Background: an optimization exercise with open tools, aiming at small area, a short achievable clock period and few clock cycles per item. Do not read the settings as production practice. Where RTL was checked, it was by simulation tests only, not by an equivalence proof against the original. Not every run is shown, and edits may drop behaviour that the tests do not exercise. No functional check of the RTL was part of run 11.

==> flow/design.v <==
module keccakP (
	input  wire [1599:0] inData,
	input  wire [63:0]   inRc,
	output wire [1599:0] outData
);
function integer rhoOff(input integer i);
	case (i)
		0: rhoOff = 0;   1: rhoOff = 1;   2: rhoOff = 62;  3: rhoOff = 28;  4: rhoOff = 27;
		5: rhoOff = 36;  6: rhoOff = 44;  7: rhoOff = 6;   8: rhoOff = 55;  9: rhoOff = 20;
		10: rhoOff = 3;  11: rhoOff = 10; 12: rhoOff = 43; 13: rhoOff = 25; 14: rhoOff = 39;
		15: rhoOff = 41; 16: rhoOff = 45; 17: rhoOff = 15; 18: rhoOff = 21; 19: rhoOff = 8;
		20: rhoOff = 18; 21: rhoOff = 2;  22: rhoOff = 61; 23: rhoOff = 56; default: rhoOff = 14;
	endcase
endfunction
wire [63:0] c [0:4];
wire [63:0] d [0:4];
wire [63:0] b [0:24];
genvar x, y;
generate
	for (x = 0; x < 5; x = x + 1) begin : gc
		assign c[x] = inData[64*x +: 64] ^ inData[64*(x+5) +: 64] ^ inData[64*(x+10) +: 64]
		            ^ inData[64*(x+15) +: 64] ^ inData[64*(x+20) +: 64];
	end
	for (x = 0; x < 5; x = x + 1) begin : gd
		assign d[x] = c[(x+4)%5] ^ {c[(x+1)%5][62:0], c[(x+1)%5][63]};
	end
	for (y = 0; y < 5; y = y + 1) begin : gby
		for (x = 0; x < 5; x = x + 1) begin : gbx
			wire [63:0] t = inData[64*(x+5*y) +: 64] ^ d[x];
			if (rhoOff(x+5*y) == 0)
				assign b[y + 5*((2*x+3*y)%5)] = t;
			else
				assign b[y + 5*((2*x+3*y)%5)] = {t[63-rhoOff(x+5*y):0], t[63:64-rhoOff(x+5*y)]};
		end
	end
	for (y = 0; y < 5; y = y + 1) begin : gcy
		for (x = 0; x < 5; x = x + 1) begin : gcx
			if (x == 0 && y == 0)
				assign outData[0 +: 64] = b[0] ^ (~b[1] & b[2]) ^ inRc;
			else
				assign outData[64*(x+5*y) +: 64] = b[x+5*y] ^ (~b[(x+1)%5+5*y] & b[(x+2)%5+5*y]);
		end
	end
endgenerate
endmodule
module Sha3512(
	input  wire         inClk,
	input  wire         inInit,
	input  wire         inDataWr,
	input  wire [575:0] inData,
	output wire [575:0] outData,
	output wire         outBusy
);
reg  [1599:0] regState;
reg           regBusy;
reg  [4:0]    regRound;
reg  [63:0]   rc;
wire [1599:0] roundOut;
always @(*) begin
	case (regRound)
		5'd0:  rc = 64'h0000000000000001;  5'd1:  rc = 64'h0000000000008082;
		5'd2:  rc = 64'h800000000000808A;  5'd3:  rc = 64'h8000000080008000;
		5'd4:  rc = 64'h000000000000808B;  5'd5:  rc = 64'h0000000080000001;
		5'd6:  rc = 64'h8000000080008081;  5'd7:  rc = 64'h8000000000008009;
		5'd8:  rc = 64'h000000000000008A;  5'd9:  rc = 64'h0000000000000088;
		5'd10: rc = 64'h0000000080008009;  5'd11: rc = 64'h000000008000000A;
		5'd12: rc = 64'h000000008000808B;  5'd13: rc = 64'h800000000000008B;
		5'd14: rc = 64'h8000000000008089;  5'd15: rc = 64'h8000000000008003;
		5'd16: rc = 64'h8000000000008002;  5'd17: rc = 64'h8000000000000080;
		5'd18: rc = 64'h000000000000800A;  5'd19: rc = 64'h800000008000000A;
		5'd20: rc = 64'h8000000080008081;  5'd21: rc = 64'h8000000000008080;
		5'd22: rc = 64'h0000000080000001;  default: rc = 64'h8000000080008008;
	endcase
end
keccakP keccakp (.inData(regState), .inRc(rc), .outData(roundOut));
always @(posedge inClk) begin
	if (inInit) begin
		regState <= 1600'b0;
		regBusy  <= 1'b0;
		regRound <= 5'd0;
	end else if (regBusy) begin
		regState <= roundOut;
		regBusy  <= (regRound != 5'd23);
		regRound <= (regRound == 5'd23) ? 5'd0 : regRound + 5'd1;
	end else if (inDataWr) begin
		regState[575:0] <= regState[575:0] ^ inData;
		regBusy <= 1'b1;
	end
end
assign outData = {64'b0, regState[511:0]};
assign outBusy = regBusy;
endmodule
==> flow/run.sh <==
#!/bin/bash
# synth_recipe.tcl (not shown) runs the flow's synth.tcl, then flattens the netlist and writes it again
# the make line also repeats each setting of config.mk as NAME=value (left out here)
make -C /OpenROAD-flow-scripts/flow DESIGN_CONFIG=/design/flow/config.mk WORK_HOME=/design/flow/orfs CLKGATE_MAP_FILE= SYNTH_SCRIPT=/design/flow/synth_recipe.tcl finish
==> flow/config.mk <==
export PLATFORM = sky130hd
export DESIGN_NAME = Sha3512
export DESIGN_NICKNAME = Sha3512
export VERILOG_FILES = /design/flow/design.v
export SDC_FILE = /design/flow/constraint.sdc
export NUM_CORES = 4
export LEC_CHECK = 0
export CAP_MARGIN = 30
export CORE_MARGIN = 2
export CORE_UTILIZATION = 30
export PLACE_DENSITY = 0.5
export SLEW_MARGIN = 30
==> flow/constraint.sdc <==
create_clock -name core_clock -period 5.0 [get_ports {inClk}]
set_input_delay 1.0000 -clock core_clock [delete_from_list [all_inputs] [get_ports {inClk}]]
set_output_delay 1.0000 -clock core_clock [all_outputs]
set_load 0.01 [all_outputs]
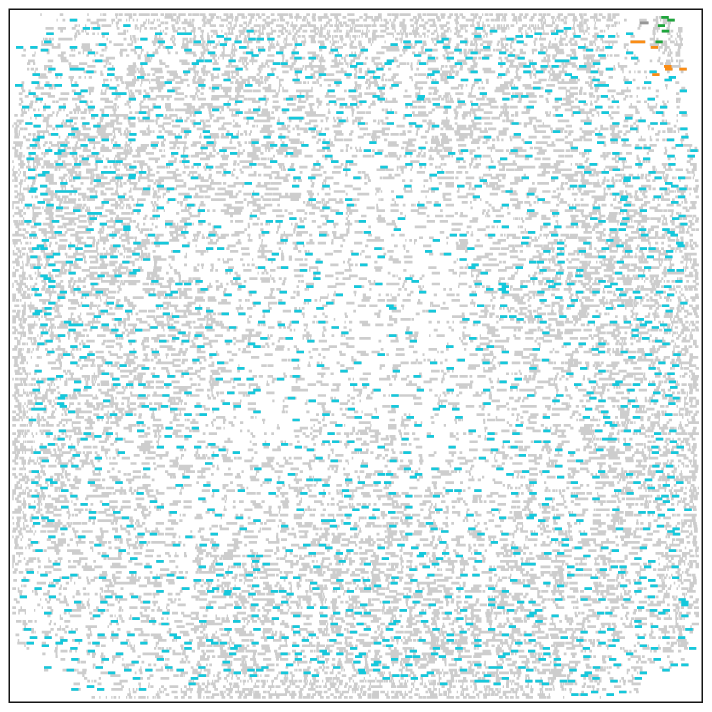
(run_1/ff_map.png)
(1 px per micron) Other sequential cells in the stronger gray, the rest of the logic in the fainter gray.
[orange] keccakp.inRc | flops: 7 | where: north-east
[green] regRound | flops: 5 | where: north-east
[cyan] regState | flops: 1600 | where: spread over the die
not colored: 1

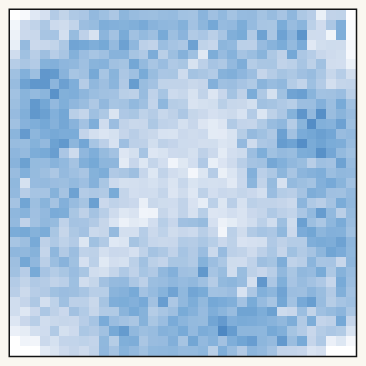
(run_1/util_map.png)
(0.5 px per micron) 35 x 35 tiles, from white (low) to dark blue (high), 0 to 100% covered.
fullest tile: 64%
mean over tiles: 35%
nearly empty tiles: 0.70%
emptiest ninth of the die: center

==> flow_summary.json, run 1 <==
{
  "outcome": "no timing/DRC/antenna violations",
  "placed_cell_area_sq_um": 165000,
  "hp-class": "in2reg",
  "fin_area_sq_um": 173000,
  "hpwl_mm": 1090,
  "cts_num_sinks": 1613,
  "syn_area_sq_um": 142000,
  "grt_start_max_net_pins": 152,
  "rows": 252,
  "cts_setup_buffers": 0,
  "skew_ns": 0.0691,
  "max_cap_viol_count": 0,
  "worstMarginPinSlew_ns": 1.27,
  "cts_buffer_depth": 4,
  "nets": 15800,
  "post_drt_via_cell_ratio": 5.95,
  "worstHoldStart": "inInit",
  "crit_type": "reg2reg",
  "drt_iter0_markers": 23100,
  "wl_per_cell_microns": 57.3,
  "crit_path_frequent_cell": "xnor3_1",
  "hold_violations": 0,
  "overflow": 0,
  "setup.worst_path.start_class": "flip-flop",
  "cts-root-buf": "clkbuf_16",
  "fin_setup_tns_ns": 0,
  "timing.fmax_mhz": 222,
  "utilization": 0.369,
  "drc_errors": 0,
  "fin_crit_sh": 0.899,
  "die-area_sq_um": 478000,
  "via_count": 129000,
  "ys.warnings.count": 2,
  "io_pins": 1156,
  "slew_headroom": 0.154,
  "synth.avg_cell_area_sq_um": 10.1,
  "drive_gt1_frac": 0.130,
  "grt_pass1_vias": 111000,
  "hold_ws_ns": 0.449,
  "area_growth_pct": 22.3,
  "grt_pass1_wl_mm": 1490,
  "insertion_delay_ns": 1.08,
  "crit_path_end_kind": "flip-flop",
  "crit_family": "XOR/XNOR gates",
  "h-tree-depth": 4,
  "cp_max_fo": 6,
  "fin_crit_ns": 4.50,
  "crit_buf_inv": 1,
  "crit_chain": "xnor3_1 -> xnor2_4 -> buf_4 -> xnor3_1 -> nand2_1 -> xor2_1 -> a211oi_2",
  "cts_resized": 0,
  "cp.required_ns": 5.88,
  "gp_congestion": 1.12,
  "setup-violations-final": 0,
  "yosysSeqAreaShare": 0.228,
  "ant_nets": 0,
  "grt_use_total": 0.503,
  "core-area_sq_um": 471000,
  "max_stage_delay_ns": 0.90,
  "drv_slew": 0,
  "drtPass1Iterations": 6,
  "holdBufCountCts": 0,
  "antenna_found_initial": 218,
  "io_buffers": 1091,
  "crit_path_start": "regState[1556]",
  "ys.flop_type": "dfxtp_1",
  "die_height_microns": 692,
  "ys_ff_latch": 1613,
  "ys_async_sr_fraction": 0,
  "cts_tree": "done",
  "grt_setup_unrepaired": "no",
  "arrival_ns": 5.37,
  "rr_worst_depth": 7,
  "min_to": "regState[120]",
  "yosysUniqueCellTypes": 67,
  "regToRegEndpoint": "regState[1469]",
  "synth_edf_count": 0,
  "die_x_microns": 692,
  "hold_depth": 2,
  "r2r_setup_slack_ns": 0.50,
  "reg2reg_from": "regState[1556]",
  "start_util": 0.301,
  "numCtsBuffers": 233,
  "clkSlewWorstSetupHoldPaths_ns": 0.07,
  "slowest_stage": "xnor3_1",
  "wirelength_mm": 1250,
  "syn_inst": 14100
}
Testbench counts for the RTL of run 1, summed over its fixed seeds: cycles 12,417, blocks 489.
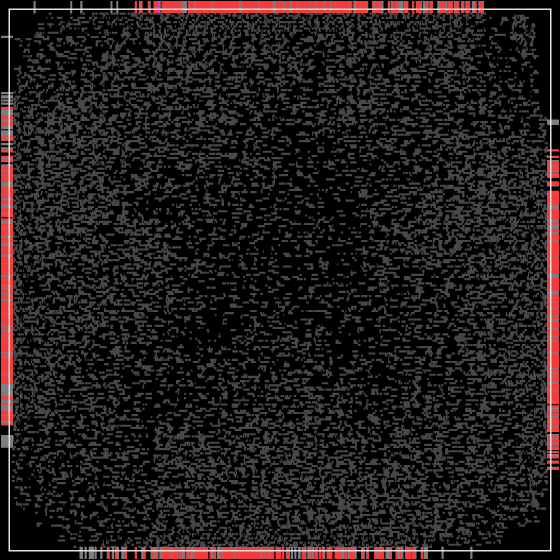
(run_1/pinout.png)
Pins as bars across the die edge, other pins in gray.
[red] inData | pins: 576 | direction: input | edge: 189 north, 136 east, 131 west, 120 south
[magenta] inDataWr | pins: 1 | direction: input | edge: north
all pins by edge: 356 north, 291 west, 265 east, 244 south

[run 1: how the worst max path moves through the flow]
stage / to / cells past startpoint
floorplan: keccakp.inRc[31] / 10
CTS: regState[1469] / 7
global placement: regState[1469] / 7
global route: regState[1469] / 7
finish: regState[1469] / 7
detailed placement: regState[1469] / 7
[run 1: flip-flops by register name, indices dropped and copies added, names as in the netlist]
register / count
regState: 1600
keccakp.inRc: 7
regRound: 5
regBusy: 1
[run 1: per-layer routing]
metal / GRT usage / routed length, microns / up-vias
met3: 0.191 / 155000 / 2171
met1: 0.616 / 473000 / 66200
met2: 0.672 / 479000 / 10200
li1: - / - / 50800
met4: 0.462 / 140000 / 52
met5: 0 / 376 / -
[run 1: logic make-up (layout without fill, tap and decap cells)]
family                     after synthesis  after routing  synth area share
AOI/OAI and AO/OA                     2246           2246             0.117
adders and majority gates                8              8          0.000706
other                                    1            224         0.0000264
DFF                                   1613           1613             0.228
muxes                                    1              1         0.0000706
and+or+nand+nor                       4163           4163             0.132
xor gates and xnor gates              4678           4678             0.469
buffers and inverters                 1384           2592            0.0533
[run 1: cell usage after synthesis (all sizes together) (23+ instances only)]
cell type	count	area [sq um]
o2bb2ai	37	324
nand3	197	986
xnor2	2185	21300
nand2	974	3660
inv	25	93.8
nand2b	293	1830
nor3	34	170
a21oi	32	160
o21a	23	173
a311oi	470	4120
o21ai	393	1970
a21o	81	608
dfxtp	1613	32300
nand3b	24	180
xnor3	1605	36200
o211ai	50	375
o2111ai	33	289
or3	406	2540
xor3	88	2090
clkbuf	627	2350
a211oi	1053	7910
or4	51	384
nor2	1881	7060
buf	727	5070
nor2b	236	1480
o21bai	24	180
xor2	800	7030
[run 1: per-stage QoR]
stage               cells  setup slack [ns]
finish              21700             0.505
global route        21600             0.808
CTS                 21600             0.830
detailed placement  21200             0.872
global placement    21200             0.420
floorplan           14200              1.98
[run 1: area by class of cell]
type	instances	area [sq um]
Fill cell	47300	297000
Multi-Input combinational cell	11200	106000
Sequential cell	1613	32300
Timing Repair Buffer	2151	19600
Tap cell	6223	7790
Clock buffer	359	6960
Clock inverter	56	774
Antenna cell	160	400
Inverter	26	105
[run 1: cell usage in the layout, fill, tap and decap left out, types with 328 or more instances in the layout]
cell type,synthesis,routed
xnor2_2,99,328
clkdlybuf4s50_1,0,1089
a211oi_1,1053,1051
o21ai_0,392,392
a311oi_1,470,470
xnor2_1,2013,1714
dfxtp_1,1613,1612
xor2_1,797,771
xnor3_1,1603,1536
buf_4,579,1008
nand2_1,974,974
or3_1,405,405
nor2_1,1881,1880
==> run 1 -> run 2 <==
--- a/flow/design.v
+++ b/flow/design.v
@@ -72,19 +72,17 @@
 		5'd22: rc = 64'h0000000080000001;  default: rc = 64'h8000000080008008;
 	endcase
 end
-keccakP keccakp (.inData(regState), .inRc(rc), .outData(roundOut));
+wire [1599:0] roundIn = {regState[1599:576], regState[575:0] ^ (inData & {576{~regBusy}})};
+keccakP keccakp (.inData(roundIn), .inRc(rc), .outData(roundOut));
 always @(posedge inClk) begin
 	if (inInit) begin
 		regState <= 1600'b0;
 		regBusy  <= 1'b0;
 		regRound <= 5'd0;
-	end else if (regBusy) begin
+	end else if (regBusy || inDataWr) begin
 		regState <= roundOut;
 		regBusy  <= (regRound != 5'd23);
 		regRound <= (regRound == 5'd23) ? 5'd0 : regRound + 5'd1;
-	end else if (inDataWr) begin
-		regState[575:0] <= regState[575:0] ^ inData;
-		regBusy <= 1'b1;
 	end
 end
 assign outData = {64'b0, regState[511:0]};
==> run 2 against run 1 <==
Effect of this change: first-iteration DRC count rose by 5.2%; worst hold slack lost 0.054 ns; final cell count rose by 9.2%; critical path type unchanged; flip-flop and latch count unchanged.
==> flow_summary.json, run 2 <==
{
  "ys_async_sr_fraction": 0,
  "yosysUniqueCellTypes": 60,
  "final_common_cell": "xnor2_1",
  "fin_crit_sh": 0.953,
  "yosysMostFrequentCell": "xnor2_1",
  "setup.worst_path.start_class": "flip-flop",
  "clkSlewWorstSetupHoldPaths_ns": 0.06,
  "ys_ff_latch": 1613,
  "grt_start_max_net_pins": 193,
  "wl_per_cell_microns": 56.7,
  "outcome": "no timing/DRC/antenna violations",
  "fin_crit_ns": 4.76,
  "hpwl_mm": 1180,
  "setup-violations-final": 0,
  "largest-register": "regState",
  "netlist_top_cells_count": "2633 x xnor2_1, 2081 x nor2_1, 1721 x xnor3_1, 1613 x dfxtp_1, 1002 x a211oi_1",
  "synth.avg_cell_area_sq_um": 10.1,
  "ys.warnings.count": 2,
  "drt_iter0_markers": 24300,
  "cts_resized": 0,
  "arrival_ns": 5.67,
  "cts_setup_buffers": 0,
  "die-area_sq_um": 514000,
  "regArea_sq_um": 32300,
  "slew_headroom": 0.190,
  "drc_errors": 0,
  "final_cell_mix": "2520 x xnor2_1, 2080 x nor2_1, 1686 x xnor3_1, 1612 x dfxtp_1, 1361 x buf_4",
  "ys.flop_type": "dfxtp_1",
  "fin_area_sq_um": 187000,
  "skew_ns": 0.0475,
  "placed_cell_area_sq_um": 178000,
  "syn_area_sq_um": 152000,
  "crit_path_end_kind": "flip-flop",
  "syn_inst": 15100,
  "grt_pass1_vias": 120000,
  "fin_cells": 23700,
  "synth_edf_count": 0,
  "hp-class": "in2reg",
  "insertion_delay_ns": 1.04,
  "cp.required_ns": 5.91,
  "post_drt_via_cell_ratio": 5.88,
  "antenna_found_initial": 181,
  "largest_reg_flops": 1600,
  "io_pins": 1156,
  "overflow": 0,
  "wirelength_mm": 1350,
  "drive_gt1_frac": 0.125,
  "cp_max_fo": 26,
  "via_count": 140000,
  "yosysSeqAreaShare": 0.212,
  "max_cap_viol_count": 0,
  "hold_violations": 0,
  "grt_use_total": 0.508,
  "grt_pass1_wl_mm": 1610,
  "timing.fmax_mhz": 210,
  "cts_tree": "done",
  "h-tree-depth": 4,
  "io_buffers": 1091,
  "start_util": 0.301,
  "cts-root-buf": "clkbuf_16",
  "drtPass1Iterations": 8,
  "grt_setup_unrepaired": "no",
  "crit_type": "reg2reg",
  "worstMarginPinSlew_ns": 1.22,
  "yosys.area.top_type": "xnor3_1",
  "nets": 17300,
  "synthTopCellsByArea": "xnor3_1 25%, dfxtp_1 21%, xnor2_1 15%",
  "gp_congestion": 1.12,
  "cts_num_sinks": 1613,
  "cts_buffer_depth": 4,
  "rows": 261,
  "core-area_sq_um": 506000,
  "place_inst": 23200,
  "ant_nets": 0,
  "numCtsBuffers": 238,
  "area_growth_pct": 22.5,
  "multiInputGateArea_sq_um": 114000,
  "holdBufCountCts": 0,
  "synth.top_cell.area_share": 0.254,
  "drv_slew": 0,
  "nFillCells": 50900
}
Testbench counts for the RTL of run 2, summed over its fixed seeds: cycles 11,928, blocks 489.
[run 2: area by class of cell]
class                      count  area share
antenna                      134     0.00180
sequential                  1613       0.173
clock inverter                73     0.00519
timing repair buffer        2555       0.124
multi-input combinational  12300       0.612
clock buffer                 356      0.0378
inverter                      41    0.000864
tap                         6706      0.0449
[run 2: cell families (layout without fill, tap and decap cells)]
logic type / count (synthesis) / in the layout / synth area share
DFF: 1613 / 1613 / 0.212
buffers and inverters: 1307 / 3025 / 0.0477
and+or+nand+nor: 5084 / 5084 / 0.155
xor gates and xnor gates: 5391 / 5391 / 0.497
muxes: 48 / 48 / 0.00332
AOI/OAI and AO/OA: 1670 / 1670 / 0.0843
adders and majority gates: 8 / 8 / 0.000657
other: 1 / 198 / 0.0000246
[run 2: path summary, 6_finish.rpt]
check                startpoint             to  slack (ns)  cells after the start
setup / recovery        regBusy  regState[789]        0.24                     11
hold reg to reg   regState[697]  regState[697]        0.50                      2
hold / removal           inInit    regRound[1]        0.40                      2
setup reg to reg        regBusy  regState[789]        0.24                     11
[run 2: layer usage]
layer | vias up | wire, microns | share of wire | GRT usage
li1 | 54900 | - | - | -
met1 | 72300 | 525000 | 0.39 | 0.642
met2 | 10300 | 509000 | 0.38 | 0.667
met3 | 2100 | 169000 | 0.13 | 0.195
met4 | 90 | 142000 | 0.11 | 0.439
met5 | - | 1120 | 0.00083 | 0.00364
[run 2: metrics by stage]
| step | setup slack (ns) | hold WS (ns) | setup TNS (ns) |
|---|---|---|---|
| floorplan | 1.76 | 0.452 | 0 |
| global placement | -0.0839 | 0.485 | -0.150 |
| detailed placement | 0.0955 | 0.489 | 0 |
| CTS | 0.513 | 0.372 | 0 |
| global route | 0.472 | 0.445 | 0 |
| finish | 0.237 | 0.395 | 0 |
[run 2: worst max-delay path, cell delays in order, from the launching register on]
cell and delay (ns):
dfxtp_4 0.46, buf_12 0.23, buf_12 0.24, nor2b_1 0.62
buf_4 0.34, xnor2_1 0.18, buf_4 0.22, xnor3_1 0.53
xnor3_1 1.01, nand2_1 0.14, xnor2_1 0.18, a211oi_1 0.21
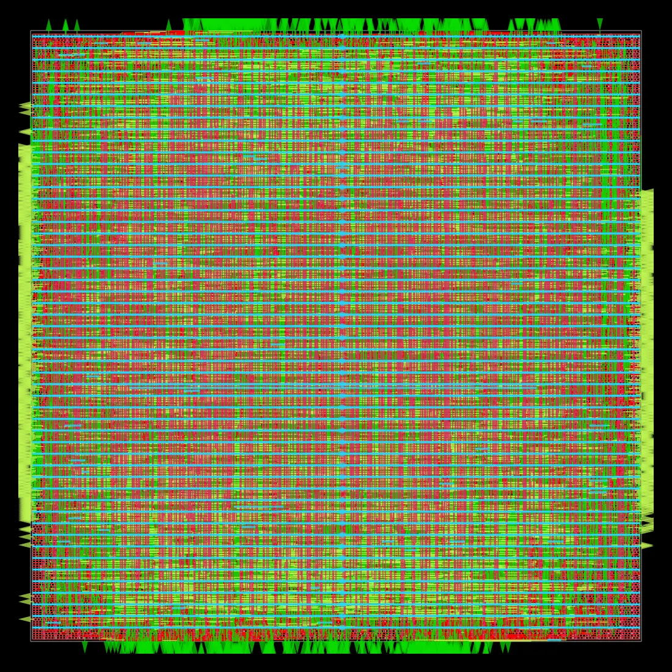
(run_2/top_view.png)
Die W: 717 microns
Final Util: 0.369

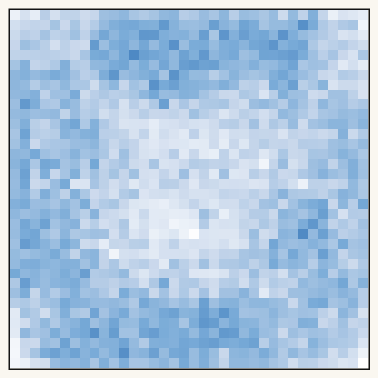
(run_2/util_map.png)
(0.5 px per micron) 36 x 36 tiles, from white (low) to dark blue (high), 0 to 100% covered.
nearly empty tiles: 0.20%
emptiest ninth of the die: center
mean over tiles: 35%

--- run 3 (changed files replaced; the others as in run 2) ---
==> flow/design.v <==
module kXor2 (input wire a, input wire b, output wire y);
	assign y = a ^ b;
endmodule
module kXnor2 (input wire a, input wire b, output wire y);
	assign y = ~(a ^ b);
endmodule
module kOrN (input wire a, input wire b, output wire y);
	assign y = a | ~b;
endmodule
module kChi (input wire a, input wire b, input wire c, output wire y);
	wire t;
	kOrN u1 (.a(b), .b(c), .y(t));
	kXnor2 u2 (.a(a), .b(t), .y(y));
endmodule
module keccakP (
	input  wire [1599:0] inData,
	input  wire [63:0]   inRc,
	output wire [1599:0] outData
);
function integer rhoOff(input integer i);
	case (i)
		0: rhoOff = 0;   1: rhoOff = 1;   2: rhoOff = 62;  3: rhoOff = 28;  4: rhoOff = 27;
		5: rhoOff = 36;  6: rhoOff = 44;  7: rhoOff = 6;   8: rhoOff = 55;  9: rhoOff = 20;
		10: rhoOff = 3;  11: rhoOff = 10; 12: rhoOff = 43; 13: rhoOff = 25; 14: rhoOff = 39;
		15: rhoOff = 41; 16: rhoOff = 45; 17: rhoOff = 15; 18: rhoOff = 21; 19: rhoOff = 8;
		20: rhoOff = 18; 21: rhoOff = 2;  22: rhoOff = 61; 23: rhoOff = 56; default: rhoOff = 14;
	endcase
endfunction
function isRcBit(input integer z);
	isRcBit = (z == 0) || (z == 1) || (z == 3) || (z == 7) || (z == 15) || (z == 31) || (z == 63);
endfunction
wire [63:0] c [0:4];
wire [63:0] d [0:4];
wire [63:0] b [0:24];
genvar x, y, z;
generate
	for (x = 0; x < 5; x = x + 1) begin : gc
		for (z = 0; z < 64; z = z + 1) begin : gz
			wire t1, t2, t3;
			if (x < 4) begin : gr
				kXor2 u1 (.a(inData[64*(x+10)+z]), .b(inData[64*(x+15)+z]), .y(t1));
				kXor2 u2 (.a(t1), .b(inData[64*(x+20)+z]), .y(t2));
				kXor2 u3 (.a(inData[64*x+z]), .b(inData[64*(x+5)+z]), .y(t3));
				kXor2 u4 (.a(t2), .b(t3), .y(c[x][z]));
			end else begin : gl
				kXor2 u1 (.a(inData[64*(x+5)+z]), .b(inData[64*(x+10)+z]), .y(t1));
				kXor2 u2 (.a(inData[64*(x+15)+z]), .b(inData[64*(x+20)+z]), .y(t2));
				kXor2 u3 (.a(t1), .b(t2), .y(t3));
				kXor2 u4 (.a(t3), .b(inData[64*x+z]), .y(c[x][z]));
			end
		end
	end
	for (x = 0; x < 5; x = x + 1) begin : gd
		for (z = 0; z < 64; z = z + 1) begin : gz
			kXor2 u (.a(c[(x+4)%5][z]), .b(c[(x+1)%5][(z+63)%64]), .y(d[x][z]));
		end
	end
	for (y = 0; y < 5; y = y + 1) begin : gby
		for (x = 0; x < 5; x = x + 1) begin : gbx
			for (z = 0; z < 64; z = z + 1) begin : gz
				kXor2 u (.a(inData[64*(x+5*y)+z]), .b(d[x][z]),
				         .y(b[y+5*((2*x+3*y)%5)][(z+rhoOff(x+5*y))%64]));
			end
		end
	end
	for (y = 0; y < 5; y = y + 1) begin : gcy
		for (x = 0; x < 5; x = x + 1) begin : gcx
			for (z = 0; z < 64; z = z + 1) begin : gz
				if (x == 0 && y == 0 && isRcBit(z)) begin : gi
					wire a;
					kXor2 ui (.a(b[0][z]), .b(inRc[z]), .y(a));
					kChi u (.a(a), .b(b[1][z]), .c(b[2][z]), .y(outData[z]));
				end else begin : gn
					kChi u (.a(b[x+5*y][z]), .b(b[(x+1)%5+5*y][z]), .c(b[(x+2)%5+5*y][z]),
					        .y(outData[64*(x+5*y)+z]));
				end
			end
		end
	end
endgenerate
endmodule
module Sha3512(
	input  wire         inClk,
	input  wire         inInit,
	input  wire         inDataWr,
	input  wire [575:0] inData,
	output wire [575:0] outData,
	output wire         outBusy
);
reg  [1599:0] regState;
reg           regBusy;
reg  [4:0]    regRound;
reg  [63:0]   rc;
wire [1599:0] roundOut;
always @(*) begin
	case (regRound)
		5'd0:  rc = 64'h0000000000000001;  5'd1:  rc = 64'h0000000000008082;
		5'd2:  rc = 64'h800000000000808A;  5'd3:  rc = 64'h8000000080008000;
		5'd4:  rc = 64'h000000000000808B;  5'd5:  rc = 64'h0000000080000001;
		5'd6:  rc = 64'h8000000080008081;  5'd7:  rc = 64'h8000000000008009;
		5'd8:  rc = 64'h000000000000008A;  5'd9:  rc = 64'h0000000000000088;
		5'd10: rc = 64'h0000000080008009;  5'd11: rc = 64'h000000008000000A;
		5'd12: rc = 64'h000000008000808B;  5'd13: rc = 64'h800000000000008B;
		5'd14: rc = 64'h8000000000008089;  5'd15: rc = 64'h8000000000008003;
		5'd16: rc = 64'h8000000000008002;  5'd17: rc = 64'h8000000000000080;
		5'd18: rc = 64'h000000000000800A;  5'd19: rc = 64'h800000008000000A;
		5'd20: rc = 64'h8000000080008081;  5'd21: rc = 64'h8000000000008080;
		5'd22: rc = 64'h0000000080000001;  default: rc = 64'h8000000080008008;
	endcase
end
wire selRound  = ~inInit & regBusy;
wire selHold   = ~inInit & ~regBusy;
wire selAbsorb = ~inInit & ~regBusy & inDataWr;
wire [1599:0] nextState;
genvar i;
generate
	for (i = 0; i < 576; i = i + 1) begin : gabs
		kNextAbs u (.r(roundOut[i]), .s(regState[i]), .d(inData[i]), .selR(selRound),
		            .selS(selHold), .selD(selAbsorb), .y(nextState[i]));
	end
	for (i = 576; i < 1600; i = i + 1) begin : gnext
		kNext u (.r(roundOut[i]), .s(regState[i]), .selR(selRound), .selS(selHold), .y(nextState[i]));
	end
endgenerate
keccakP keccakp (.inData(regState), .inRc(rc), .outData(roundOut));
always @(posedge inClk) begin
	regState <= nextState;
	if (inInit) begin
		regBusy  <= 1'b0;
		regRound <= 5'd0;
	end else if (regBusy) begin
		regBusy  <= (regRound != 5'd23);
		regRound <= (regRound == 5'd23) ? 5'd0 : regRound + 5'd1;
	end else if (inDataWr) begin
		regBusy  <= 1'b1;
	end
end
assign outData = {64'b0, regState[511:0]};
assign outBusy = regBusy;
endmodule
module kNextAbs (input wire r, input wire s, input wire d, input wire selR, input wire selS,
                 input wire selD, output wire y);
	assign y = (r & selR) | ((s & selS) ^ (d & selD));
endmodule
module kNext (input wire r, input wire s, input wire selR, input wire selS, output wire y);
	assign y = (r & selR) | (s & selS);
endmodule
==> flow/config.mk <==
export PLATFORM = sky130hd
export DESIGN_NAME = Sha3512
export DESIGN_NICKNAME = Sha3512
export VERILOG_FILES = /design/flow/design.v
export SDC_FILE = /design/flow/constraint.sdc
export NUM_CORES = 4
export LEC_CHECK = 0
export CAP_MARGIN = 15
export CORE_MARGIN = 2
export CORE_UTILIZATION = 50
export PLACE_DENSITY = 0.65
export SLEW_MARGIN = 15
export SYNTH_HIERARCHICAL = 1
export SYNTH_MINIMUM_KEEP_SIZE = 0
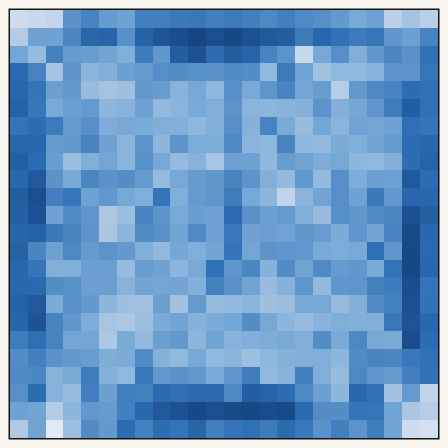
(run_3/util_map.png)
24 x 24 tiles, from white (low) to dark blue (high), 0 to 100% covered.
tiles over 75% full: 15%
fullest tile: 92%
mean over tiles: 58%

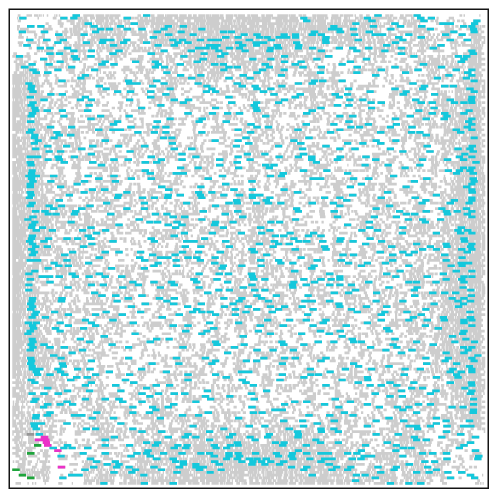
(run_3/ff_map.png)
(1 px per micron) Other sequential cells in the stronger gray, the rest of the logic in the fainter gray.
[magenta] rc | flops: 7 | where: south-west
[cyan] regState | flops: 1600 | where: spread over the die
[green] regRound | flops: 5 | where: south-west
not colored: 1

==> run 3 against run 2 <==
Effect of this change: now fails the layout checks on max-capacitance violations, max-slew violations; count of clock-buffer cells in the layout fell by 95; synthesized area fell by 26%; final cell count fell by 27%; fmax rose by 8.2%; cell area fell by 27%; highest routed layer unchanged; die area fell by 56%.
==> flow_summary.json, run 3 <==
{
  "grt_use_total": 0.590,
  "cts_setup_buffers": 0,
  "grt_pass1_vias": 96900,
  "die_height_microns": 477,
  "cp.required_ns": 5.77,
  "drv_slew": 8,
  "gp_congestion": 1.23,
  "syn_area_sq_um": 112000,
  "critical_path_depth": 9,
  "crit_buf_inv": 1,
  "yosys.area.top_type": "dfxtp_1",
  "hold_depth": 1,
  "crit_chain": "xor2_1 -> xor2_1 -> xor2_1 -> xor2_1 -> xor2_1 -> buf_4 -> nand2b_1 -> xnor2_1 -> a22o_1",
  "nets": 14600,
  "synth_edf_count": 0,
  "utilization": 0.615,
  "die-area_sq_um": 228000,
  "final_common_cell": "xor2_1",
  "use_met3": 0.311,
  "cts-root-buf": "clkbuf_16",
  "synthTopCellsByArea": "dfxtp_1 29%, xor2_1 25%, xnor2_1 17%",
  "setup-violations-final": 0,
  "nFillCells": 18700,
  "crit_family": "XOR/XNOR gates",
  "cts_tree": "done",
  "grt_setup_unrepaired": "no",
  "skew_ns": 0.0399,
  "hp-class": "reg2reg",
  "clkSlewWorstSetupHoldPaths_ns": 0.06,
  "multiInputGateArea_sq_um": 77000,
  "grt_start_max_net_pins": 166,
  "fin_crit_ns": 4.40,
  "arrival_ns": 5.17,
  "insertion_delay_ns": 0.90,
  "ant_nets": 0,
  "timing.fmax_mhz": 227,
  "ys.flop_type": "dfxtp_1",
  "wl_per_cell_microns": 40.6,
  "cp_max_fo": 5,
  "io_buffers": 1091,
  "fin_setup_tns_ns": 0,
  "area_growth_pct": 22.1,
  "place_ws_ns": 0.715,
  "drc_errors": 0,
  "regArea_sq_um": 32300,
  "yosysMostFrequentCell": "xor2_1",
  "worst_slack_ns": 0.596,
  "yosysUniqueCellTypes": 51,
  "largest_reg_flops": 1600,
  "drive_gt1_frac": 0.0846,
  "place_inst": 16800,
  "h-tree-depth": 4,
  "slew_headroom": -0.00688,
  "yosysSeqAreaShare": 0.288,
  "overflow": 0,
  "via_count": 107000,
  "grt_pass1_wl_mm": 899,
  "post_drt_via_cell_ratio": 6.16,
  "outcome": "complete, but fails checks",
  "cts_resized": 0,
  "wirelength_mm": 701,
  "cts_num_sinks": 1613,
  "drtPass1Iterations": 9,
  "placed_cell_area_sq_um": 129000,
  "start_util": 0.504,
  "hold_violations": 0,
  "ys_async_sr_fraction": 0,
  "rows": 173,
  "cts_buffer_depth": 3,
  "crit_path_end_kind": "flip-flop",
  "so.violations": "max-capacitance violations, max-slew violations",
  "crit_type": "reg2reg",
  "synth.avg_cell_area_sq_um": 8.90,
  "final_cell_mix": "3042 x xor2_1, 2314 x nand2_1, 2177 x xnor2_1, 1613 x dfxtp_1, 1604 x nand2b_1",
  "syn_inst": 12600,
  "core-area_sq_um": 223000,
  "ys_ff_latch": 1613,
  "rr_worst_depth": 9,
  "hold_ws_ns": 0.536,
  "max_stage_delay_ns": 1.05,
  "holdBufCountCts": 0,
  "use_met1": 0.657,
  "fin_crit_sh": 0.881,
  "synth.top_cell.area_share": 0.288,
  "ys.warnings.count": 8,
  "crit_path_frequent_cell": "xor2_1",
  "drt_iter0_markers": 19300,
  "netlist_top_cells_count": "3207 x xor2_1, 2314 x nand2_1, 2178 x xnor2_1, 1613 x dfxtp_1, 1604 x nand2b_1",
  "setup.worst_path.start_class": "flip-flop",
  "fin_cells": 17300,
  "grt_use_met2": 0.774,
  "grt-busiest-layer": "met2",
  "io_pins": 1156,
  "largest-register": "regState",
  "antenna_found_initial": 76,
  "slowest_stage": "xor2_1",
  "numCtsBuffers": 190,
  "fin_area_sq_um": 137000,
  "hpwl_mm": 594,
  "worstMarginPinSlew_ns": 1.51,
  "max_cap_viol_count": 3,
  "die_x_microns": 477
}
Testbench counts for the RTL of run 3, summed over its fixed seeds: cycles 12,417, blocks 489.
## run 3: modules after synthesis, one instance, submodules excluded, a selection
module | cells inside | copies in the design
Sha3512 | 2280 | 1
kNextAbs | 5 | 576
kNext | 1 | 1024
kXnor2 | 1 | 1600
kXor2 | 1 | 3207
kOrN | 1 | 1600
## run 3: final cells by class
type,instances,area share
Tap cell,2975,0.0272
Timing Repair Buffer,1783,0.122
Multi-Input combinational cell,10500,0.563
Clock inverter,97,0.00970
Sequential cell,1613,0.236
Inverter,7,0.000238
Clock buffer,261,0.0406
Antenna cell,93,0.00170
## run 3: path summary, 6_finish.rpt
kind / from / end / slack, ns
worst max register to register: regState[1139] / regState[591] / 0.60
worst min-delay path: regState[812] / regState[812] / 0.54
worst min register to register: regState[812] / regState[812] / 0.54
worst max-delay path: regState[1139] / regState[591] / 0.60
## run 3: cells by family after synthesis
| kind of cell | after synthesis | synth area share |
|---|---|---|
| multiplexers | 4 | 0.000458 |
| flip-flops | 1613 | 0.288 |
| adder cells (fa/ha/maj) | 8 | 0.000893 |
| buffers and inverters | 589 | 0.0395 |
| AO/OA/AOI/OAI | 1051 | 0.0819 |
| other | 1 | 0.0000335 |
| XOR/XNOR | 5386 | 0.421 |
| AND/OR/NAND/NOR | 3939 | 0.168 |
## run 3: layer usage
metal	up-vias	part of all wire
met5	-	0.00097
met4	26	0.13
met3	2656	0.16
met2	9629	0.37
met1	51600	0.34
li1	42600	-
==> run_3/m3.png <==
(1.5 px per micron)
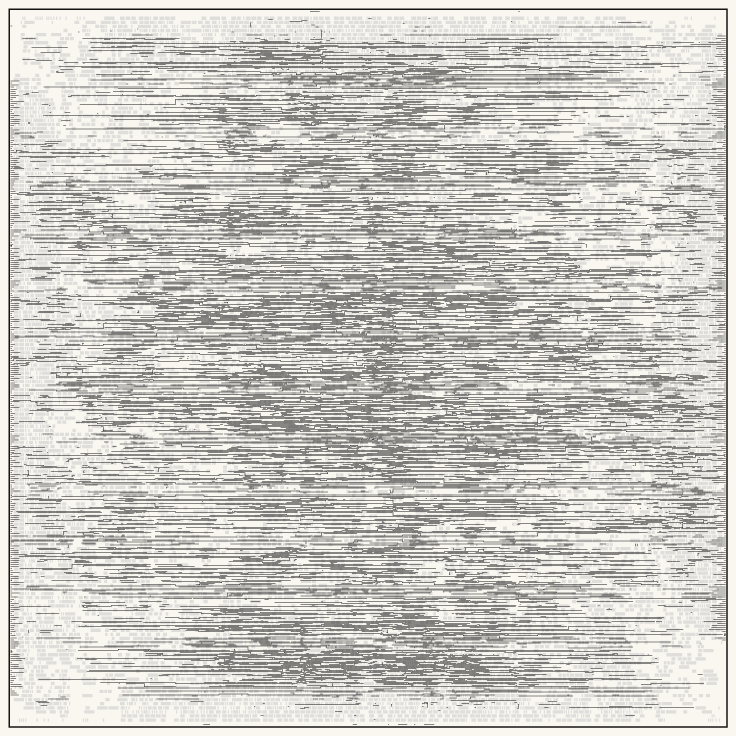

==> run 3 -> run 4 <==
--- a/flow/config.mk
+++ b/flow/config.mk
@@ -5,10 +5,11 @@
 export SDC_FILE = /design/flow/constraint.sdc
 export NUM_CORES = 4
 export LEC_CHECK = 0
-export CAP_MARGIN = 15
+export CAP_MARGIN = 30
 export CORE_MARGIN = 2
 export CORE_UTILIZATION = 50
 export PLACE_DENSITY = 0.65
-export SLEW_MARGIN = 15
+export SETUP_SLACK_MARGIN = 2.0
+export SLEW_MARGIN = 30
 export SYNTH_HIERARCHICAL = 1
 export SYNTH_MINIMUM_KEEP_SIZE = 0
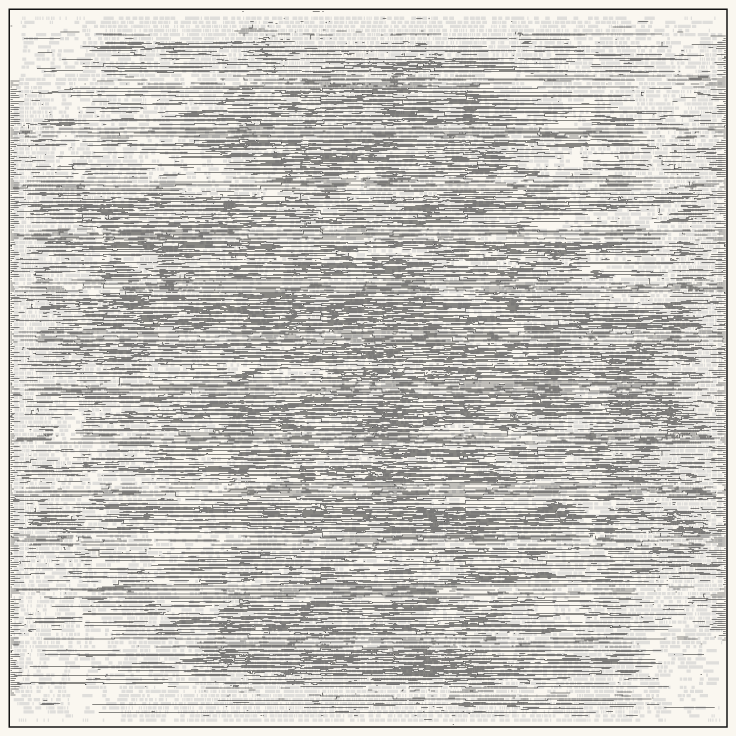
(run_4/m3.png)
(1.5 px per micron)
main direction: horizontal
wire length on this layer: 127 mm

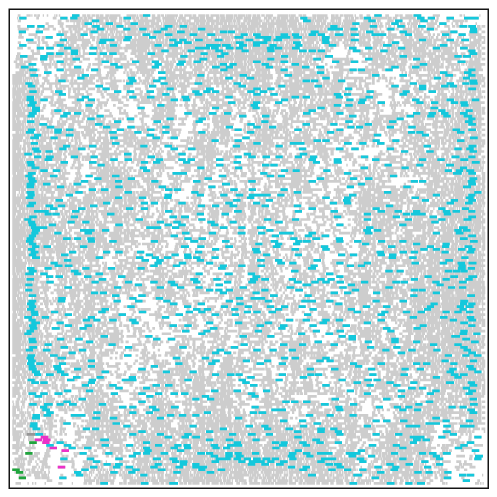
(run_4/ff_map.png)
(1 px per micron) Other sequential cells in the stronger gray, the rest of the logic in the fainter gray.
[cyan] regState | flops: 1600 | where: spread over the die
[green] regRound | flops: 5 | where: south-west
[magenta] rc | flops: 7 | where: south-west
not colored: 1

==> run 4 against run 3 <==
Effect of this change: synthesized area unchanged; clock skew increased by 0.0017 ns; die area unchanged; critical endpoint is now regState[1163]; routed wire length increased by 3.4%; worst setup slack improved by 1.0 ns; final cell count increased by 3.1%; now clean on timing, DRC and antenna; critical path type unchanged; register-to-register slack improved by 1.0 ns; global-route usage increased by 1.4 points; critical path depth unchanged.
==> flow_summary.json, run 4 <==
{
  "h-tree-depth": 4,
  "synth.top_cell.area_share": 0.288,
  "crit_path_end_kind": "flip-flop",
  "hold_ws_ns": 0.537,
  "drive_gt1_frac": 0.231,
  "place_inst": 16800,
  "timing.fmax_mhz": 297,
  "grt_pass1_vias": 101000,
  "yosysUniqueCellTypes": 51,
  "cts-root-buf": "clkbuf_16",
  "hp-class": "reg2reg",
  "arrival_ns": 4.21,
  "slew_headroom": 0.205,
  "grt_setup_unrepaired": "yes",
  "via_count": 111000,
  "nets": 15200,
  "drv_slew": 0,
  "yosysMostFrequentCell": "xor2_1",
  "cts_num_sinks": 1613,
  "grt_start_max_net_pins": 166,
  "synthTopCellsByArea": "dfxtp_1 29%, xor2_1 25%, xnor2_1 17%",
  "crit_type": "reg2reg",
  "fin_cells": 17800,
  "drc_errors": 0,
  "drtPass1Iterations": 7,
  "post_drt_via_cell_ratio": 6.21,
  "gp_congestion": 1.23,
  "utilization": 0.728,
  "numCtsBuffers": 192,
  "cts_tree": "done",
  "start_util": 0.504,
  "wl_per_cell_microns": 40.7,
  "netlist_top_cells_count": "3207 x xor2_1, 2314 x nand2_1, 2178 x xnor2_1, 1613 x dfxtp_1, 1604 x nand2b_1",
  "hold_violations": 0,
  "crit_chain": "xor2_1 -> xor2_1 -> xor2_4 -> xor2_4 -> xor2_2 -> buf_4 -> nand2b_1 -> xnor2_2 -> a22o_1",
  "wirelength_mm": 725,
  "fin_crit_ns": 3.37,
  "ys.flop_type": "dfxtp_1",
  "skew_ns": 0.0417,
  "die_x_microns": 477,
  "fin_area_sq_um": 162000,
  "slowest_stage": "xnor2_2",
  "synth.avg_cell_area_sq_um": 8.90,
  "area_growth_pct": 44.5,
  "ant_nets": 0,
  "worst_slack_ns": 1.63,
  "io_pins": 1156,
  "ys_ff_latch": 1613,
  "clkSlewWorstSetupHoldPaths_ns": 0.06,
  "synth_edf_count": 0,
  "placed_cell_area_sq_um": 130000,
  "worstMarginPinSlew_ns": 1.19,
  "yosysSeqAreaShare": 0.288,
  "fin_setup_tns_ns": 0,
  "largest_reg_flops": 1600,
  "ys_async_sr_fraction": 0,
  "rows": 173,
  "insertion_delay_ns": 0.90,
  "outcome": "no timing/DRC/antenna violations",
  "cp.required_ns": 5.84,
  "final_cell_mix": "2314 x nand2_1, 2110 x xnor2_1, 1753 x xor2_1, 1604 x nand2b_1, 1326 x dfxtp_1",
  "cp_max_fo": 5,
  "setup.worst_path.start_class": "flip-flop",
  "max_cap_viol_count": 0,
  "max_stage_delay_ns": 0.63,
  "fin_crit_sh": 0.673,
  "final_common_cell": "nand2_1",
  "grt_use_total": 0.604,
  "setup-violations-final": 0,
  "grt_pass1_wl_mm": 919,
  "antenna_found_initial": 66,
  "place_ws_ns": 0.706,
  "hpwl_mm": 594,
  "io_buffers": 1091,
  "core-area_sq_um": 223000
}
run 4: changes by cell type in the layout (fill, tap and decap cells not counted), sizes merged:
cell           before   now
buf               692  1273
bufbuf              0     1
bufinv             30    24
clkbuf            261   265
clkdlybuf4s50    1091  1046
clkinv             44    47
clkinvlp           17    13
diode              93    49
dlygate4sd2         0    39
dlymetal6s2s        0     6
inv                13     9
run 4: cells by family after synthesis:
group,synth area share
XOR/XNOR,0.421
adder cells (fa/ha/maj),0.000893
AND/OR/NAND/NOR,0.168
buffers and inverters,0.0395
AO/OA/AOI/OAI,0.0819
multiplexers,0.000458
flip-flops,0.288
other,0.0000335
run 4: cell type report:
type / instances / area [sq um]
clock inverter: 86 / 1110
timing repair buffer: 2366 / 23900
multi-input combinational: 10500 / 94700
fill: 15400 / 60600
clock buffer: 264 / 5650
inverter: 7 / 32.5
tap: 2975 / 3720
sequential: 1613 / 32700
antenna: 49 / 123
run 4: path summary, 6_finish.rpt:
path	depth (start not counted)	end	slack, ns	start
worst min register to register	1	regState[812]	0.54	regState[812]
worst max-delay path	9	regState[1163]	1.63	regState[1107]
worst max register to register	9	regState[1163]	1.63	regState[1107]
worst min-delay path	1	regState[812]	0.54	regState[812]
run 4: modules after synthesis (local to each module, per instance), a selection:
module / copies in the design / cells inside
Sha3512: 1 / 2280
kNextAbs: 576 / 5
kNext: 1024 / 1
kXnor2: 1600 / 1
kXor2: 3207 / 1
kOrN: 1600 / 1
run 4: metal layers:
layer | up-vias | global-route usage | wire length [microns]
met5 | - | 0.0328 | 1970
met1 | 54100 | 0.650 | 229000
met4 | 38 | 0.621 | 98600
met3 | 3240 | 0.350 | 127000
li1 | 42700 | - | -
met2 | 10500 | 0.794 | 269000
run 4: critical path, delay by kind of cell, from the launching register on:
kind	cells	cell delay [ns]
xor+xnor	6	2.13
flops	1	0.52
compound gates	1	0.24
buf+inv	1	0.21
simple gates	1	0.19
run 4: what timing repair did:
| action | CTS | global route |
|---|---|---|
| buffers inserted | 183 | 409 |
| cloned | 1 | 1 |
| endpoints found under the setup margin | 1676 | 1202 |
| pin swaps | 110 | 169 |
| gates resized for setup | 1737 | 621 |
==> run_4/top_view.png <==
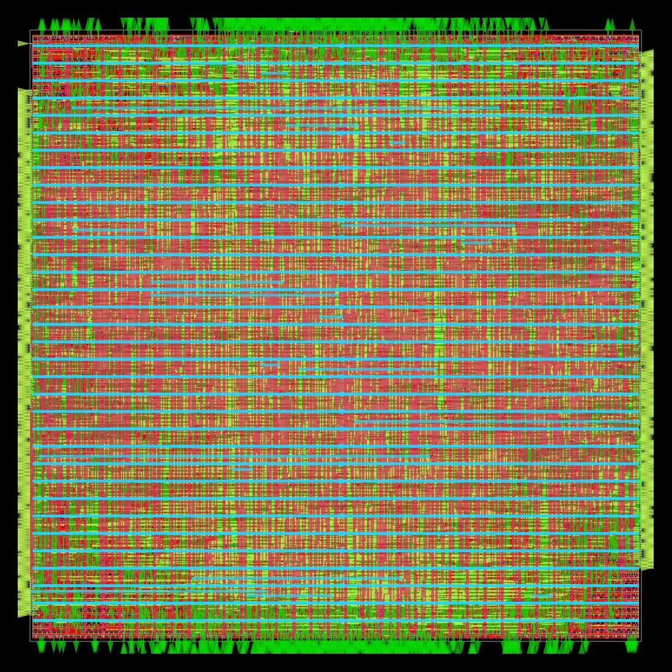

==> run 4 -> run 5 <==
--- a/flow/config.mk
+++ b/flow/config.mk
@@ -9,7 +9,7 @@
 export CORE_MARGIN = 2
 export CORE_UTILIZATION = 50
 export PLACE_DENSITY = 0.65
-export SETUP_SLACK_MARGIN = 2.0
+export SETUP_SLACK_MARGIN = 1.0
 export SLEW_MARGIN = 30
 export SYNTH_HIERARCHICAL = 1
 export SYNTH_MINIMUM_KEEP_SIZE = 0
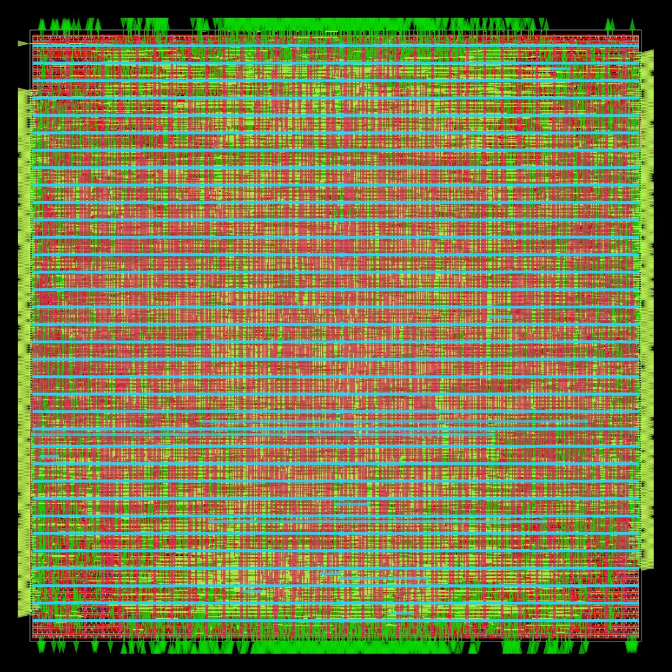
(run_5/top_view.png)
Final Util: 0.619
Finished Cell Area: 138000 sq um
FP Rows: 173

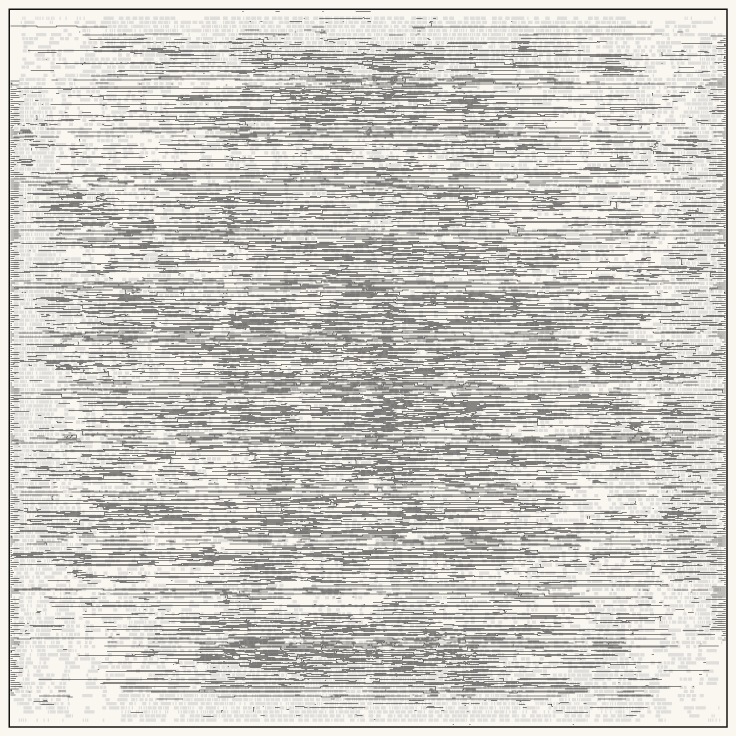
(run_5/m3.png)
(1.5 px per micron)
longest straight run: 348 microns
nets with wire on the layer: 3261
main direction: horizontal

==> run 5 against run 4 <==
Effect of this change: global-route usage is 1.4 points lower; final cell count fell by 3.2%; critical path depth decreased by 1; routed wire length is 3.1% lower; utilization shrank 11 points; cell area decreased by 15%; die area stayed put; critical endpoint is now regState[1026]; largest cell class unchanged; highest routed layer unchanged.
==> flow_summary.json, run 5 <==
{
  "outcome": "no timing/DRC/antenna violations",
  "netlist_top_cells_count": "3207 x xor2_1, 2314 x nand2_1, 2178 x xnor2_1, 1613 x dfxtp_1, 1604 x nand2b_1",
  "clkSlewWorstSetupHoldPaths_ns": 0.06,
  "core-area_sq_um": 223000,
  "largest_reg_flops": 1600,
  "synth.top_cell.area_share": 0.288,
  "muxShareOfSynthArea": 0.000458,
  "yosysMostFrequentCell": "xor2_1",
  "fin_crit_ns": 4.24,
  "area_growth_pct": 22.9,
  "drv_slew": 0,
  "fin_setup_tns_ns": 0,
  "synthSimpleGateAreaFrac": 0.168,
  "slew_headroom": 0.0537,
  "numCtsBuffers": 192,
  "hold_violations": 0,
  "fin_crit_sh": 0.849,
  "slowest_stage": "xor2_1",
  "start_util": 0.504,
  "ys_ff_latch": 1613,
  "gp_congestion": 1.23,
  "cts_tree": "done",
  "worstHoldStart": "regState[1370]",
  "io_buffers": 1091,
  "worstMarginPinSlew_ns": 1.41,
  "cts_num_sinks": 1613,
  "crit_chain": "xor2_1 -> xor2_1 -> xor2_1 -> xor2_1 -> xor2_1 -> nand2b_1 -> xnor2_1 -> a22o_1",
  "cp.required_ns": 5.83,
  "drtPass1Iterations": 8,
  "io_pins": 1156,
  "yosysSeqAreaShare": 0.288,
  "insertion_delay_ns": 0.90,
  "skew_ns": 0.0304,
  "crit_type": "reg2reg",
  "cts-root-buf": "clkbuf_16",
  "timing.fmax_mhz": 236,
  "hp-class": "reg2reg",
  "die_x_microns": 477,
  "ant_nets": 0,
  "ys.warnings.count": 8,
  "grt_use_total": 0.591,
  "via_count": 106000,
  "final_cell_mix": "2967 x xor2_1, 2314 x nand2_1, 2175 x xnor2_1, 1611 x dfxtp_1, 1604 x nand2b_1",
  "synth_top_family_by_area": "XOR/XNOR gates",
  "ys.flop_type": "dfxtp_1",
  "yosysUniqueCellTypes": 51,
  "drive_gt1_frac": 0.0892,
  "final_common_cell": "xor2_1",
  "wl_per_cell_microns": 40.7,
  "antenna_found_initial": 61,
  "reg2reg_from": "regState[882]",
  "max_stage_delay_ns": 0.96,
  "synth_edf_count": 0,
  "synth.avg_cell_area_sq_um": 8.90,
  "crit_path_start": "regState[882]",
  "die_height_microns": 477,
  "max_cap_viol_count": 0,
  "hpwl_mm": 594,
  "grt_pass1_wl_mm": 901,
  "ys_async_sr_fraction": 0,
  "h-tree-depth": 4,
  "synth_compound_area_frac": 0.0819,
  "drc_errors": 0,
  "cp_max_fo": 5,
  "setup.worst_path.start_class": "flip-flop",
  "wirelength_mm": 703,
  "arrival_ns": 5.07,
  "setup-violations-final": 0,
  "synthTopCellsByArea": "dfxtp_1 29%, xor2_1 25%, xnor2_1 17%",
  "synth_xor_area_frac": 0.421,
  "placed_cell_area_sq_um": 130000,
  "crit_path_end_kind": "flip-flop"
}
-- run 5: cell types whose count changed in the layout (fill, tap and decap cells not counted), sizes merged --
cell,before,now
buf,1273,683
bufbuf,1,0
clkdlybuf4s50,1046,1091
diode,49,78
dlygate4sd2,39,0
dlymetal6s2s,6,0
-- run 5: worst paths after layout --
kind / slack [ns] / cells after the start / end
max: 0.76 / 8 / regState[1026]
min: 0.54 / 1 / regState[1370]
max reg2reg: 0.76 / 8 / regState[1026]
min reg2reg: 0.54 / 1 / regState[1370]
-- run 5: metrics by stage --
stage	setup WS [ns]	hold slack, ns	instances
floorplan	-19.13	0.503	12700
global placement	0.321	0.516	16800
detailed placement	0.706	0.520	16800
CTS	0.985	0.537	17200
global route	1.01	0.553	17200
finish	0.757	0.537	17300
-- run 5: cell families (layout without fill, tap and decap cells) --
group / after synthesis / after routing
XOR/XNOR: 5386 / 5386
AND/OR/NAND/NOR: 3939 / 3939
flip-flops: 1613 / 1613
AO/OA/AOI/OAI: 1051 / 1051
buffers and inverters: 589 / 2132
adder cells (fa/ha/maj): 8 / 8
multiplexers: 4 / 4
other: 1 / 142
-- run 5: timing repair --
| action | in CTS | in global routing |
|---|---|---|
| resized for setup | 1 | 4 |
| setup buffers | 0 | 0 |
| endpoints found under the setup margin | 2 | 7 |
| pin swaps | 0 | 0 |
-- run 5: area by class of cell --
| class | instances | area [sq um] |
|---|---|---|
| diodes | 78 | 195 |
| clock buffers | 264 | 5650 |
| clock inverters | 86 | 1110 |
| fillers | 18600 | 84700 |
| inverters | 7 | 32.5 |
| multi-input cells | 10500 | 78100 |
| flip-flops and latches | 1613 | 32300 |
| well taps | 2975 | 3720 |
| repair buffers | 1775 | 16600 |
-- run 5: per-module statistics from Yosys (local to each module, per instance), excerpt --
module | cell area [sq um] | cells
kXor2 | 8.76 | 1
kXnor2 | 8.76 | 1
kOrN | 6.26 | 1
kNext | 8.76 | 1
kNextAbs | 23.8 | 5
Sha3512 | 37300 | 2280
-- run 5: layer usage --
layer | vias up | track usage | wire [microns]
met1 | 51500 | 0.648 | 234000
li1 | 42500 | - | -
met4 | 22 | 0.603 | 90900
met5 | - | 0.0284 | 1100
met2 | 9574 | 0.775 | 260000
met3 | 2662 | 0.323 | 117000
-- run 5: worst max-delay path, delay by kind of cell, from the launching register on --
kind            cells  cell delay, ns
xor+xnor            6            3.33
flops               1            0.39
simple gates        1            0.21
compound gates      1            0.25
==> run 5 -> run 6 <==
--- a/flow/design.v
+++ b/flow/design.v
@@ -110,13 +110,12 @@
 end
 wire selRound  = ~inInit & regBusy;
 wire selHold   = ~inInit & ~regBusy;
-wire selAbsorb = ~inInit & ~regBusy & inDataWr;
 wire [1599:0] nextState;
 genvar i;
 generate
 	for (i = 0; i < 576; i = i + 1) begin : gabs
 		kNextAbs u (.r(roundOut[i]), .s(regState[i]), .d(inData[i]), .selR(selRound),
-		            .selS(selHold), .selD(selAbsorb), .y(nextState[i]));
+		            .selS(selHold), .wr(inDataWr), .y(nextState[i]));
 	end
 	for (i = 576; i < 1600; i = i + 1) begin : gnext
 		kNext u (.r(roundOut[i]), .s(regState[i]), .selR(selRound), .selS(selHold), .y(nextState[i]));
@@ -139,8 +138,13 @@
 assign outBusy = regBusy;
 endmodule
 module kNextAbs (input wire r, input wire s, input wire d, input wire selR, input wire selS,
-                 input wire selD, output wire y);
-	assign y = (r & selR) | ((s & selS) ^ (d & selD));
+                 input wire wr, output wire y);
+	wire t;
+	kAbsorb u1 (.s(s), .d(d), .en(wr), .y(t));
+	kNext u2 (.r(r), .s(t), .selR(selR), .selS(selS), .y(y));
+endmodule
+module kAbsorb (input wire s, input wire d, input wire en, output wire y);
+	assign y = s ^ (d & en);
 endmodule
 module kNext (input wire r, input wire s, input wire selR, input wire selS, output wire y);
 	assign y = (r & selR) | (s & selS);
--- a/flow/config.mk
+++ b/flow/config.mk
@@ -9,7 +9,7 @@
 export CORE_MARGIN = 2
 export CORE_UTILIZATION = 50
 export PLACE_DENSITY = 0.65
-export SETUP_SLACK_MARGIN = 1.0
+export SETUP_SLACK_MARGIN = 2.5
 export SLEW_MARGIN = 30
 export SYNTH_HIERARCHICAL = 1
 export SYNTH_MINIMUM_KEEP_SIZE = 0
==> run 6 against run 5 <==
Effect of this change: the flow now stops in 5_1_grt; synthesized area fell by 1.3%; synthesized cell count decreased by 9.2%.
==> flow_summary.json, run 6 <==
{
  "grt_use_total": 0.809,
  "ys.warnings.count": 8,
  "ys_async_sr_fraction": 0,
  "holdBufCountCts": 0,
  "ys.flop_type": "dfxtp_1",
  "grt_pass1_vias": 140000,
  "rows": 172,
  "cts_buffer_depth": 3,
  "h-tree-depth": 4,
  "io_buffers": 1091,
  "cts_num_sinks": 1613,
  "synth_fa_ha_area_frac": 0.000905,
  "synth_xor_area_frac": 0.427,
  "yosysMostFrequentCell": "xor2_1",
  "synth_top_family_by_area": "XOR/XNOR gates",
  "ys_ff_latch": 1613,
  "synthSimpleGateAreaFrac": 0.112,
  "yosysUniqueCellTypes": 43,
  "synth.avg_cell_area_sq_um": 9.67,
  "error": "[ERROR GRT-0116] Global routing finished with congestion. Check the congestion regions in the DRC Viewer.",
  "gp_congestion": 1.23,
  "cts-root-buf": "clkbuf_16",
  "synth.top_cell.area_share": 0.292,
  "synthTopCellsByArea": "dfxtp_1 29%, xor2_1 25%, xnor2_1 17%",
  "outcome": "did not finish",
  "syn_inst": 11400,
  "netlist_top_cells_count": "3207 x xor2_1, 2178 x xnor2_1, 1613 x dfxtp_1, 1603 x nand2b_1, 1600 x a22o_1",
  "grt_start_max_net_pins": 145,
  "yosys.area.top_type": "dfxtp_1",
  "synth_compound_area_frac": 0.128,
  "numCtsBuffers": 188,
  "die_x_microns": 474,
  "die_height_microns": 474,
  "hpwl_mm": 585,
  "start_util": 0.503,
  "overflow": 783,
  "io_pins": 1156,
  "synth_edf_count": 0,
  "yosysSeqAreaShare": 0.292,
  "muxShareOfSynthArea": 0.000588,
  "grt_pass1_wl_mm": 1290,
  "syn_area_sq_um": 111000,
  "lastStage": "5_1_grt"
}
Testbench counts for the RTL of run 6, summed over its fixed seeds: cycles 12,417, blocks 489.
-- run 6: changes by cell type after synthesis, sizes merged, moves of 2 or more --
cell / delta
a211oi: +3
a21o: -2
a21oi: +2
a22o: +576
a31oi: -2
clkinv: -2
mux2i: +2
nand2: -1728
nor2b: +2
o211ai: -6
o21a: +2
o21ai: -2
o22ai: +2
-- run 6: timing repair --
action,CTS
endpoints found under the setup margin,2119
cloned,0
pin swaps,977
buffers inserted,2347
resized for setup,7843
-- run 6: cells by family after synthesis --
| logic type | Yosys count |
|---|---|
| xor gates and xnor gates | 5386 |
| and+or+nand+nor | 2210 |
| AOI/OAI and AO/OA | 1623 |
| DFF | 1613 |
| buffers and inverters | 587 |
| adders and majority gates | 8 |
| muxes | 5 |
| other | 1 |
-- run 6: Yosys stat by module (local to each module, per instance), a selection --
| module | copies in the design | area (sq um) | cells | flops+latches |
|---|---|---|---|---|
| kXnor2 | 1600 | 8.76 | 1 | 0 |
| kXor2 | 3207 | 8.76 | 1 | 0 |
| Sha3512 | 1 | 37200 | 2274 | 1613 |
| kNext | 1600 | 8.76 | 1 | 0 |
| kAbsorb | 576 | 12.5 | 2 | 0 |
| kOrN | 1600 | 6.26 | 1 | 0 |
-- run 6: how the worst min path moves through the flow --
stage                           to            from  slack, ns  cells past startpoint
detailed placement  regState[1106]  regState[1106]       0.52                      1
CTS                  regState[827]   regState[827]       0.50                      1
floorplan           regState[1216]  regState[1216]       0.50                      1
global placement    regState[1106]  regState[1106]       0.52                      1
-- run 6: per-stage QoR --
stage	utilization	setup WS [ns]	area, sq um	hold slack (ns)	std cells
3_3_place_gp	0.581	0.710	128000	0.517	15600
4_1_cts	0.890	2.34	196000	0.501	18300
2_1_floorplan	-	-14.11	111000	0.502	11500
3_5_place_dp	0.584	1.06	128000	0.519	15600
-- run 6: routing by layer --
layer | GRT overflow | GRT usage
met5 | 2 | 0.436
met4 | 360 | 0.803
met3 | 3 | 0.705
met2 | 414 | 0.947
met1 | 4 | 0.793
==> run 6 -> run 7 <==
==> flow/flow/run.sh (new file) <==
#!/bin/bash
# Standard ORFS layout, except that the port buffers are buf_2 cells rather
# than the delay buffers buffer_ports picks by default.
set -euo pipefail
export BUFFER_PORTS_ARGS="-buffer_cell sky130_fd_sc_hd__buf_2"
bash standard.sh > flow_make.log 2>&1
==> flow/standard.sh (new file) <==
#!/bin/bash
# synth_recipe.tcl (not shown) runs the flow's synth.tcl, then flattens the netlist and writes it again
# the make line also repeats each setting of config.mk as NAME=value (left out here)
make -C /OpenROAD-flow-scripts/flow DESIGN_CONFIG=/design/flow/config.mk WORK_HOME=/design/flow/orfs CLKGATE_MAP_FILE= SYNTH_SCRIPT=/design/flow/synth_recipe.tcl "${@:-finish}"
removed: flow/run.sh
==> run 7 against run 6 <==
Effect of this change: the flow again stops in 5_1_grt; synthesized area unchanged; synthesized cell count unchanged.
==> flow_summary.json, run 7 <==
{
  "outcome": "did not finish",
  "lastStage": "5_1_grt",
  "error": "[ERROR GRT-0116] Global routing finished with congestion. Check the congestion regions in the DRC Viewer.",
  "grt_use_total": 0.768,
  "synth_fa_ha_area_frac": 0.000905,
  "ys_async_sr_fraction": 0,
  "grt_pass1_wl_mm": 1190,
  "netlist_top_cells_count": "3207 x xor2_1, 2178 x xnor2_1, 1613 x dfxtp_1, 1603 x nand2b_1, 1600 x a22o_1",
  "yosysSeqAreaShare": 0.292,
  "yosysUniqueCellTypes": 43,
  "die_x_microns": 474,
  "cts-root-buf": "clkbuf_16",
  "synthTopCellsByArea": "dfxtp_1 29%, xor2_1 25%, xnor2_1 17%",
  "rows": 172,
  "start_util": 0.503,
  "muxShareOfSynthArea": 0.000588,
  "synth.top_cell.area_share": 0.292,
  "h-tree-depth": 4,
  "ys_ff_latch": 1613,
  "synth.avg_cell_area_sq_um": 9.67,
  "syn_inst": 11400,
  "io_buffers": 1091,
  "cts_num_sinks": 1613,
  "synth_xor_area_frac": 0.427,
  "synthSimpleGateAreaFrac": 0.112,
  "yosys.area.top_type": "dfxtp_1",
  "synth_compound_area_frac": 0.128,
  "synth_top_family_by_area": "XOR/XNOR gates",
  "grt_pass1_vias": 130000,
  "hpwl_mm": 590,
  "syn_area_sq_um": 111000,
  "synth_edf_count": 0,
  "cts_buffer_depth": 3,
  "overflow": 294,
  "io_pins": 1156,
  "grt_start_max_net_pins": 182,
  "numCtsBuffers": 190,
  "yosysMostFrequentCell": "xor2_1",
  "gp_congestion": 1.24,
  "die_height_microns": 474,
  "ys.flop_type": "dfxtp_1",
  "ys.warnings.count": 8,
  "holdBufCountCts": 0
}
-- run 7: cell counts after synthesis --
No cell type changed its count.
-- run 7: how the worst max path moves through the flow --
stage / cells after the start / slack (ns) / endpoint / from
floorplan: 3 / -14.11 / regState[0] / inInit
global placement: 9 / 0.72 / regState[1177] / regState[1121]
detailed placement: 9 / 1.07 / regState[1177] / regState[1121]
CTS: 11 / 2.34 / regState[1177] / regState[801]
-- run 7: kinds of logic after synthesis --
logic type | after synthesis
compound gates | 1623
xor+xnor | 5386
fa+ha+maj | 8
buf+inv | 587
flops | 1613
mux | 5
other cells | 1
simple gates | 2210
-- run 7: what timing repair did --
action	4_1_cts
gates cloned	0
pin swaps	981
endpoints found under the setup margin	2037
gates resized for setup	6290
buffers inserted	1958
-- run 7: per-module statistics from Yosys, one instance, submodules excluded, a selection --
| module | flip-flops and latches | copies in the design | area, sq um | cells |
|---|---|---|---|---|
| Sha3512 | 1613 | 1 | 37200 | 2274 |
| kAbsorb | 0 | 576 | 12.5 | 2 |
| kNext | 0 | 1600 | 8.76 | 1 |
| kOrN | 0 | 1600 | 6.26 | 1 |
| kXnor2 | 0 | 1600 | 8.76 | 1 |
| kXor2 | 0 | 3207 | 8.76 | 1 |
-- run 7: routing by layer --
layer | global-route usage | overflow
met3 | 0.616 | 2
met2 | 0.930 | 171
met4 | 0.776 | 120
met1 | 0.766 | 1
met5 | 0.287 | 0
-- run 7: through the flow --
step,cells,instance area (sq um),setup WS (ns),hold WS (ns)
floorplan,11500,111000,-14.11,0.502
global placement,15600,122000,0.720,0.517
detailed placement,15600,123000,1.07,0.519
CTS,17900,191000,2.34,0.501
==> run 7 -> run 8 <==
--- a/flow/config.mk
+++ b/flow/config.mk
@@ -9,7 +9,7 @@
 export CORE_MARGIN = 2
 export CORE_UTILIZATION = 50
 export PLACE_DENSITY = 0.65
-export SETUP_SLACK_MARGIN = 2.5
+export SETUP_SLACK_MARGIN = 2.0
 export SLEW_MARGIN = 30
 export SYNTH_HIERARCHICAL = 1
 export SYNTH_MINIMUM_KEEP_SIZE = 0
==> run 8 against run 7 <==
Effect of this change: the run now finishes clean; synthesized area unchanged; synthesized cell count unchanged.
==> flow_summary.json, run 8 <==
{
  "cp.required_ns": 5.77,
  "ant_nets": 0,
  "grt_pass1_wl_mm": 901,
  "rr_worst_depth": 10,
  "synth.top_cell.area_share": 0.292,
  "yosys.area.top_type": "dfxtp_1",
  "cts_num_sinks": 1613,
  "synthTopCellsByArea": "dfxtp_1 29%, xor2_1 25%, xnor2_1 17%",
  "netlist_top_cells_count": "3207 x xor2_1, 2178 x xnor2_1, 1613 x dfxtp_1, 1603 x nand2b_1, 1600 x a22o_1",
  "crit_path_end_kind": "flip-flop",
  "fin_crit_sh": 0.642,
  "setup-violations-final": 0,
  "nFillCells": 15900,
  "synth.avg_cell_area_sq_um": 9.67,
  "drive_gt1_frac": 0.322,
  "synth_top_family_by_area": "XOR/XNOR gates",
  "worstMarginPinSlew_ns": 1.03,
  "reg2reg_from": "regState[1132]",
  "insertion_delay_ns": 0.89,
  "crit_path_start": "regState[1132]",
  "synth_fa_ha_area_frac": 0.000905,
  "outcome": "no timing/DRC/antenna violations",
  "via_count": 106000,
  "arrival_ns": 3.99,
  "ys_async_sr_fraction": 0,
  "area_growth_pct": 40.3,
  "cp_max_fo": 5,
  "synth_compound_area_frac": 0.128,
  "start_util": 0.503,
  "yosysSeqAreaShare": 0.292,
  "drv_slew": 0,
  "syn_area_sq_um": 111000,
  "wl_per_cell_microns": 42.9,
  "grt_pass1_vias": 94900,
  "largest-register": "regState",
  "ys.flop_type": "dfxtp_1",
  "overflow": 0,
  "largest_reg_flops": 1600,
  "cts_tree": "done",
  "yosysMostFrequentCell": "xor2_1",
  "synth_edf_count": 0,
  "antenna_found_initial": 80,
  "die-area_sq_um": 225000,
  "grt_use_total": 0.609,
  "grt_setup_unrepaired": "yes",
  "r2r_setup_slack_ns": 1.79,
  "crit_type": "reg2reg",
  "fin_crit_ns": 3.21,
  "grt_start_max_net_pins": 182,
  "regToRegEndpoint": "regState[328]",
  "placed_cell_area_sq_um": 123000,
  "synth_xor_area_frac": 0.427,
  "final_cell_mix": "2088 x xnor2_1, 1729 x xor2_1, 1603 x nand2b_1, 1600 x a22o_1, 1525 x dfxtp_1",
  "ys_ff_latch": 1613,
  "syn_inst": 11400,
  "clkSlewWorstSetupHoldPaths_ns": 0.06,
  "h-tree-depth": 4,
  "final_common_cell": "xnor2_1",
  "hp-class": "in2reg",
  "max_cap_viol_count": 0,
  "numCtsBuffers": 190,
  "hpwl_mm": 590,
  "drtPass1Iterations": 8,
  "drc_errors": 0,
  "slew_headroom": 0.314,
  "gp_congestion": 1.24,
  "drt_iter0_markers": 17100,
  "setup.worst_path.start_class": "flip-flop",
  "timing.fmax_mhz": 311,
  "yosysUniqueCellTypes": 43,
  "post_drt_via_cell_ratio": 6.36,
  "cts_buffer_depth": 3,
  "fin_area_sq_um": 155000,
  "setup.worst_path.end": "regState[328]",
  "synthSimpleGateAreaFrac": 0.112,
  "core-area_sq_um": 220000,
  "muxShareOfSynthArea": 0.000588,
  "fin_setup_tns_ns": 0,
  "io_buffers": 1091,
  "nets": 14100,
  "cts-root-buf": "clkbuf_16",
  "ys.warnings.count": 8
}
-- run 8: area by class of cell --
class / instances / area (sq um) / share of cell area
Antenna cell: 66 / 165 / 0.00106
Clock buffer: 270 / 5640 / 0.0364
Tap cell: 2958 / 3700 / 0.0239
Multi-Input combinational cell: 9296 / 93500 / 0.603
Inverter: 6 / 25.0 / 0.000161
Sequential cell: 1613 / 32400 / 0.209
Timing Repair Buffer: 2410 / 18600 / 0.120
Clock inverter: 77 / 1130 / 0.00730
-- run 8: worst min-delay path by stage --
stage | from | end | cells past startpoint
2_1_floorplan | regState[1216] | regState[1216] | 1
3_3_place_gp | regState[843] | regState[843] | 1
3_5_place_dp | regState[1200] | regState[1200] | 1
4_1_cts | inData[165] | regState[165] | 4
5_1_grt | inData[165] | regState[165] | 4
6_report | inData[253] | regState[253] | 4
-- run 8: repair_timing --
action,in CTS,in global routing
setup endpoints to repair,1550,1233
pin swaps,135,167
setup buffers,248,422
gates resized for setup,1622,507
hold buffers,0,0
-- run 8: layer usage --
layer  part of all wire  track usage
met5             0.0030       0.0322
met4               0.13        0.600
met3               0.17        0.346
met2               0.37        0.802
met1               0.32        0.667
-- run 8: through the flow --
step                      worst slack [ns]  std cells  utilization  hold WS, ns
final                                 1.79      16700        0.706        0.501
after global routing                  1.79      16600        0.705        0.533
after CTS                             1.77      16200        0.665        0.507
after detailed placement              1.07      15600        0.558        0.519
after global placement               0.720      15600        0.554        0.517
after floorplan                     -14.11      11500            -        0.502
-- run 8: logic make-up (layout without fill, tap and decap cells) --
group | Yosys count | count (layout)
AOI/OAI and AO/OA | 1623 | 1623
xor gates and xnor gates | 5386 | 5386
adders and majority gates | 8 | 8
buffers and inverters | 587 | 2763
DFF | 1613 | 1613
muxes | 5 | 5
other | 1 | 130
and+or+nand+nor | 2210 | 2210
-- run 8: worst max-delay path: stages, from the launching register on --
cell and delay (ns):
dfxtp_1 0.53, xor2_1 0.21, xor2_1 0.32, xor2_2 0.16
buf_4 0.20, xor2_4 0.17, buf_12 0.15, buf_4 0.15
xor2_4 0.65, xnor2_1 0.27, a22o_1 0.28
-- run 8: per-module statistics from Yosys, one instance, submodules excluded, a selection --
module	flops+latches	area (sq um)	times used
kAbsorb	0	12.5	576
kNext	0	8.76	1600
kOrN	0	6.26	1600
Sha3512	1613	37200	1
kXnor2	0	8.76	1600
kXor2	0	8.76	3207
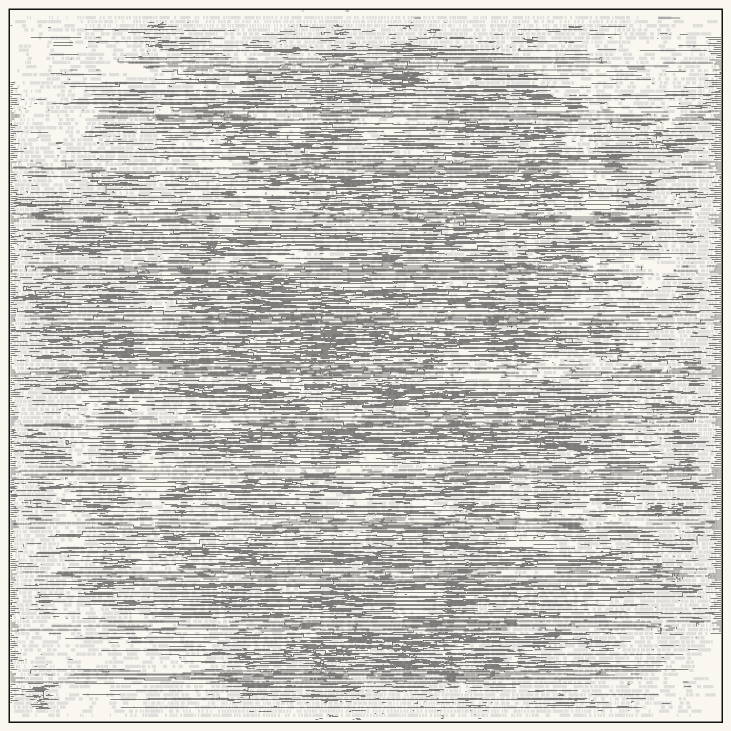
(run_8/m3.png)
(1.5 px per micron)
nets with wire on the layer: 3451
wire length on this layer: 123 mm

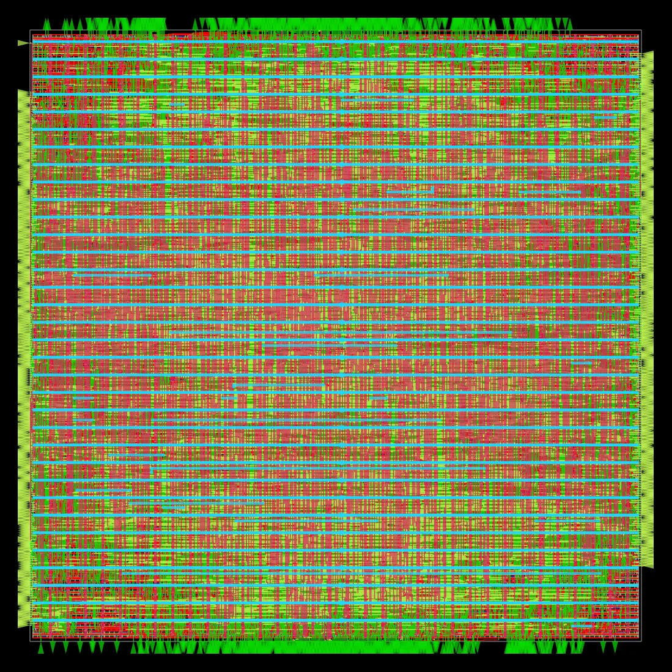
(run_8/top_view.png)
drt total wl: 717 mm
Ports: 1156
Die W: 474 microns
FP Rows: 172
fin cells: 16700

==> run 8 -> run 9 <==
--- a/flow/config.mk
+++ b/flow/config.mk
@@ -7,9 +7,9 @@
 export LEC_CHECK = 0
 export CAP_MARGIN = 30
 export CORE_MARGIN = 2
-export CORE_UTILIZATION = 50
-export PLACE_DENSITY = 0.65
-export SETUP_SLACK_MARGIN = 2.0
+export CORE_UTILIZATION = 45
+export PLACE_DENSITY = 0.6
+export SETUP_SLACK_MARGIN = 2.25
 export SLEW_MARGIN = 30
 export SYNTH_HIERARCHICAL = 1
 export SYNTH_MINIMUM_KEEP_SIZE = 0
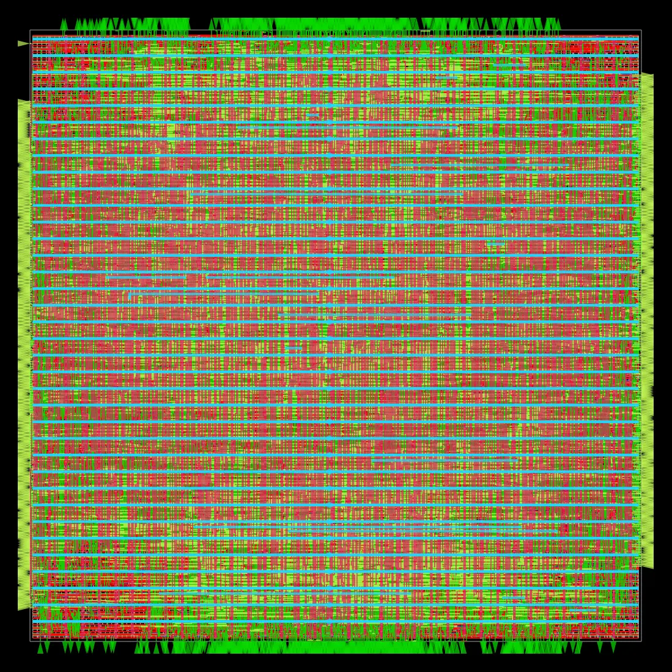
(run_9/top_view.png)
drt total wl: 778 mm
FP Rows: 181
die area: 250000 sq um
die height: 500 microns
Final Util: 0.726

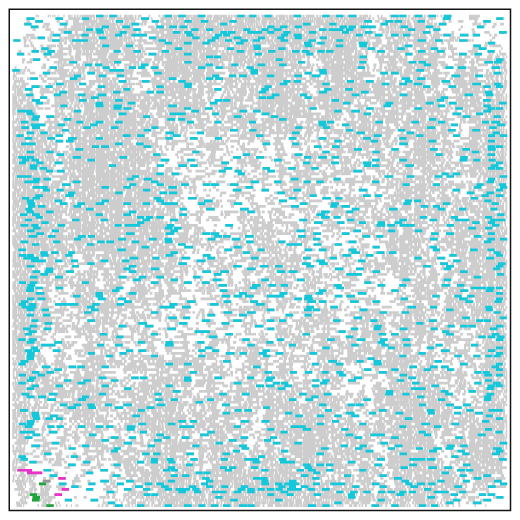
(run_9/ff_map.png)
(1 px per micron) Other sequential cells in the stronger gray, the rest of the logic in the fainter gray.
[magenta] rc | flops: 7 | where: south-west
[cyan] regState | flops: 1600 | where: spread over the die
[green] regRound | flops: 5 | where: south-west
not colored: 1

==> run 9 against run 8 <==
Effect of this change: still clean on timing, DRC and antenna; die area increased by 11%; synthesized cell count unchanged; final cell count increased by 6.4%; routed wire length increased by 8.6%; synthesized area unchanged.
==> flow_summary.json, run 9 <==
{
  "outcome": "no timing/DRC/antenna violations",
  "timing.fmax_mhz": 327,
  "synth.avg_cell_area_sq_um": 9.67,
  "hp-class": "in2reg",
  "fin_setup_tns_ns": 0,
  "synth.top_cell.area_share": 0.292,
  "clkSlewWorstSetupHoldPaths_ns": 0.07,
  "syn_area_sq_um": 111000,
  "io_pins": 1156,
  "grt_setup_unrepaired": "yes",
  "crit_chain": "xor2_1 -> xor2_1 -> xor2_2 -> buf_4 -> xor2_4 -> buf_4 -> xor2_2 -> nand2b_1 -> xnor2_1 -> a22o_1",
  "drc_errors": 0,
  "via_count": 111000,
  "hpwl_mm": 627,
  "yosysSeqAreaShare": 0.292,
  "h-tree-depth": 4,
  "fin_area_sq_um": 177000,
  "crit_path_end_kind": "flip-flop",
  "synthTopCellsByArea": "dfxtp_1 29%, xor2_1 25%, xnor2_1 17%",
  "worstMarginPinSlew_ns": 1.22,
  "drt_iter0_markers": 18000,
  "nets": 14900,
  "insertion_delay_ns": 0.94,
  "core-area_sq_um": 244000,
  "drive_gt1_frac": 0.462,
  "slew_headroom": 0.187,
  "placed_cell_area_sq_um": 124000,
  "fin_crit_sh": 0.612,
  "final_common_cell": "xnor2_1",
  "ys.warnings.count": 8,
  "yosysMostFrequentCell": "xor2_1",
  "cts_num_sinks": 1613,
  "yosys.area.top_type": "dfxtp_1",
  "drv_slew": 0,
  "fin_crit_ns": 3.06,
  "ys_async_sr_fraction": 0,
  "drtPass1Iterations": 9,
  "numCtsBuffers": 198,
  "crit_type": "reg2reg",
  "grt_pass1_wl_mm": 972,
  "ys_ff_latch": 1613,
  "grt_use_total": 0.591,
  "setup.worst_path.start_class": "flip-flop",
  "overflow": 0,
  "final_cell_mix": "1989 x xnor2_1, 1600 x a22o_1, 1555 x nand2b_1, 1291 x buf_4, 1146 x xor2_2",
  "largest_reg_flops": 1600,
  "cts_tree": "done",
  "netlist_top_cells_count": "3207 x xor2_1, 2178 x xnor2_1, 1613 x dfxtp_1, 1603 x nand2b_1, 1600 x a22o_1",
  "cts_buffer_depth": 3,
  "arrival_ns": 3.86,
  "crit_buf_inv": 2
}
==> run 9: cells by family after synthesis <==
group	after synthesis	share of synthesized area
AO/OA/AOI/OAI	1623	0.128
multiplexers	5	0.000588
buffers and inverters	587	0.0397
XOR/XNOR	5386	0.427
adder cells (fa/ha/maj)	8	0.000905
other	1	0.0000339
flip-flops	1613	0.292
AND/OR/NAND/NOR	2210	0.112
==> run 9: worst reg2reg max path, delay by kind of cell, from the launching register on <==
kind / cells / cell delay [ns]
AND/OR/NAND/NOR: 1 / 0.23
AO/OA/AOI/OAI: 1 / 0.25
buffers and inverters: 2 / 0.35
XOR/XNOR: 6 / 1.69
flip-flops: 1 / 0.42
==> run 9: final timing paths <==
check	slack [ns]	to	depth (start not counted)	from
max	1.94	regState[860]	10	regState[906]
min	0.46	regState[91]	4	inData[91]
max reg2reg	1.94	regState[860]	10	regState[906]
min reg2reg	0.51	regState[1144]	1	regState[1144]
==> run 9: modules after synthesis (local to each module, per instance), excerpt <==
module / times used / flops+latches / cells inside / cell area, sq um
kXor2: 3207 / 0 / 1 / 8.76
kOrN: 1600 / 0 / 1 / 6.26
kNext: 1600 / 0 / 1 / 8.76
kXnor2: 1600 / 0 / 1 / 8.76
kAbsorb: 576 / 0 / 2 / 12.5
Sha3512: 1 / 1613 / 2274 / 37200
==> run 9: metrics by stage <==
step | hold WS, ns | setup WS [ns] | cells
2_1_floorplan | 0.502 | -14.11 | 11500
3_3_place_gp | 0.516 | 0.774 | 16000
3_5_place_dp | 0.519 | 1.10 | 16000
4_1_cts | 0.448 | 2.11 | 17300
5_1_grt | 0.494 | 1.93 | 17700
6_report | 0.464 | 1.94 | 17800
==> run 9: area by class of cell <==
cell class | instances | area, sq um | area share
multi-input cells | 9296 | 103000 | 0.584
repair buffers | 3198 | 28900 | 0.163
diodes | 79 | 198 | 0.00112
clock buffers | 280 | 5790 | 0.0327
flip-flops and latches | 1613 | 33600 | 0.190
well taps | 3202 | 4010 | 0.0226
clock inverters | 83 | 1100 | 0.00623
inverters | 6 | 25.0 | 0.000141
==> run 9: what timing repair did <==
action	CTS	global route
endpoints found under the setup margin	1637	1526
hold buffers	0	0
gates resized for setup	2709	1729
pin swaps	370	276
endpoints found under the hold margin	0	0
setup buffers	928	389
==> run 9: metal layers <==
metal / global-route usage / vias to the layer above / share of wire
met5: 0.0243 / - / 0.0025
met4: 0.608 / 36 / 0.14
met3: 0.307 / 3513 / 0.17
met2: 0.775 / 10600 / 0.37
met1: 0.658 / 55000 / 0.32
li1: - / 41600 / -
==> run_9/m3.png <==
(1.5 px per micron)
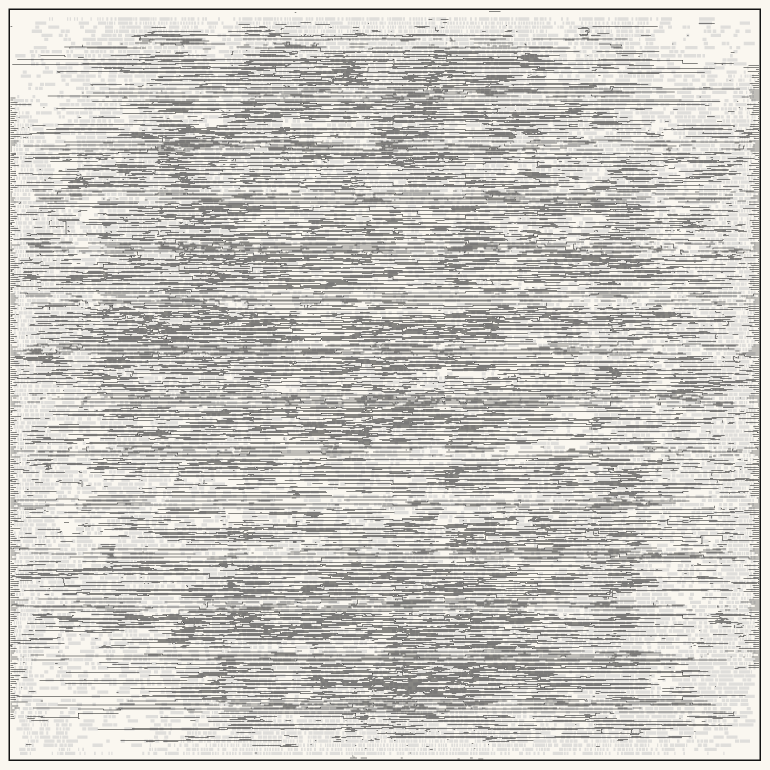

==> run 9 -> run 10 <==
--- a/flow/design.v
+++ b/flow/design.v
@@ -7,10 +7,33 @@
 module kOrN (input wire a, input wire b, output wire y);
 	assign y = a | ~b;
 endmodule
-module kChi (input wire a, input wire b, input wire c, output wire y);
-	wire t;
-	kOrN u1 (.a(b), .b(c), .y(t));
-	kXnor2 u2 (.a(a), .b(t), .y(y));
+module kNand2 (input wire a, input wire b, output wire y);
+	assign y = ~(a & b);
+endmodule
+module kNor2 (input wire a, input wire b, output wire y);
+	assign y = ~(a | b);
+endmodule
+module kChi #(parameter PA = 0, parameter PB = 0, parameter PC = 0) (
+	input wire a, input wire b, input wire c, output wire y
+);
+	wire g;  
+	localparam GI = (PB == 0 && PC == 1) ? 0 : 1;
+	generate
+		if (PB == 1 && PC == 0) begin : gnand
+			kNand2 u1 (.a(b), .b(c), .y(g));
+		end else if (PB == 0 && PC == 1) begin : gnor
+			kNor2 u1 (.a(b), .b(c), .y(g));
+		end else if (PB == 0) begin : gorn0
+			kOrN u1 (.a(b), .b(c), .y(g));
+		end else begin : gorn1
+			kOrN u1 (.a(c), .b(b), .y(g));
+		end
+		if ((PA ^ GI) == 0) begin : gx
+			kXor2 u2 (.a(a), .b(g), .y(y));
+		end else begin : gxn
+			kXnor2 u2 (.a(a), .b(g), .y(y));
+		end
+	endgenerate
 endmodule
 module keccakP (
 	input  wire [1599:0] inData,
@@ -25,6 +48,9 @@
 		15: rhoOff = 41; 16: rhoOff = 45; 17: rhoOff = 15; 18: rhoOff = 21; 19: rhoOff = 8;
 		20: rhoOff = 18; 21: rhoOff = 2;  22: rhoOff = 61; 23: rhoOff = 56; default: rhoOff = 14;
 	endcase
+endfunction
+function integer inv(input integer xx);
+	inv = (xx == 1 || xx == 3 || xx == 4) ? 1 : 0;
 endfunction
 function isRcBit(input integer z);
 	isRcBit = (z == 0) || (z == 1) || (z == 3) || (z == 7) || (z == 15) || (z == 31) || (z == 63);
@@ -58,8 +84,13 @@
 	for (y = 0; y < 5; y = y + 1) begin : gby
 		for (x = 0; x < 5; x = x + 1) begin : gbx
 			for (z = 0; z < 64; z = z + 1) begin : gz
-				kXor2 u (.a(inData[64*(x+5*y)+z]), .b(d[x][z]),
-				         .y(b[y+5*((2*x+3*y)%5)][(z+rhoOff(x+5*y))%64]));
+				if (inv(y)) begin : gn
+					kXnor2 u (.a(inData[64*(x+5*y)+z]), .b(d[x][z]),
+					          .y(b[y+5*((2*x+3*y)%5)][(z+rhoOff(x+5*y))%64]));
+				end else begin : gp
+					kXor2 u (.a(inData[64*(x+5*y)+z]), .b(d[x][z]),
+					         .y(b[y+5*((2*x+3*y)%5)][(z+rhoOff(x+5*y))%64]));
+				end
 			end
 		end
 	end
@@ -69,10 +100,12 @@
 				if (x == 0 && y == 0 && isRcBit(z)) begin : gi
 					wire a;
 					kXor2 ui (.a(b[0][z]), .b(inRc[z]), .y(a));
-					kChi u (.a(a), .b(b[1][z]), .c(b[2][z]), .y(outData[z]));
+					kChi #(.PA(inv(0)), .PB(inv(1)), .PC(inv(2)))
+						u (.a(a), .b(b[1][z]), .c(b[2][z]), .y(outData[z]));
 				end else begin : gn
-					kChi u (.a(b[x+5*y][z]), .b(b[(x+1)%5+5*y][z]), .c(b[(x+2)%5+5*y][z]),
-					        .y(outData[64*(x+5*y)+z]));
+					kChi #(.PA(inv(x)), .PB(inv((x+1)%5)), .PC(inv((x+2)%5)))
+						u (.a(b[x+5*y][z]), .b(b[(x+1)%5+5*y][z]), .c(b[(x+2)%5+5*y][z]),
+						   .y(outData[64*(x+5*y)+z]));
 				end
 			end
 		end
--- a/flow/config.mk
+++ b/flow/config.mk
@@ -7,9 +7,9 @@
 export LEC_CHECK = 0
 export CAP_MARGIN = 30
 export CORE_MARGIN = 2
-export CORE_UTILIZATION = 45
-export PLACE_DENSITY = 0.6
-export SETUP_SLACK_MARGIN = 2.25
+export CORE_UTILIZATION = 50
+export PLACE_DENSITY = 0.65
+export SETUP_SLACK_MARGIN = 2.0
 export SLEW_MARGIN = 30
 export SYNTH_HIERARCHICAL = 1
 export SYNTH_MINIMUM_KEEP_SIZE = 0
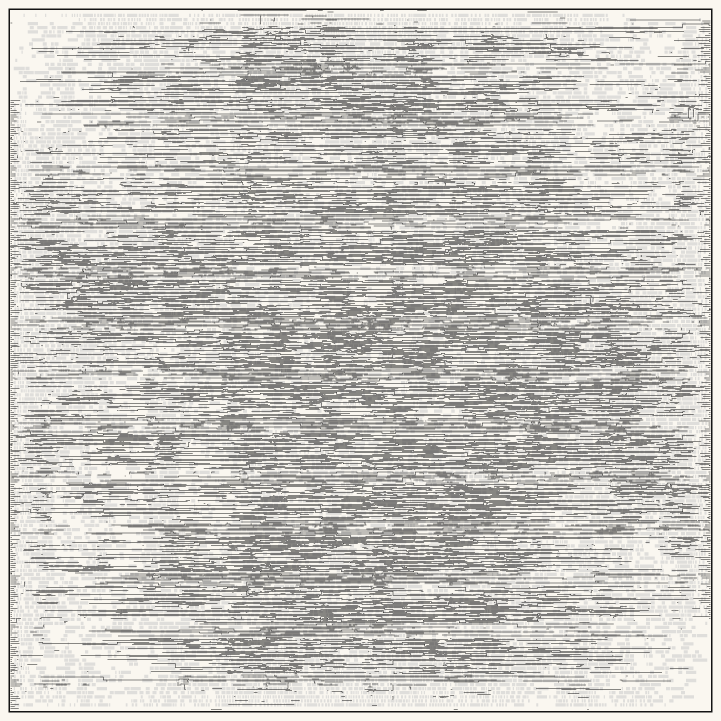
(run_10/m3.png)
(1.5 px per micron)
main direction: horizontal
wire length on this layer: 121 mm
longest straight run: 323 microns

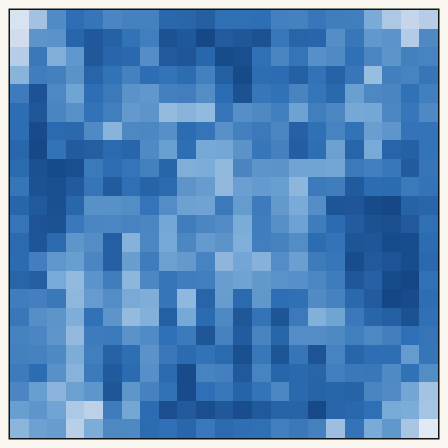
(run_10/util_map.png)
23 x 23 tiles, from white (low) to dark blue (high), 0 to 100% covered.
mean over tiles: 68%
fullest tile: 91%
tiles over 75% full: 32%

==> run 10 against run 9 <==
Effect of this change: non-clock buffer count fell by 931; critical path depth fell by 1; count of clock-buffer cells in the layout decreased by 7; die area down 13%; routed wire length decreased by 10%; still clean; synthesized cell count stayed put.
==> flow_summary.json, run 10 <==
{
  "cts_tree": "done",
  "die_height_microns": 467,
  "syn_area_sq_um": 107000,
  "crit_path_end_kind": "flip-flop",
  "syn_inst": 11400,
  "crit_path_frequent_cell": "xor2_1",
  "die-area_sq_um": 218000,
  "crit_chain": "xor2_1 -> xor2_1 -> xor2_2 -> xor2_1 -> buf_4 -> xnor2_4 -> nor2_1 -> xnor2_1 -> a22o_1",
  "hp-class": "in2reg",
  "cts_buffer_depth": 3,
  "outcome": "no timing/DRC/antenna violations",
  "wirelength_mm": 699,
  "numCtsBuffers": 188,
  "nets": 14000,
  "insertion_delay_ns": 0.91,
  "cp.required_ns": 5.76,
  "drtPass1Iterations": 10,
  "worst_slack_ns": 1.71,
  "io_pins": 1156,
  "drive_gt1_frac": 0.318,
  "setup.worst_path.start_class": "flip-flop",
  "final_common_cell": "xnor2_1",
  "yosysUniqueCellTypes": 43,
  "place_inst": 15400,
  "multiInputGateArea_sq_um": 91700,
  "final_cell_mix": "2202 x xnor2_1, 1600 x a22o_1, 1551 x dfxtp_1, 1525 x xor2_1, 1225 x nand2_1",
  "utilization": 0.710,
  "drv_slew": 0,
  "area_growth_pct": 41.4,
  "fin_setup_tns_ns": 0,
  "regArea_sq_um": 32400,
  "skew_ns": 0.0450,
  "ys.warnings.count": 8,
  "max_stage_delay_ns": 0.84,
  "crit_buf_inv": 1,
  "ys_async_sr_fraction": 0,
  "timing.fmax_mhz": 304,
  "yosysSeqAreaShare": 0.301,
  "arrival_ns": 4.05,
  "h-tree-depth": 4,
  "synthTopCellsByArea": "dfxtp_1 30%, xnor2_1 23%, xor2_1 21%",
  "via_count": 106000,
  "slew_headroom": 0.276,
  "netlist_top_cells_count": "2818 x xnor2_1, 2567 x xor2_1, 1613 x dfxtp_1, 1600 x a22o_1, 1225 x nand2_1",
  "yosys.area.top_type": "dfxtp_1",
  "hpwl_mm": 573,
  "drc_errors": 0,
  "grt_pass1_wl_mm": 879,
  "clkSlewWorstSetupHoldPaths_ns": 0.06,
  "overflow": 0,
  "fin_crit_sh": 0.657,
  "largest_reg_flops": 1600,
  "place_ws_ns": 1.07,
  "ys_ff_latch": 1613,
  "cts_num_sinks": 1613,
  "ys.flop_type": "dfxtp_1",
  "grt_use_total": 0.610,
  "fin_crit_ns": 3.29,
  "crit_type": "reg2reg",
  "drt_iter0_markers": 17500,
  "rows": 170,
  "antenna_found_initial": 46,
  "synth.top_cell.area_share": 0.301,
  "synth.avg_cell_area_sq_um": 9.39,
  "grt_setup_unrepaired": "yes",
  "yosysMostFrequentCell": "xnor2_1",
  "fin_cells": 16400,
  "max_cap_viol_count": 0,
  "core-area_sq_um": 214000,
  "worstMarginPinSlew_ns": 1.09
}
Testbench counts for the RTL of run 10, summed over its fixed seeds: cycles 12,417, blocks 489.
[run 10: changes by cell type in the layout (fill, tap and decap cells not counted), sizes merged]
cell | previous run | this run
clkbuf | 280 | 273
nand2 | 586 | 1226
bufinv | 23 | 21
xor2 | 3208 | 2568
clkinv | 41 | 33
buf | 3198 | 2267
diode | 79 | 54
clkinvlp | 12 | 7
xnor2 | 2178 | 2818
nand2b | 1603 | 323
nor2 | 7 | 647
[run 10: cells by family after synthesis]
| group | after synthesis | share of synthesized area |
|---|---|---|
| mux | 5 | 0.000606 |
| simple gates | 2210 | 0.0852 |
| fa+ha+maj | 8 | 0.000932 |
| flops | 1613 | 0.301 |
| buf+inv | 587 | 0.0408 |
| xor+xnor | 5386 | 0.439 |
| other cells | 1 | 0.0000349 |
| compound gates | 1623 | 0.132 |
[run 10: final cells by class]
class,count,share of cell area
multi-input cells,9296,0.604
flip-flops and latches,1613,0.213
repair buffers,2267,0.116
clock buffers,273,0.0364
well taps,2838,0.0234
clock inverters,68,0.00612
diodes,54,0.000890
inverters,6,0.000165
[run 10: worst paths after layout]
path / slack, ns / cells past startpoint / to / start
max reg2reg: 1.71 / 9 / regState[1537] / regState[1098]
min: 0.49 / 2 / regRound[1] / inInit
min reg2reg: 0.54 / 1 / regState[577] / regState[577]
max: 1.71 / 9 / regState[1537] / regState[1098]
[run 10: what timing repair did]
action / in CTS / in global routing
gates cloned: 0 / 0
endpoints found under the setup margin: 1537 / 1234
buffers inserted: 187 / 452
pin swaps: 122 / 211
resized for setup: 1553 / 560
hold buffers: 0 / 0
[run 10: layer usage]
metal | part of all wire | vias to the layer above | GRT usage
li1 | - | 40600 | -
met1 | 0.32 | 51900 | 0.665
met2 | 0.37 | 10300 | 0.794
met3 | 0.17 | 3188 | 0.352
met4 | 0.13 | 34 | 0.616
met5 | 0.0036 | - | 0.0613
[run 10: per-module statistics from Yosys (local to each module, per instance), excerpt]
module	flip-flops and latches	area [sq um]
kNor2	0	3.75
kOrN	0	6.26
Sha3512	1613	37200
kNand2	0	3.75
kXor2	0	8.76
kXnor2	0	8.76
kNext	0	8.76
kAbsorb	0	12.5
[run 10: worst register-to-register path: cells and delay by family (launching register included)]
| family | cells | cell delay, ns |
|---|---|---|
| simple gates | 1 | 0.16 |
| flops | 1 | 0.47 |
| compound gates | 1 | 0.25 |
| buf+inv | 1 | 0.23 |
| xor+xnor | 6 | 2.04 |
[run 10: metrics by stage]
| stage | instance area, sq um | hold slack, ns |
|---|---|---|
| floorplan | 108000 | 0.503 |
| global placement | 118000 | 0.517 |
| detailed placement | 120000 | 0.520 |
| CTS | 142000 | 0.458 |
| global route | 152000 | 0.520 |
| finish | 152000 | 0.486 |
--- run 11 (changed files replaced; the others as in run 10) ---
removed: flow/flow/run.sh
removed: flow/standard.sh
==> flow/design.v <==
module RCfun(
	input wire	[7:0]  inRoundNumber,
	output wire	[63:0] outData
);
assign outData = (inRoundNumber == 8'd1) ? 64'h0000000000000001 :
					  (inRoundNumber == 8'd2) ? 64'h0000000000008082 :
					  (inRoundNumber == 8'd3) ? 64'h800000000000808A :
					  (inRoundNumber == 8'd4) ? 64'h8000000080008000 :
					  (inRoundNumber == 8'd5) ? 64'h000000000000808B :
					  (inRoundNumber == 8'd6) ? 64'h0000000080000001 :
					  (inRoundNumber == 8'd7) ? 64'h8000000080008081 :
					  (inRoundNumber == 8'd8) ? 64'h8000000000008009 :
					  (inRoundNumber == 8'd9) ? 64'h000000000000008A :
					  (inRoundNumber == 8'd10) ? 64'h0000000000000088 :
					  (inRoundNumber == 8'd11) ? 64'h0000000080008009 :
					  (inRoundNumber == 8'd12) ? 64'h000000008000000A :
					  (inRoundNumber == 8'd13) ? 64'h000000008000808B :
					  (inRoundNumber == 8'd14) ? 64'h800000000000008B :
				     (inRoundNumber == 8'd15) ? 64'h8000000000008089 :
					  (inRoundNumber == 8'd16) ? 64'h8000000000008003 :
					  (inRoundNumber == 8'd17) ? 64'h8000000000008002 :
					  (inRoundNumber == 8'd18) ? 64'h8000000000000080 :
					  (inRoundNumber == 8'd19) ? 64'h000000000000800A :
					  (inRoundNumber == 8'd20) ? 64'h800000008000000A :
					  (inRoundNumber == 8'd21) ? 64'h8000000080008081 :
					  (inRoundNumber == 8'd22) ? 64'h8000000000008080 :
					  (inRoundNumber == 8'd23) ? 64'h0000000080000001 : 64'h8000000080008008;  
endmodule
module lotaFun(
	input wire  [7:0]    inRoundNumber,  
	input wire  [1599:0] inData,			 
	output wire [1599:0] outData			 
);
wire [63:0] rcNumber;  
RCfun rcfun(.inRoundNumber(inRoundNumber), .outData(rcNumber));
assign outData[1599:64] = inData[1599:64];
assign outData[63:0] = inData[63:0] ^ rcNumber[63:0];
endmodule
module chiFun (
	input wire  [1599:0] inData,
	output wire [1599:0] outData
);
assign outData[1599:1536] =   inData[1599:1536] ^ ((~inData[1343:1280]) & inData[1407:1344]);
assign outData[1535:1472] =   inData[1535:1472] ^ ((~inData[1599:1536]) & inData[1343:1280]);
assign outData[1471:1408] =   inData[1471:1408] ^ ((~inData[1535:1472]) & inData[1599:1536]);
assign outData[1407:1344] =   inData[1407:1344] ^ ((~inData[1471:1408]) & inData[1535:1472]);
assign outData[1343:1280] =   inData[1343:1280] ^ ((~inData[1407:1344]) & inData[1471:1408]);
assign outData[1279:1216] =   inData[1279:1216] ^ ((~inData[1023:960]) & inData[1087:1024]);
assign outData[1215:1152] =   inData[1215:1152] ^ ((~inData[1279:1216]) & inData[1023:960]);
assign outData[1151:1088] =   inData[1151:1088] ^ ((~inData[1215:1152]) & inData[1279:1216]);
assign outData[1087:1024] =   inData[1087:1024] ^ ((~inData[1151:1088]) & inData[1215:1152]);
assign outData[1023:960]  =   inData[1023:960]  ^ ((~inData[1087:1024]) & inData[1151:1088]);
assign outData[959:896]   =   inData[959:896] ^ ((~inData[703:640]) & inData[767:704]);
assign outData[895:832]   =   inData[895:832] ^ ((~inData[959:896]) & inData[703:640]);
assign outData[831:768]   =   inData[831:768] ^ ((~inData[895:832]) & inData[959:896]);
assign outData[767:704]   =   inData[767:704] ^ ((~inData[831:768]) & inData[895:832]);
assign outData[703:640]   =   inData[703:640] ^ ((~inData[767:704]) & inData[831:768]);
assign outData[639:576]   =   inData[639:576] ^ ((~inData[383:320]) & inData[447:384]);
assign outData[575:512]   =   inData[575:512] ^ ((~inData[639:576]) & inData[383:320]);
assign outData[511:448]   =   inData[511:448] ^ ((~inData[575:512]) & inData[639:576]);
assign outData[447:384]   =   inData[447:384] ^ ((~inData[511:448]) & inData[575:512]);
assign outData[383:320]   =   inData[383:320] ^ ((~inData[447:384]) & inData[511:448]);
assign outData[319:256]   =   inData[319:256] ^ ((~inData[63:0]) & inData[127:64]);
assign outData[255:192]   =   inData[255:192] ^ ((~inData[319:256]) & inData[63:0]);
assign outData[191:128]   =   inData[191:128] ^ ((~inData[255:192]) & inData[319:256]);
assign outData[127:64]    =   inData[127:64]  ^ ((~inData[191:128]) & inData[255:192]);
assign outData[63:0]      =   inData[63:0]    ^ ((~inData[127:64]) & inData[191:128]); 
endmodule
module phiFun (
	input  wire [1599:0] inData,  
	output wire [1599:0] outData  
);
assign outData[1599:1280] = {inData[1407:1344], inData[1023:960], inData[959:896],
									  inData[575:512], inData[191:128]};
assign outData[1279:960]  = {inData[1535:1472], inData[1151:1088], inData[767:704],
									  inData[383:320], inData[319:256]};
assign outData[959:640]   = {inData[1343:1280], inData[1279:1216], inData[895:832],
									  inData[511:448], inData[127:64]};
assign outData[639:320]   = {inData[1471:1408], inData[1087:1024], inData[703:640],
									  inData[639:576], inData[255:192]};
assign outData[319:64]    = {inData[1599:1536], inData[1215:1152], inData[831:768],
								     inData[447:384]};
assign outData[63:0]      =  inData[63:0];
endmodule
module rhoFun (
	input wire  [1599:0]  inData,  
	output wire [1599:0]  outData   
);
assign outData[1599:1536] = {inData[1585:1536], inData[1599:1586]};        
assign outData[1535:1472] = {inData[1479:1472], inData[1535:1480]};        
assign outData[1471:1408] = {inData[1410:1408], inData[1471:1411]};        
assign outData[1407:1344] = {inData[1405:1344], inData[1407:1406]};        
assign outData[1343:1280] = {inData[1325:1280], inData[1343:1326]};        
assign outData[1279:1216] = {inData[1271:1216], inData[1279:1272]};        
assign outData[1215:1152] = {inData[1194:1152], inData[1215:1195]};        
assign outData[1151:1088] = {inData[1136:1088], inData[1151:1137]};        
assign outData[1087:1024] = {inData[1042:1024], inData[1087:1043]};        
assign outData[1023:960] = {inData[982:960], inData[1023:983]};            
assign outData[959:896] = {inData[920:896], inData[959:921]};              
assign outData[895:832] = {inData[870:832], inData[895:871]};              
assign outData[831:768] = {inData[788:768], inData[831:789]};              
assign outData[767:704] = {inData[757:704], inData[767:758]};              
assign outData[703:640] = {inData[700:640], inData[703:701]};              
assign outData[639:576] = {inData[619:576], inData[639:620]};              
assign outData[575:512] = {inData[520:512], inData[575:521]};              
assign outData[511:448] = {inData[505:448], inData[511:506]};              
assign outData[447:384] = {inData[403:384], inData[447:404]};              
assign outData[383:320] = {inData[347:320], inData[383:348]};              
assign outData[319:256] = {inData[292:256], inData[319:293]};              
assign outData[255:192] = {inData[227:192], inData[255:228]};              
assign outData[191:128] = {inData[129:128], inData[191:130]};              
assign outData[127:64] = {inData[126:64], inData[127]}; 
assign outData[63:0] = inData[63:0];   
endmodule
module dFun (
	input wire [319:0] inData,
	output wire [319:0] outData
);
assign outData[319:257] = inData[255:193] ^ inData[62:0];
assign outData[256] = inData[192] ^ inData[63];
assign outData[255:193] = inData[191:129] ^ inData[318:256];
assign outData[192] = inData[128] ^ inData[319];
assign outData[191:129] = inData[127:65] ^ inData[254:192];
assign outData[128] = inData[64] ^ inData[255];
assign outData[127:65] = inData[63:1] ^ inData[190:128];
assign outData[64] = inData[0] ^ inData[191];
assign outData[63:1] = inData[319:257] ^ inData[126:64];
assign outData[0] = inData[256] ^ inData[127];
endmodule
module cFun (                
	input wire [1599:0] inData,  
	output wire [319:0] outData
	);
assign outData = { inData[319:256] ^ inData[639:576] ^ inData[959:896] ^ inData[1279:1216] ^ inData[1599:1536],	 
						 inData[255:192] ^ inData[575:512] ^ inData[895:832] ^ inData[1215:1152] ^ inData[1535:1472],	 
						 inData[191:128] ^ inData[511:448] ^ inData[831:768] ^ inData[1151:1088] ^ inData[1471:1408],	 
						 inData[127:64]  ^ inData[447:384] ^ inData[767:704] ^ inData[1087:1024] ^ inData[1407:1344],    
						 inData[63:0] 	  ^ inData[383:320] ^ inData[703:640] ^ inData[1023:960]  ^ inData[1343:1280] };  
endmodule
module thetaFun (
	input wire [1599:0] inData,   
	output wire [1599:0] outData  
);
wire[319:0] outCData;  
wire[319:0] outDData;  
cFun cfun (.inData(inData), .outData(outCData));
dFun dfun (.inData(outCData), .outData(outDData));
assign outData[1599:1280] = inData[1599:1280] ^ outDData;
assign outData[1279:960]  = inData[1279:960]  ^ outDData;
assign outData[959:640]   = inData[959:640]   ^ outDData;
assign outData[639:320]   = inData[639:320]   ^ outDData;
assign outData[319:0]     = inData[319:0]     ^ outDData;
endmodule
module keccakP (
	input wire  [1599:0]   inData,  
	input wire  [7:0] 	  inRoundNumber,  
	output wire [1599:0]   outData	 
);
wire[1599:0] outTheta;
wire[1599:0] outRho;
wire[1599:0] outPhi;
wire[1599:0] outChi;
thetaFun Thetafun (.inData(inData), .outData(outTheta));
rhoFun Rhofun (.inData(outTheta), .outData(outRho));
phiFun Phifun (.inData(outRho), .outData(outPhi));
chiFun Chifun (.inData(outPhi), .outData(outChi));
lotaFun Lotafun (.inData(outChi), .inRoundNumber(inRoundNumber), .outData(outData));
endmodule
module Sha3512RoundReg(
	input wire 					inClk,
	input wire					inInit,		 
	input wire 					inExtWr,		 
	input wire		[575:0]	inExtData,	 
	input wire 					inIntWr,		 
	input wire		[1599:0] inIntData,	 
   output wire		[1599:0] outData		
);
reg [1599:0] regData;
always @ (posedge(inClk))
begin
    if (inExtWr == 1'b1) begin
		regData[575:0] <=  (regData[575:0] ^ inExtData[575:0]);  
		regData[1599:576] <= regData[1599:576];  
    end
    if (inIntWr == 1'b1) begin										   
        regData <= inIntData[1599:0];
    end
	 if (inInit == 1'b1) begin											   
		  regData <= 1600'b0;
	 end
end
assign outData = regData;
endmodule
module Sha3512DataOutReg(
	input wire 				inClk, 	 
	input wire				inInit,
	input wire 				inWr,		 
	input wire	[1599:0] inData,	 
	output wire	[575:0] 	outData	 
);
reg [575:0] regData;
always @ (posedge(inClk))
begin
    if (inWr == 1'b1) begin
        regData <= {64'b0, inData[511:0]};  
    end												  
	 if (inInit == 1'b1) begin  
		  regData <= 576'b0;
	 end
end
assign outData = regData;
endmodule
module Sha3512Control(
	input wire 			inClk, 				 
	input wire			inInit,				 
	input wire 			inExtDataWr,		 
	output wire 		outIntStateExtWr,	 
	output wire 		outIntStateIntWr,	 
	output wire 		outIntDataOutWr,	 
	output wire 		outBusy,				 
	output wire	[7:0] outRoundNumber,	 
	output wire			outInInit			 
);
reg [7:0] regCounter;
always @ (posedge(inClk))
begin
    if (inInit == 1'b1) begin
        regCounter <= 8'b0;  
    end else if ((inExtDataWr == 1'b1) || (regCounter != 8'b0)) begin
        if (regCounter == 8'd24) begin
            regCounter <= 8'b0;
        end else begin
            regCounter <= regCounter + 8'd1;
        end
    end
end
assign outIntStateExtWr = (regCounter == 8'd0) ? inExtDataWr : 1'b0;
assign outIntStateIntWr = (regCounter == 8'd0) ? 1'b0 : 1'b1;
assign outIntDataOutWr = (regCounter == 8'd24) ? 1'b1 : 1'b0;
assign outBusy = (regCounter == 8'd0) ? 1'b0 : 1'b1;
assign outRoundNumber = regCounter;
assign outInInit = inInit;
endmodule
module Sha3512(
		input wire 				inClk, 		 
		input wire				inInit,		 
		input wire				inDataWr,	 
		input wire	[575:0] 	inData,		 
		output wire	[575:0] 	outData,		 
		output wire 			outBusy		 
);
wire wireControloutIntStateExtWr;
wire wireControloutIntStateIntWr;
wire wireControloutIntDataOutWr;
wire wireControloutInInit;
wire[1599:0] wireKeccakPoutData;
wire[1599:0] wireStateRegoutData;
wire[7:0] wireRoundNumber;
Sha3512Control Sha3512Control(
					.inClk(inClk),
					.inInit(inInit),
					.inExtDataWr(inDataWr),
					.outIntStateExtWr(wireControloutIntStateExtWr),
					.outIntStateIntWr(wireControloutIntStateIntWr),
					.outIntDataOutWr(wireControloutIntDataOutWr),
					.outBusy(outBusy),
					.outRoundNumber(wireRoundNumber),
					.outInInit(wireControloutInInit)
					);
keccakP keccakp(
            .inData(wireStateRegoutData),
				.inRoundNumber(wireRoundNumber),
            .outData(wireKeccakPoutData)
				);
Sha3512RoundReg Sha3512RoundReg(
                .inClk(inClk),
					 .inInit(wireControloutInInit),
                .inExtWr(wireControloutIntStateExtWr),
                .inExtData(inData),
                .inIntWr(wireControloutIntStateIntWr),
                .inIntData(wireKeccakPoutData),
                .outData(wireStateRegoutData)
				);
Sha3512DataOutReg Sha3512DataOutReg(
                .inClk(inClk),
					 .inInit(wireControloutInInit),
                .inWr(wireControloutIntDataOutWr),
                .inData(wireKeccakPoutData),
                .outData(outData)
				);
endmodule
==> flow/run.sh <==
#!/bin/bash
# synth_recipe.tcl (not shown) runs the flow's synth.tcl, then flattens the netlist and writes it again
# the make line also repeats each setting of config.mk as NAME=value (left out here)
make -C /OpenROAD-flow-scripts/flow DESIGN_CONFIG=/design/flow/config.mk WORK_HOME=/design/flow/orfs CLKGATE_MAP_FILE= SYNTH_SCRIPT=/design/flow/synth_recipe.tcl finish
==> flow/config.mk <==
export PLATFORM = sky130hd
export DESIGN_NAME = Sha3512
export DESIGN_NICKNAME = Sha3512
export VERILOG_FILES = /design/flow/design.v
export SDC_FILE = /design/flow/constraint.sdc
export NUM_CORES = 4
export LEC_CHECK = 0
export CAP_MARGIN = 30
export CORE_MARGIN = 2
export CORE_UTILIZATION = 30
export PLACE_DENSITY = 0.5
export SLEW_MARGIN = 30
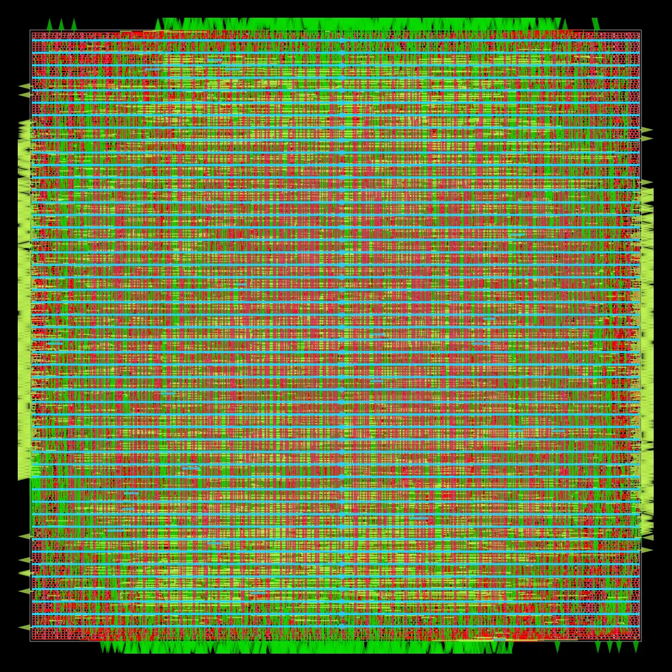
(run_11/top_view.png)
Final Util: 0.394
die height: 667 microns
Finished Cell Area: 173000 sq um
FP Rows: 243

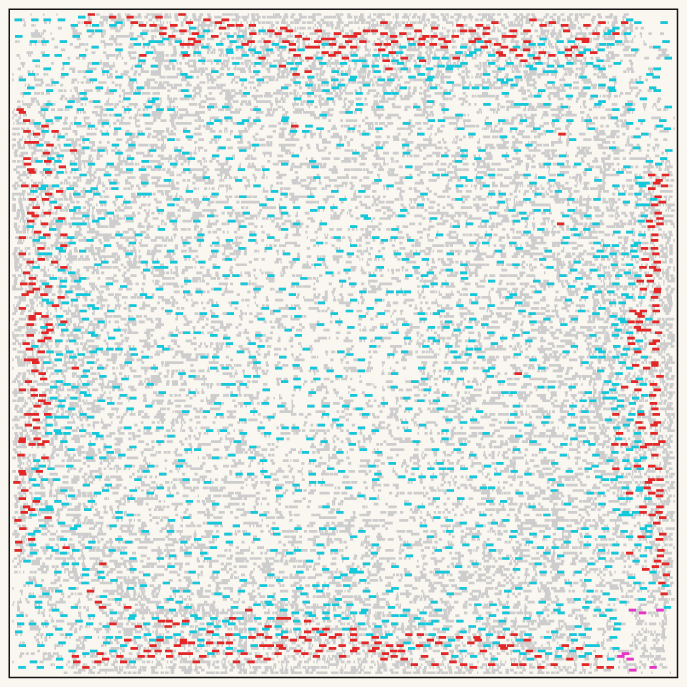
(run_11/blocks.png)
(1 px per micron) Other cells in gray.
[magenta] Sha3512Control | flops: 8 | where: south-east
[cyan] Sha3512RoundReg | flops: 1600 | where: spread over the die
[red] Sha3512DataOutReg | flops: 512 | where: spread over the die

==> run 11 against run 10 <==
Effect of this change: still clean on timing, DRC and antenna; count of clock-buffer cells in the layout increased by 133; die area rose by 100%.
==> flow_summary.json, run 11 <==
{
  "cts_num_sinks": 2120,
  "cts_tree": "done",
  "die-area_sq_um": 445000,
  "via_count": 118000,
  "fin_crit_ns": 4.71,
  "synthTopCellsByArea": "dfxtp_1 32%, xnor2_1 20%, a211oi_1 12%",
  "drive_gt1_frac": 0.162,
  "min_to": "Sha3512DataOutReg.regData[3]",
  "area_growth_pct": 31.0,
  "worstHoldStart": "Sha3512DataOutReg.regData[3]",
  "setup.worst_path.start_class": "flip-flop",
  "fin_setup_tns_ns": 0,
  "wirelength_mm": 1030,
  "syn_area_sq_um": 132000,
  "nets": 16700,
  "ys.warnings.count": 3,
  "ys.flop_type": "dfxtp_1",
  "max_cap_viol_count": 0,
  "hpwl_mm": 903,
  "worstMarginPinSlew_ns": 1.26,
  "holdBufCountCts": 0,
  "grt_pass1_wl_mm": 1270,
  "reg2reg_from": "Sha3512Control.regCounter[4]",
  "numCtsBuffers": 290,
  "final_common_cell": "nor2_1",
  "rr_worst_depth": 9,
  "clkSlewWorstSetupHoldPaths_ns": 0.06,
  "largest_reg_flops": 1600,
  "placed_cell_area_sq_um": 162000,
  "skew_ns": 0.0518,
  "place_inst": 21600,
  "synth.top_cell.area_share": 0.322,
  "regToRegEndpoint": "Sha3512RoundReg.regData[310]",
  "synth.avg_cell_area_sq_um": 9.05,
  "fin_crit_sh": 0.942,
  "cts_setup_buffers": 0,
  "io_pins": 1156,
  "syn_inst": 14600,
  "antenna_found_initial": 124,
  "slew_headroom": 0.156,
  "yosysMostFrequentCell": "xnor2_1",
  "grt_use_total": 0.449,
  "insertion_delay_ns": 1.01,
  "outcome": "no timing/DRC/antenna violations",
  "cts_resized": 0,
  "netlist_top_cells_count": "3032 x xnor2_1, 2690 x nor2_1, 2120 x dfxtp_1, 2103 x a211oi_1, 1309 x xor2_1",
  "core-area_sq_um": 438000,
  "r2r_setup_slack_ns": 0.72,
  "fin_cells": 22200,
  "drtPass1Iterations": 5,
  "arrival_ns": 3.71
}
==> run 11: cell type report <==
type                    count  area (sq um)  share of cell area
repair buffers           2057         18800               0.109
multi-input cells       11700         94000               0.545
clock inverters           114          1560             0.00901
well taps                5757          7200              0.0417
clock buffers             406          8400              0.0487
inverters                   7          33.8            0.000196
diodes                     74           185             0.00107
flip-flops and latches   2120         42400               0.246
==> run 11: worst max-delay path by stage <==
stage / from / endpoint / slack [ns] / cells past startpoint
after floorplan: Sha3512Control.regCounter[4] / outBusy / 2.06 / 9
after CTS: Sha3512Control.regCounter[4] / outBusy / 0.26 / 6
after global placement: Sha3512Control.regCounter[4] / Sha3512RoundReg.regData[310] / 0.65 / 9
final: Sha3512Control.regCounter[4] / outBusy / 0.29 / 6
after global routing: Sha3512Control.regCounter[4] / outBusy / 0.03 / 6
after detailed placement: Sha3512Control.regCounter[4] / Sha3512RoundReg.regData[310] / 0.69 / 9
==> run 11: cells by family (layout without fill, tap and decap cells) <==
logic type	count (synthesis)	after routing	share of synthesized area
AOI/OAI and AO/OA	2158	2158	0.123
adders and majority gates	4	4	0.000380
muxes	3	3	0.000237
and+or+nand+nor	4358	4358	0.134
xor gates and xnor gates	5070	5070	0.395
DFF	2120	2120	0.322
buffers and inverters	855	2584	0.0262
other	1	138	0.0000285
==> run 11: critical path, cell delays in order (launching register included) <==
cell and delay (ns):
dfxtp_1 0.49, nor3_1 0.56, and2_1 0.25, nand2_1 0.08, nor2_1 0.44, inv_8 0.26, clkdlybuf4s50_1 0.57
==> run 11: layer usage <==
layer,wire length [microns],part of all wire,track usage
met1,421000,0.41,0.568
met4,92600,0.090,0.332
met3,105000,0.10,0.154
met2,411000,0.40,0.629
met5,284,0.00028,0
==> run 11: stage by stage <==
step / hold WS (ns) / worst slack [ns]
3_5_place_dp: 0.446 / 0.686
4_1_cts: 0.457 / 0.259
3_3_place_gp: 0.445 / 0.650
5_1_grt: 0.474 / 0.0288
6_report: 0.454 / 0.291
2_1_floorplan: 0.465 / 2.06

==> port drivers added, routing unchanged <==
No port has a modelled driver above. Below, the same layouts with a new extraction and two added sets of constraints.
Step 1: set_driving_cell puts a clkbuf_16 on inClk and a buf_2 on each other input, an assumption about the parent block.
Step 2 adds t to the input delays and takes it off the output delays; t is the mean of the earliest and latest rising clock arrival at the registers after step 1. Input paths then give back, and output paths get back, about the clock's delay inside the block.
Slacks: ideal ports / drivers / drivers and shift; pairs: ideal ports / drivers.
| run | t, ns | slack for setup (ns) | hold slack, ns | worst setup path at the end | worst data-port slew with drivers (ns) |
|---|---|---|---|---|---|
| run 1 | 1.144 | 0.505 / 0.505 / 0.505 | 0.449 / 0.441 / 0.514 | register to register | 0.21 |
| run 2 | 1.158 | 0.237 / 0.237 / -0.149 | 0.395 / 0.290 / 0.505 | input to register | 0.21 |
| run 3 | 0.992 | 0.596 / 0.596 / 0.518 | 0.536 / 0.536 / 0.536 | input to register | 0.07 |
| run 4 | 1.004 | 1.633 / 1.633 / 1.325 | 0.537 / 0.537 / 0.537 | input to register | 0.08 |
| run 5 | 0.997 | 0.757 / 0.757 / 0.350 | 0.537 / 0.537 / 0.537 | input to register | 0.08 |
| run 8 | 0.986 | 1.788 / 1.788 / 1.720 | 0.501 / 0.406 / 0.538 | input to register | 0.14 |
| run 9 | 1.035 | 1.939 / 1.939 / 1.534 | 0.464 / 0.366 / 0.509 | input to register | 0.07 |
| run 10 | 1.003 | 1.713 / 1.713 / 1.602 | 0.486 / 0.395 / 0.541 | input to register | 0.08 |
| run 11 | 1.115 | 0.291 / 0.156 / 0.715 | 0.454 / 0.454 / 0.454 | register to register | 0.14 |
With both steps, setup timing fails in run 2, where it was met with ideal ports. For run 5, which loses most, drivers alone change the setup slack by 0.000 ns; drivers and shift together by -0.407 ns.
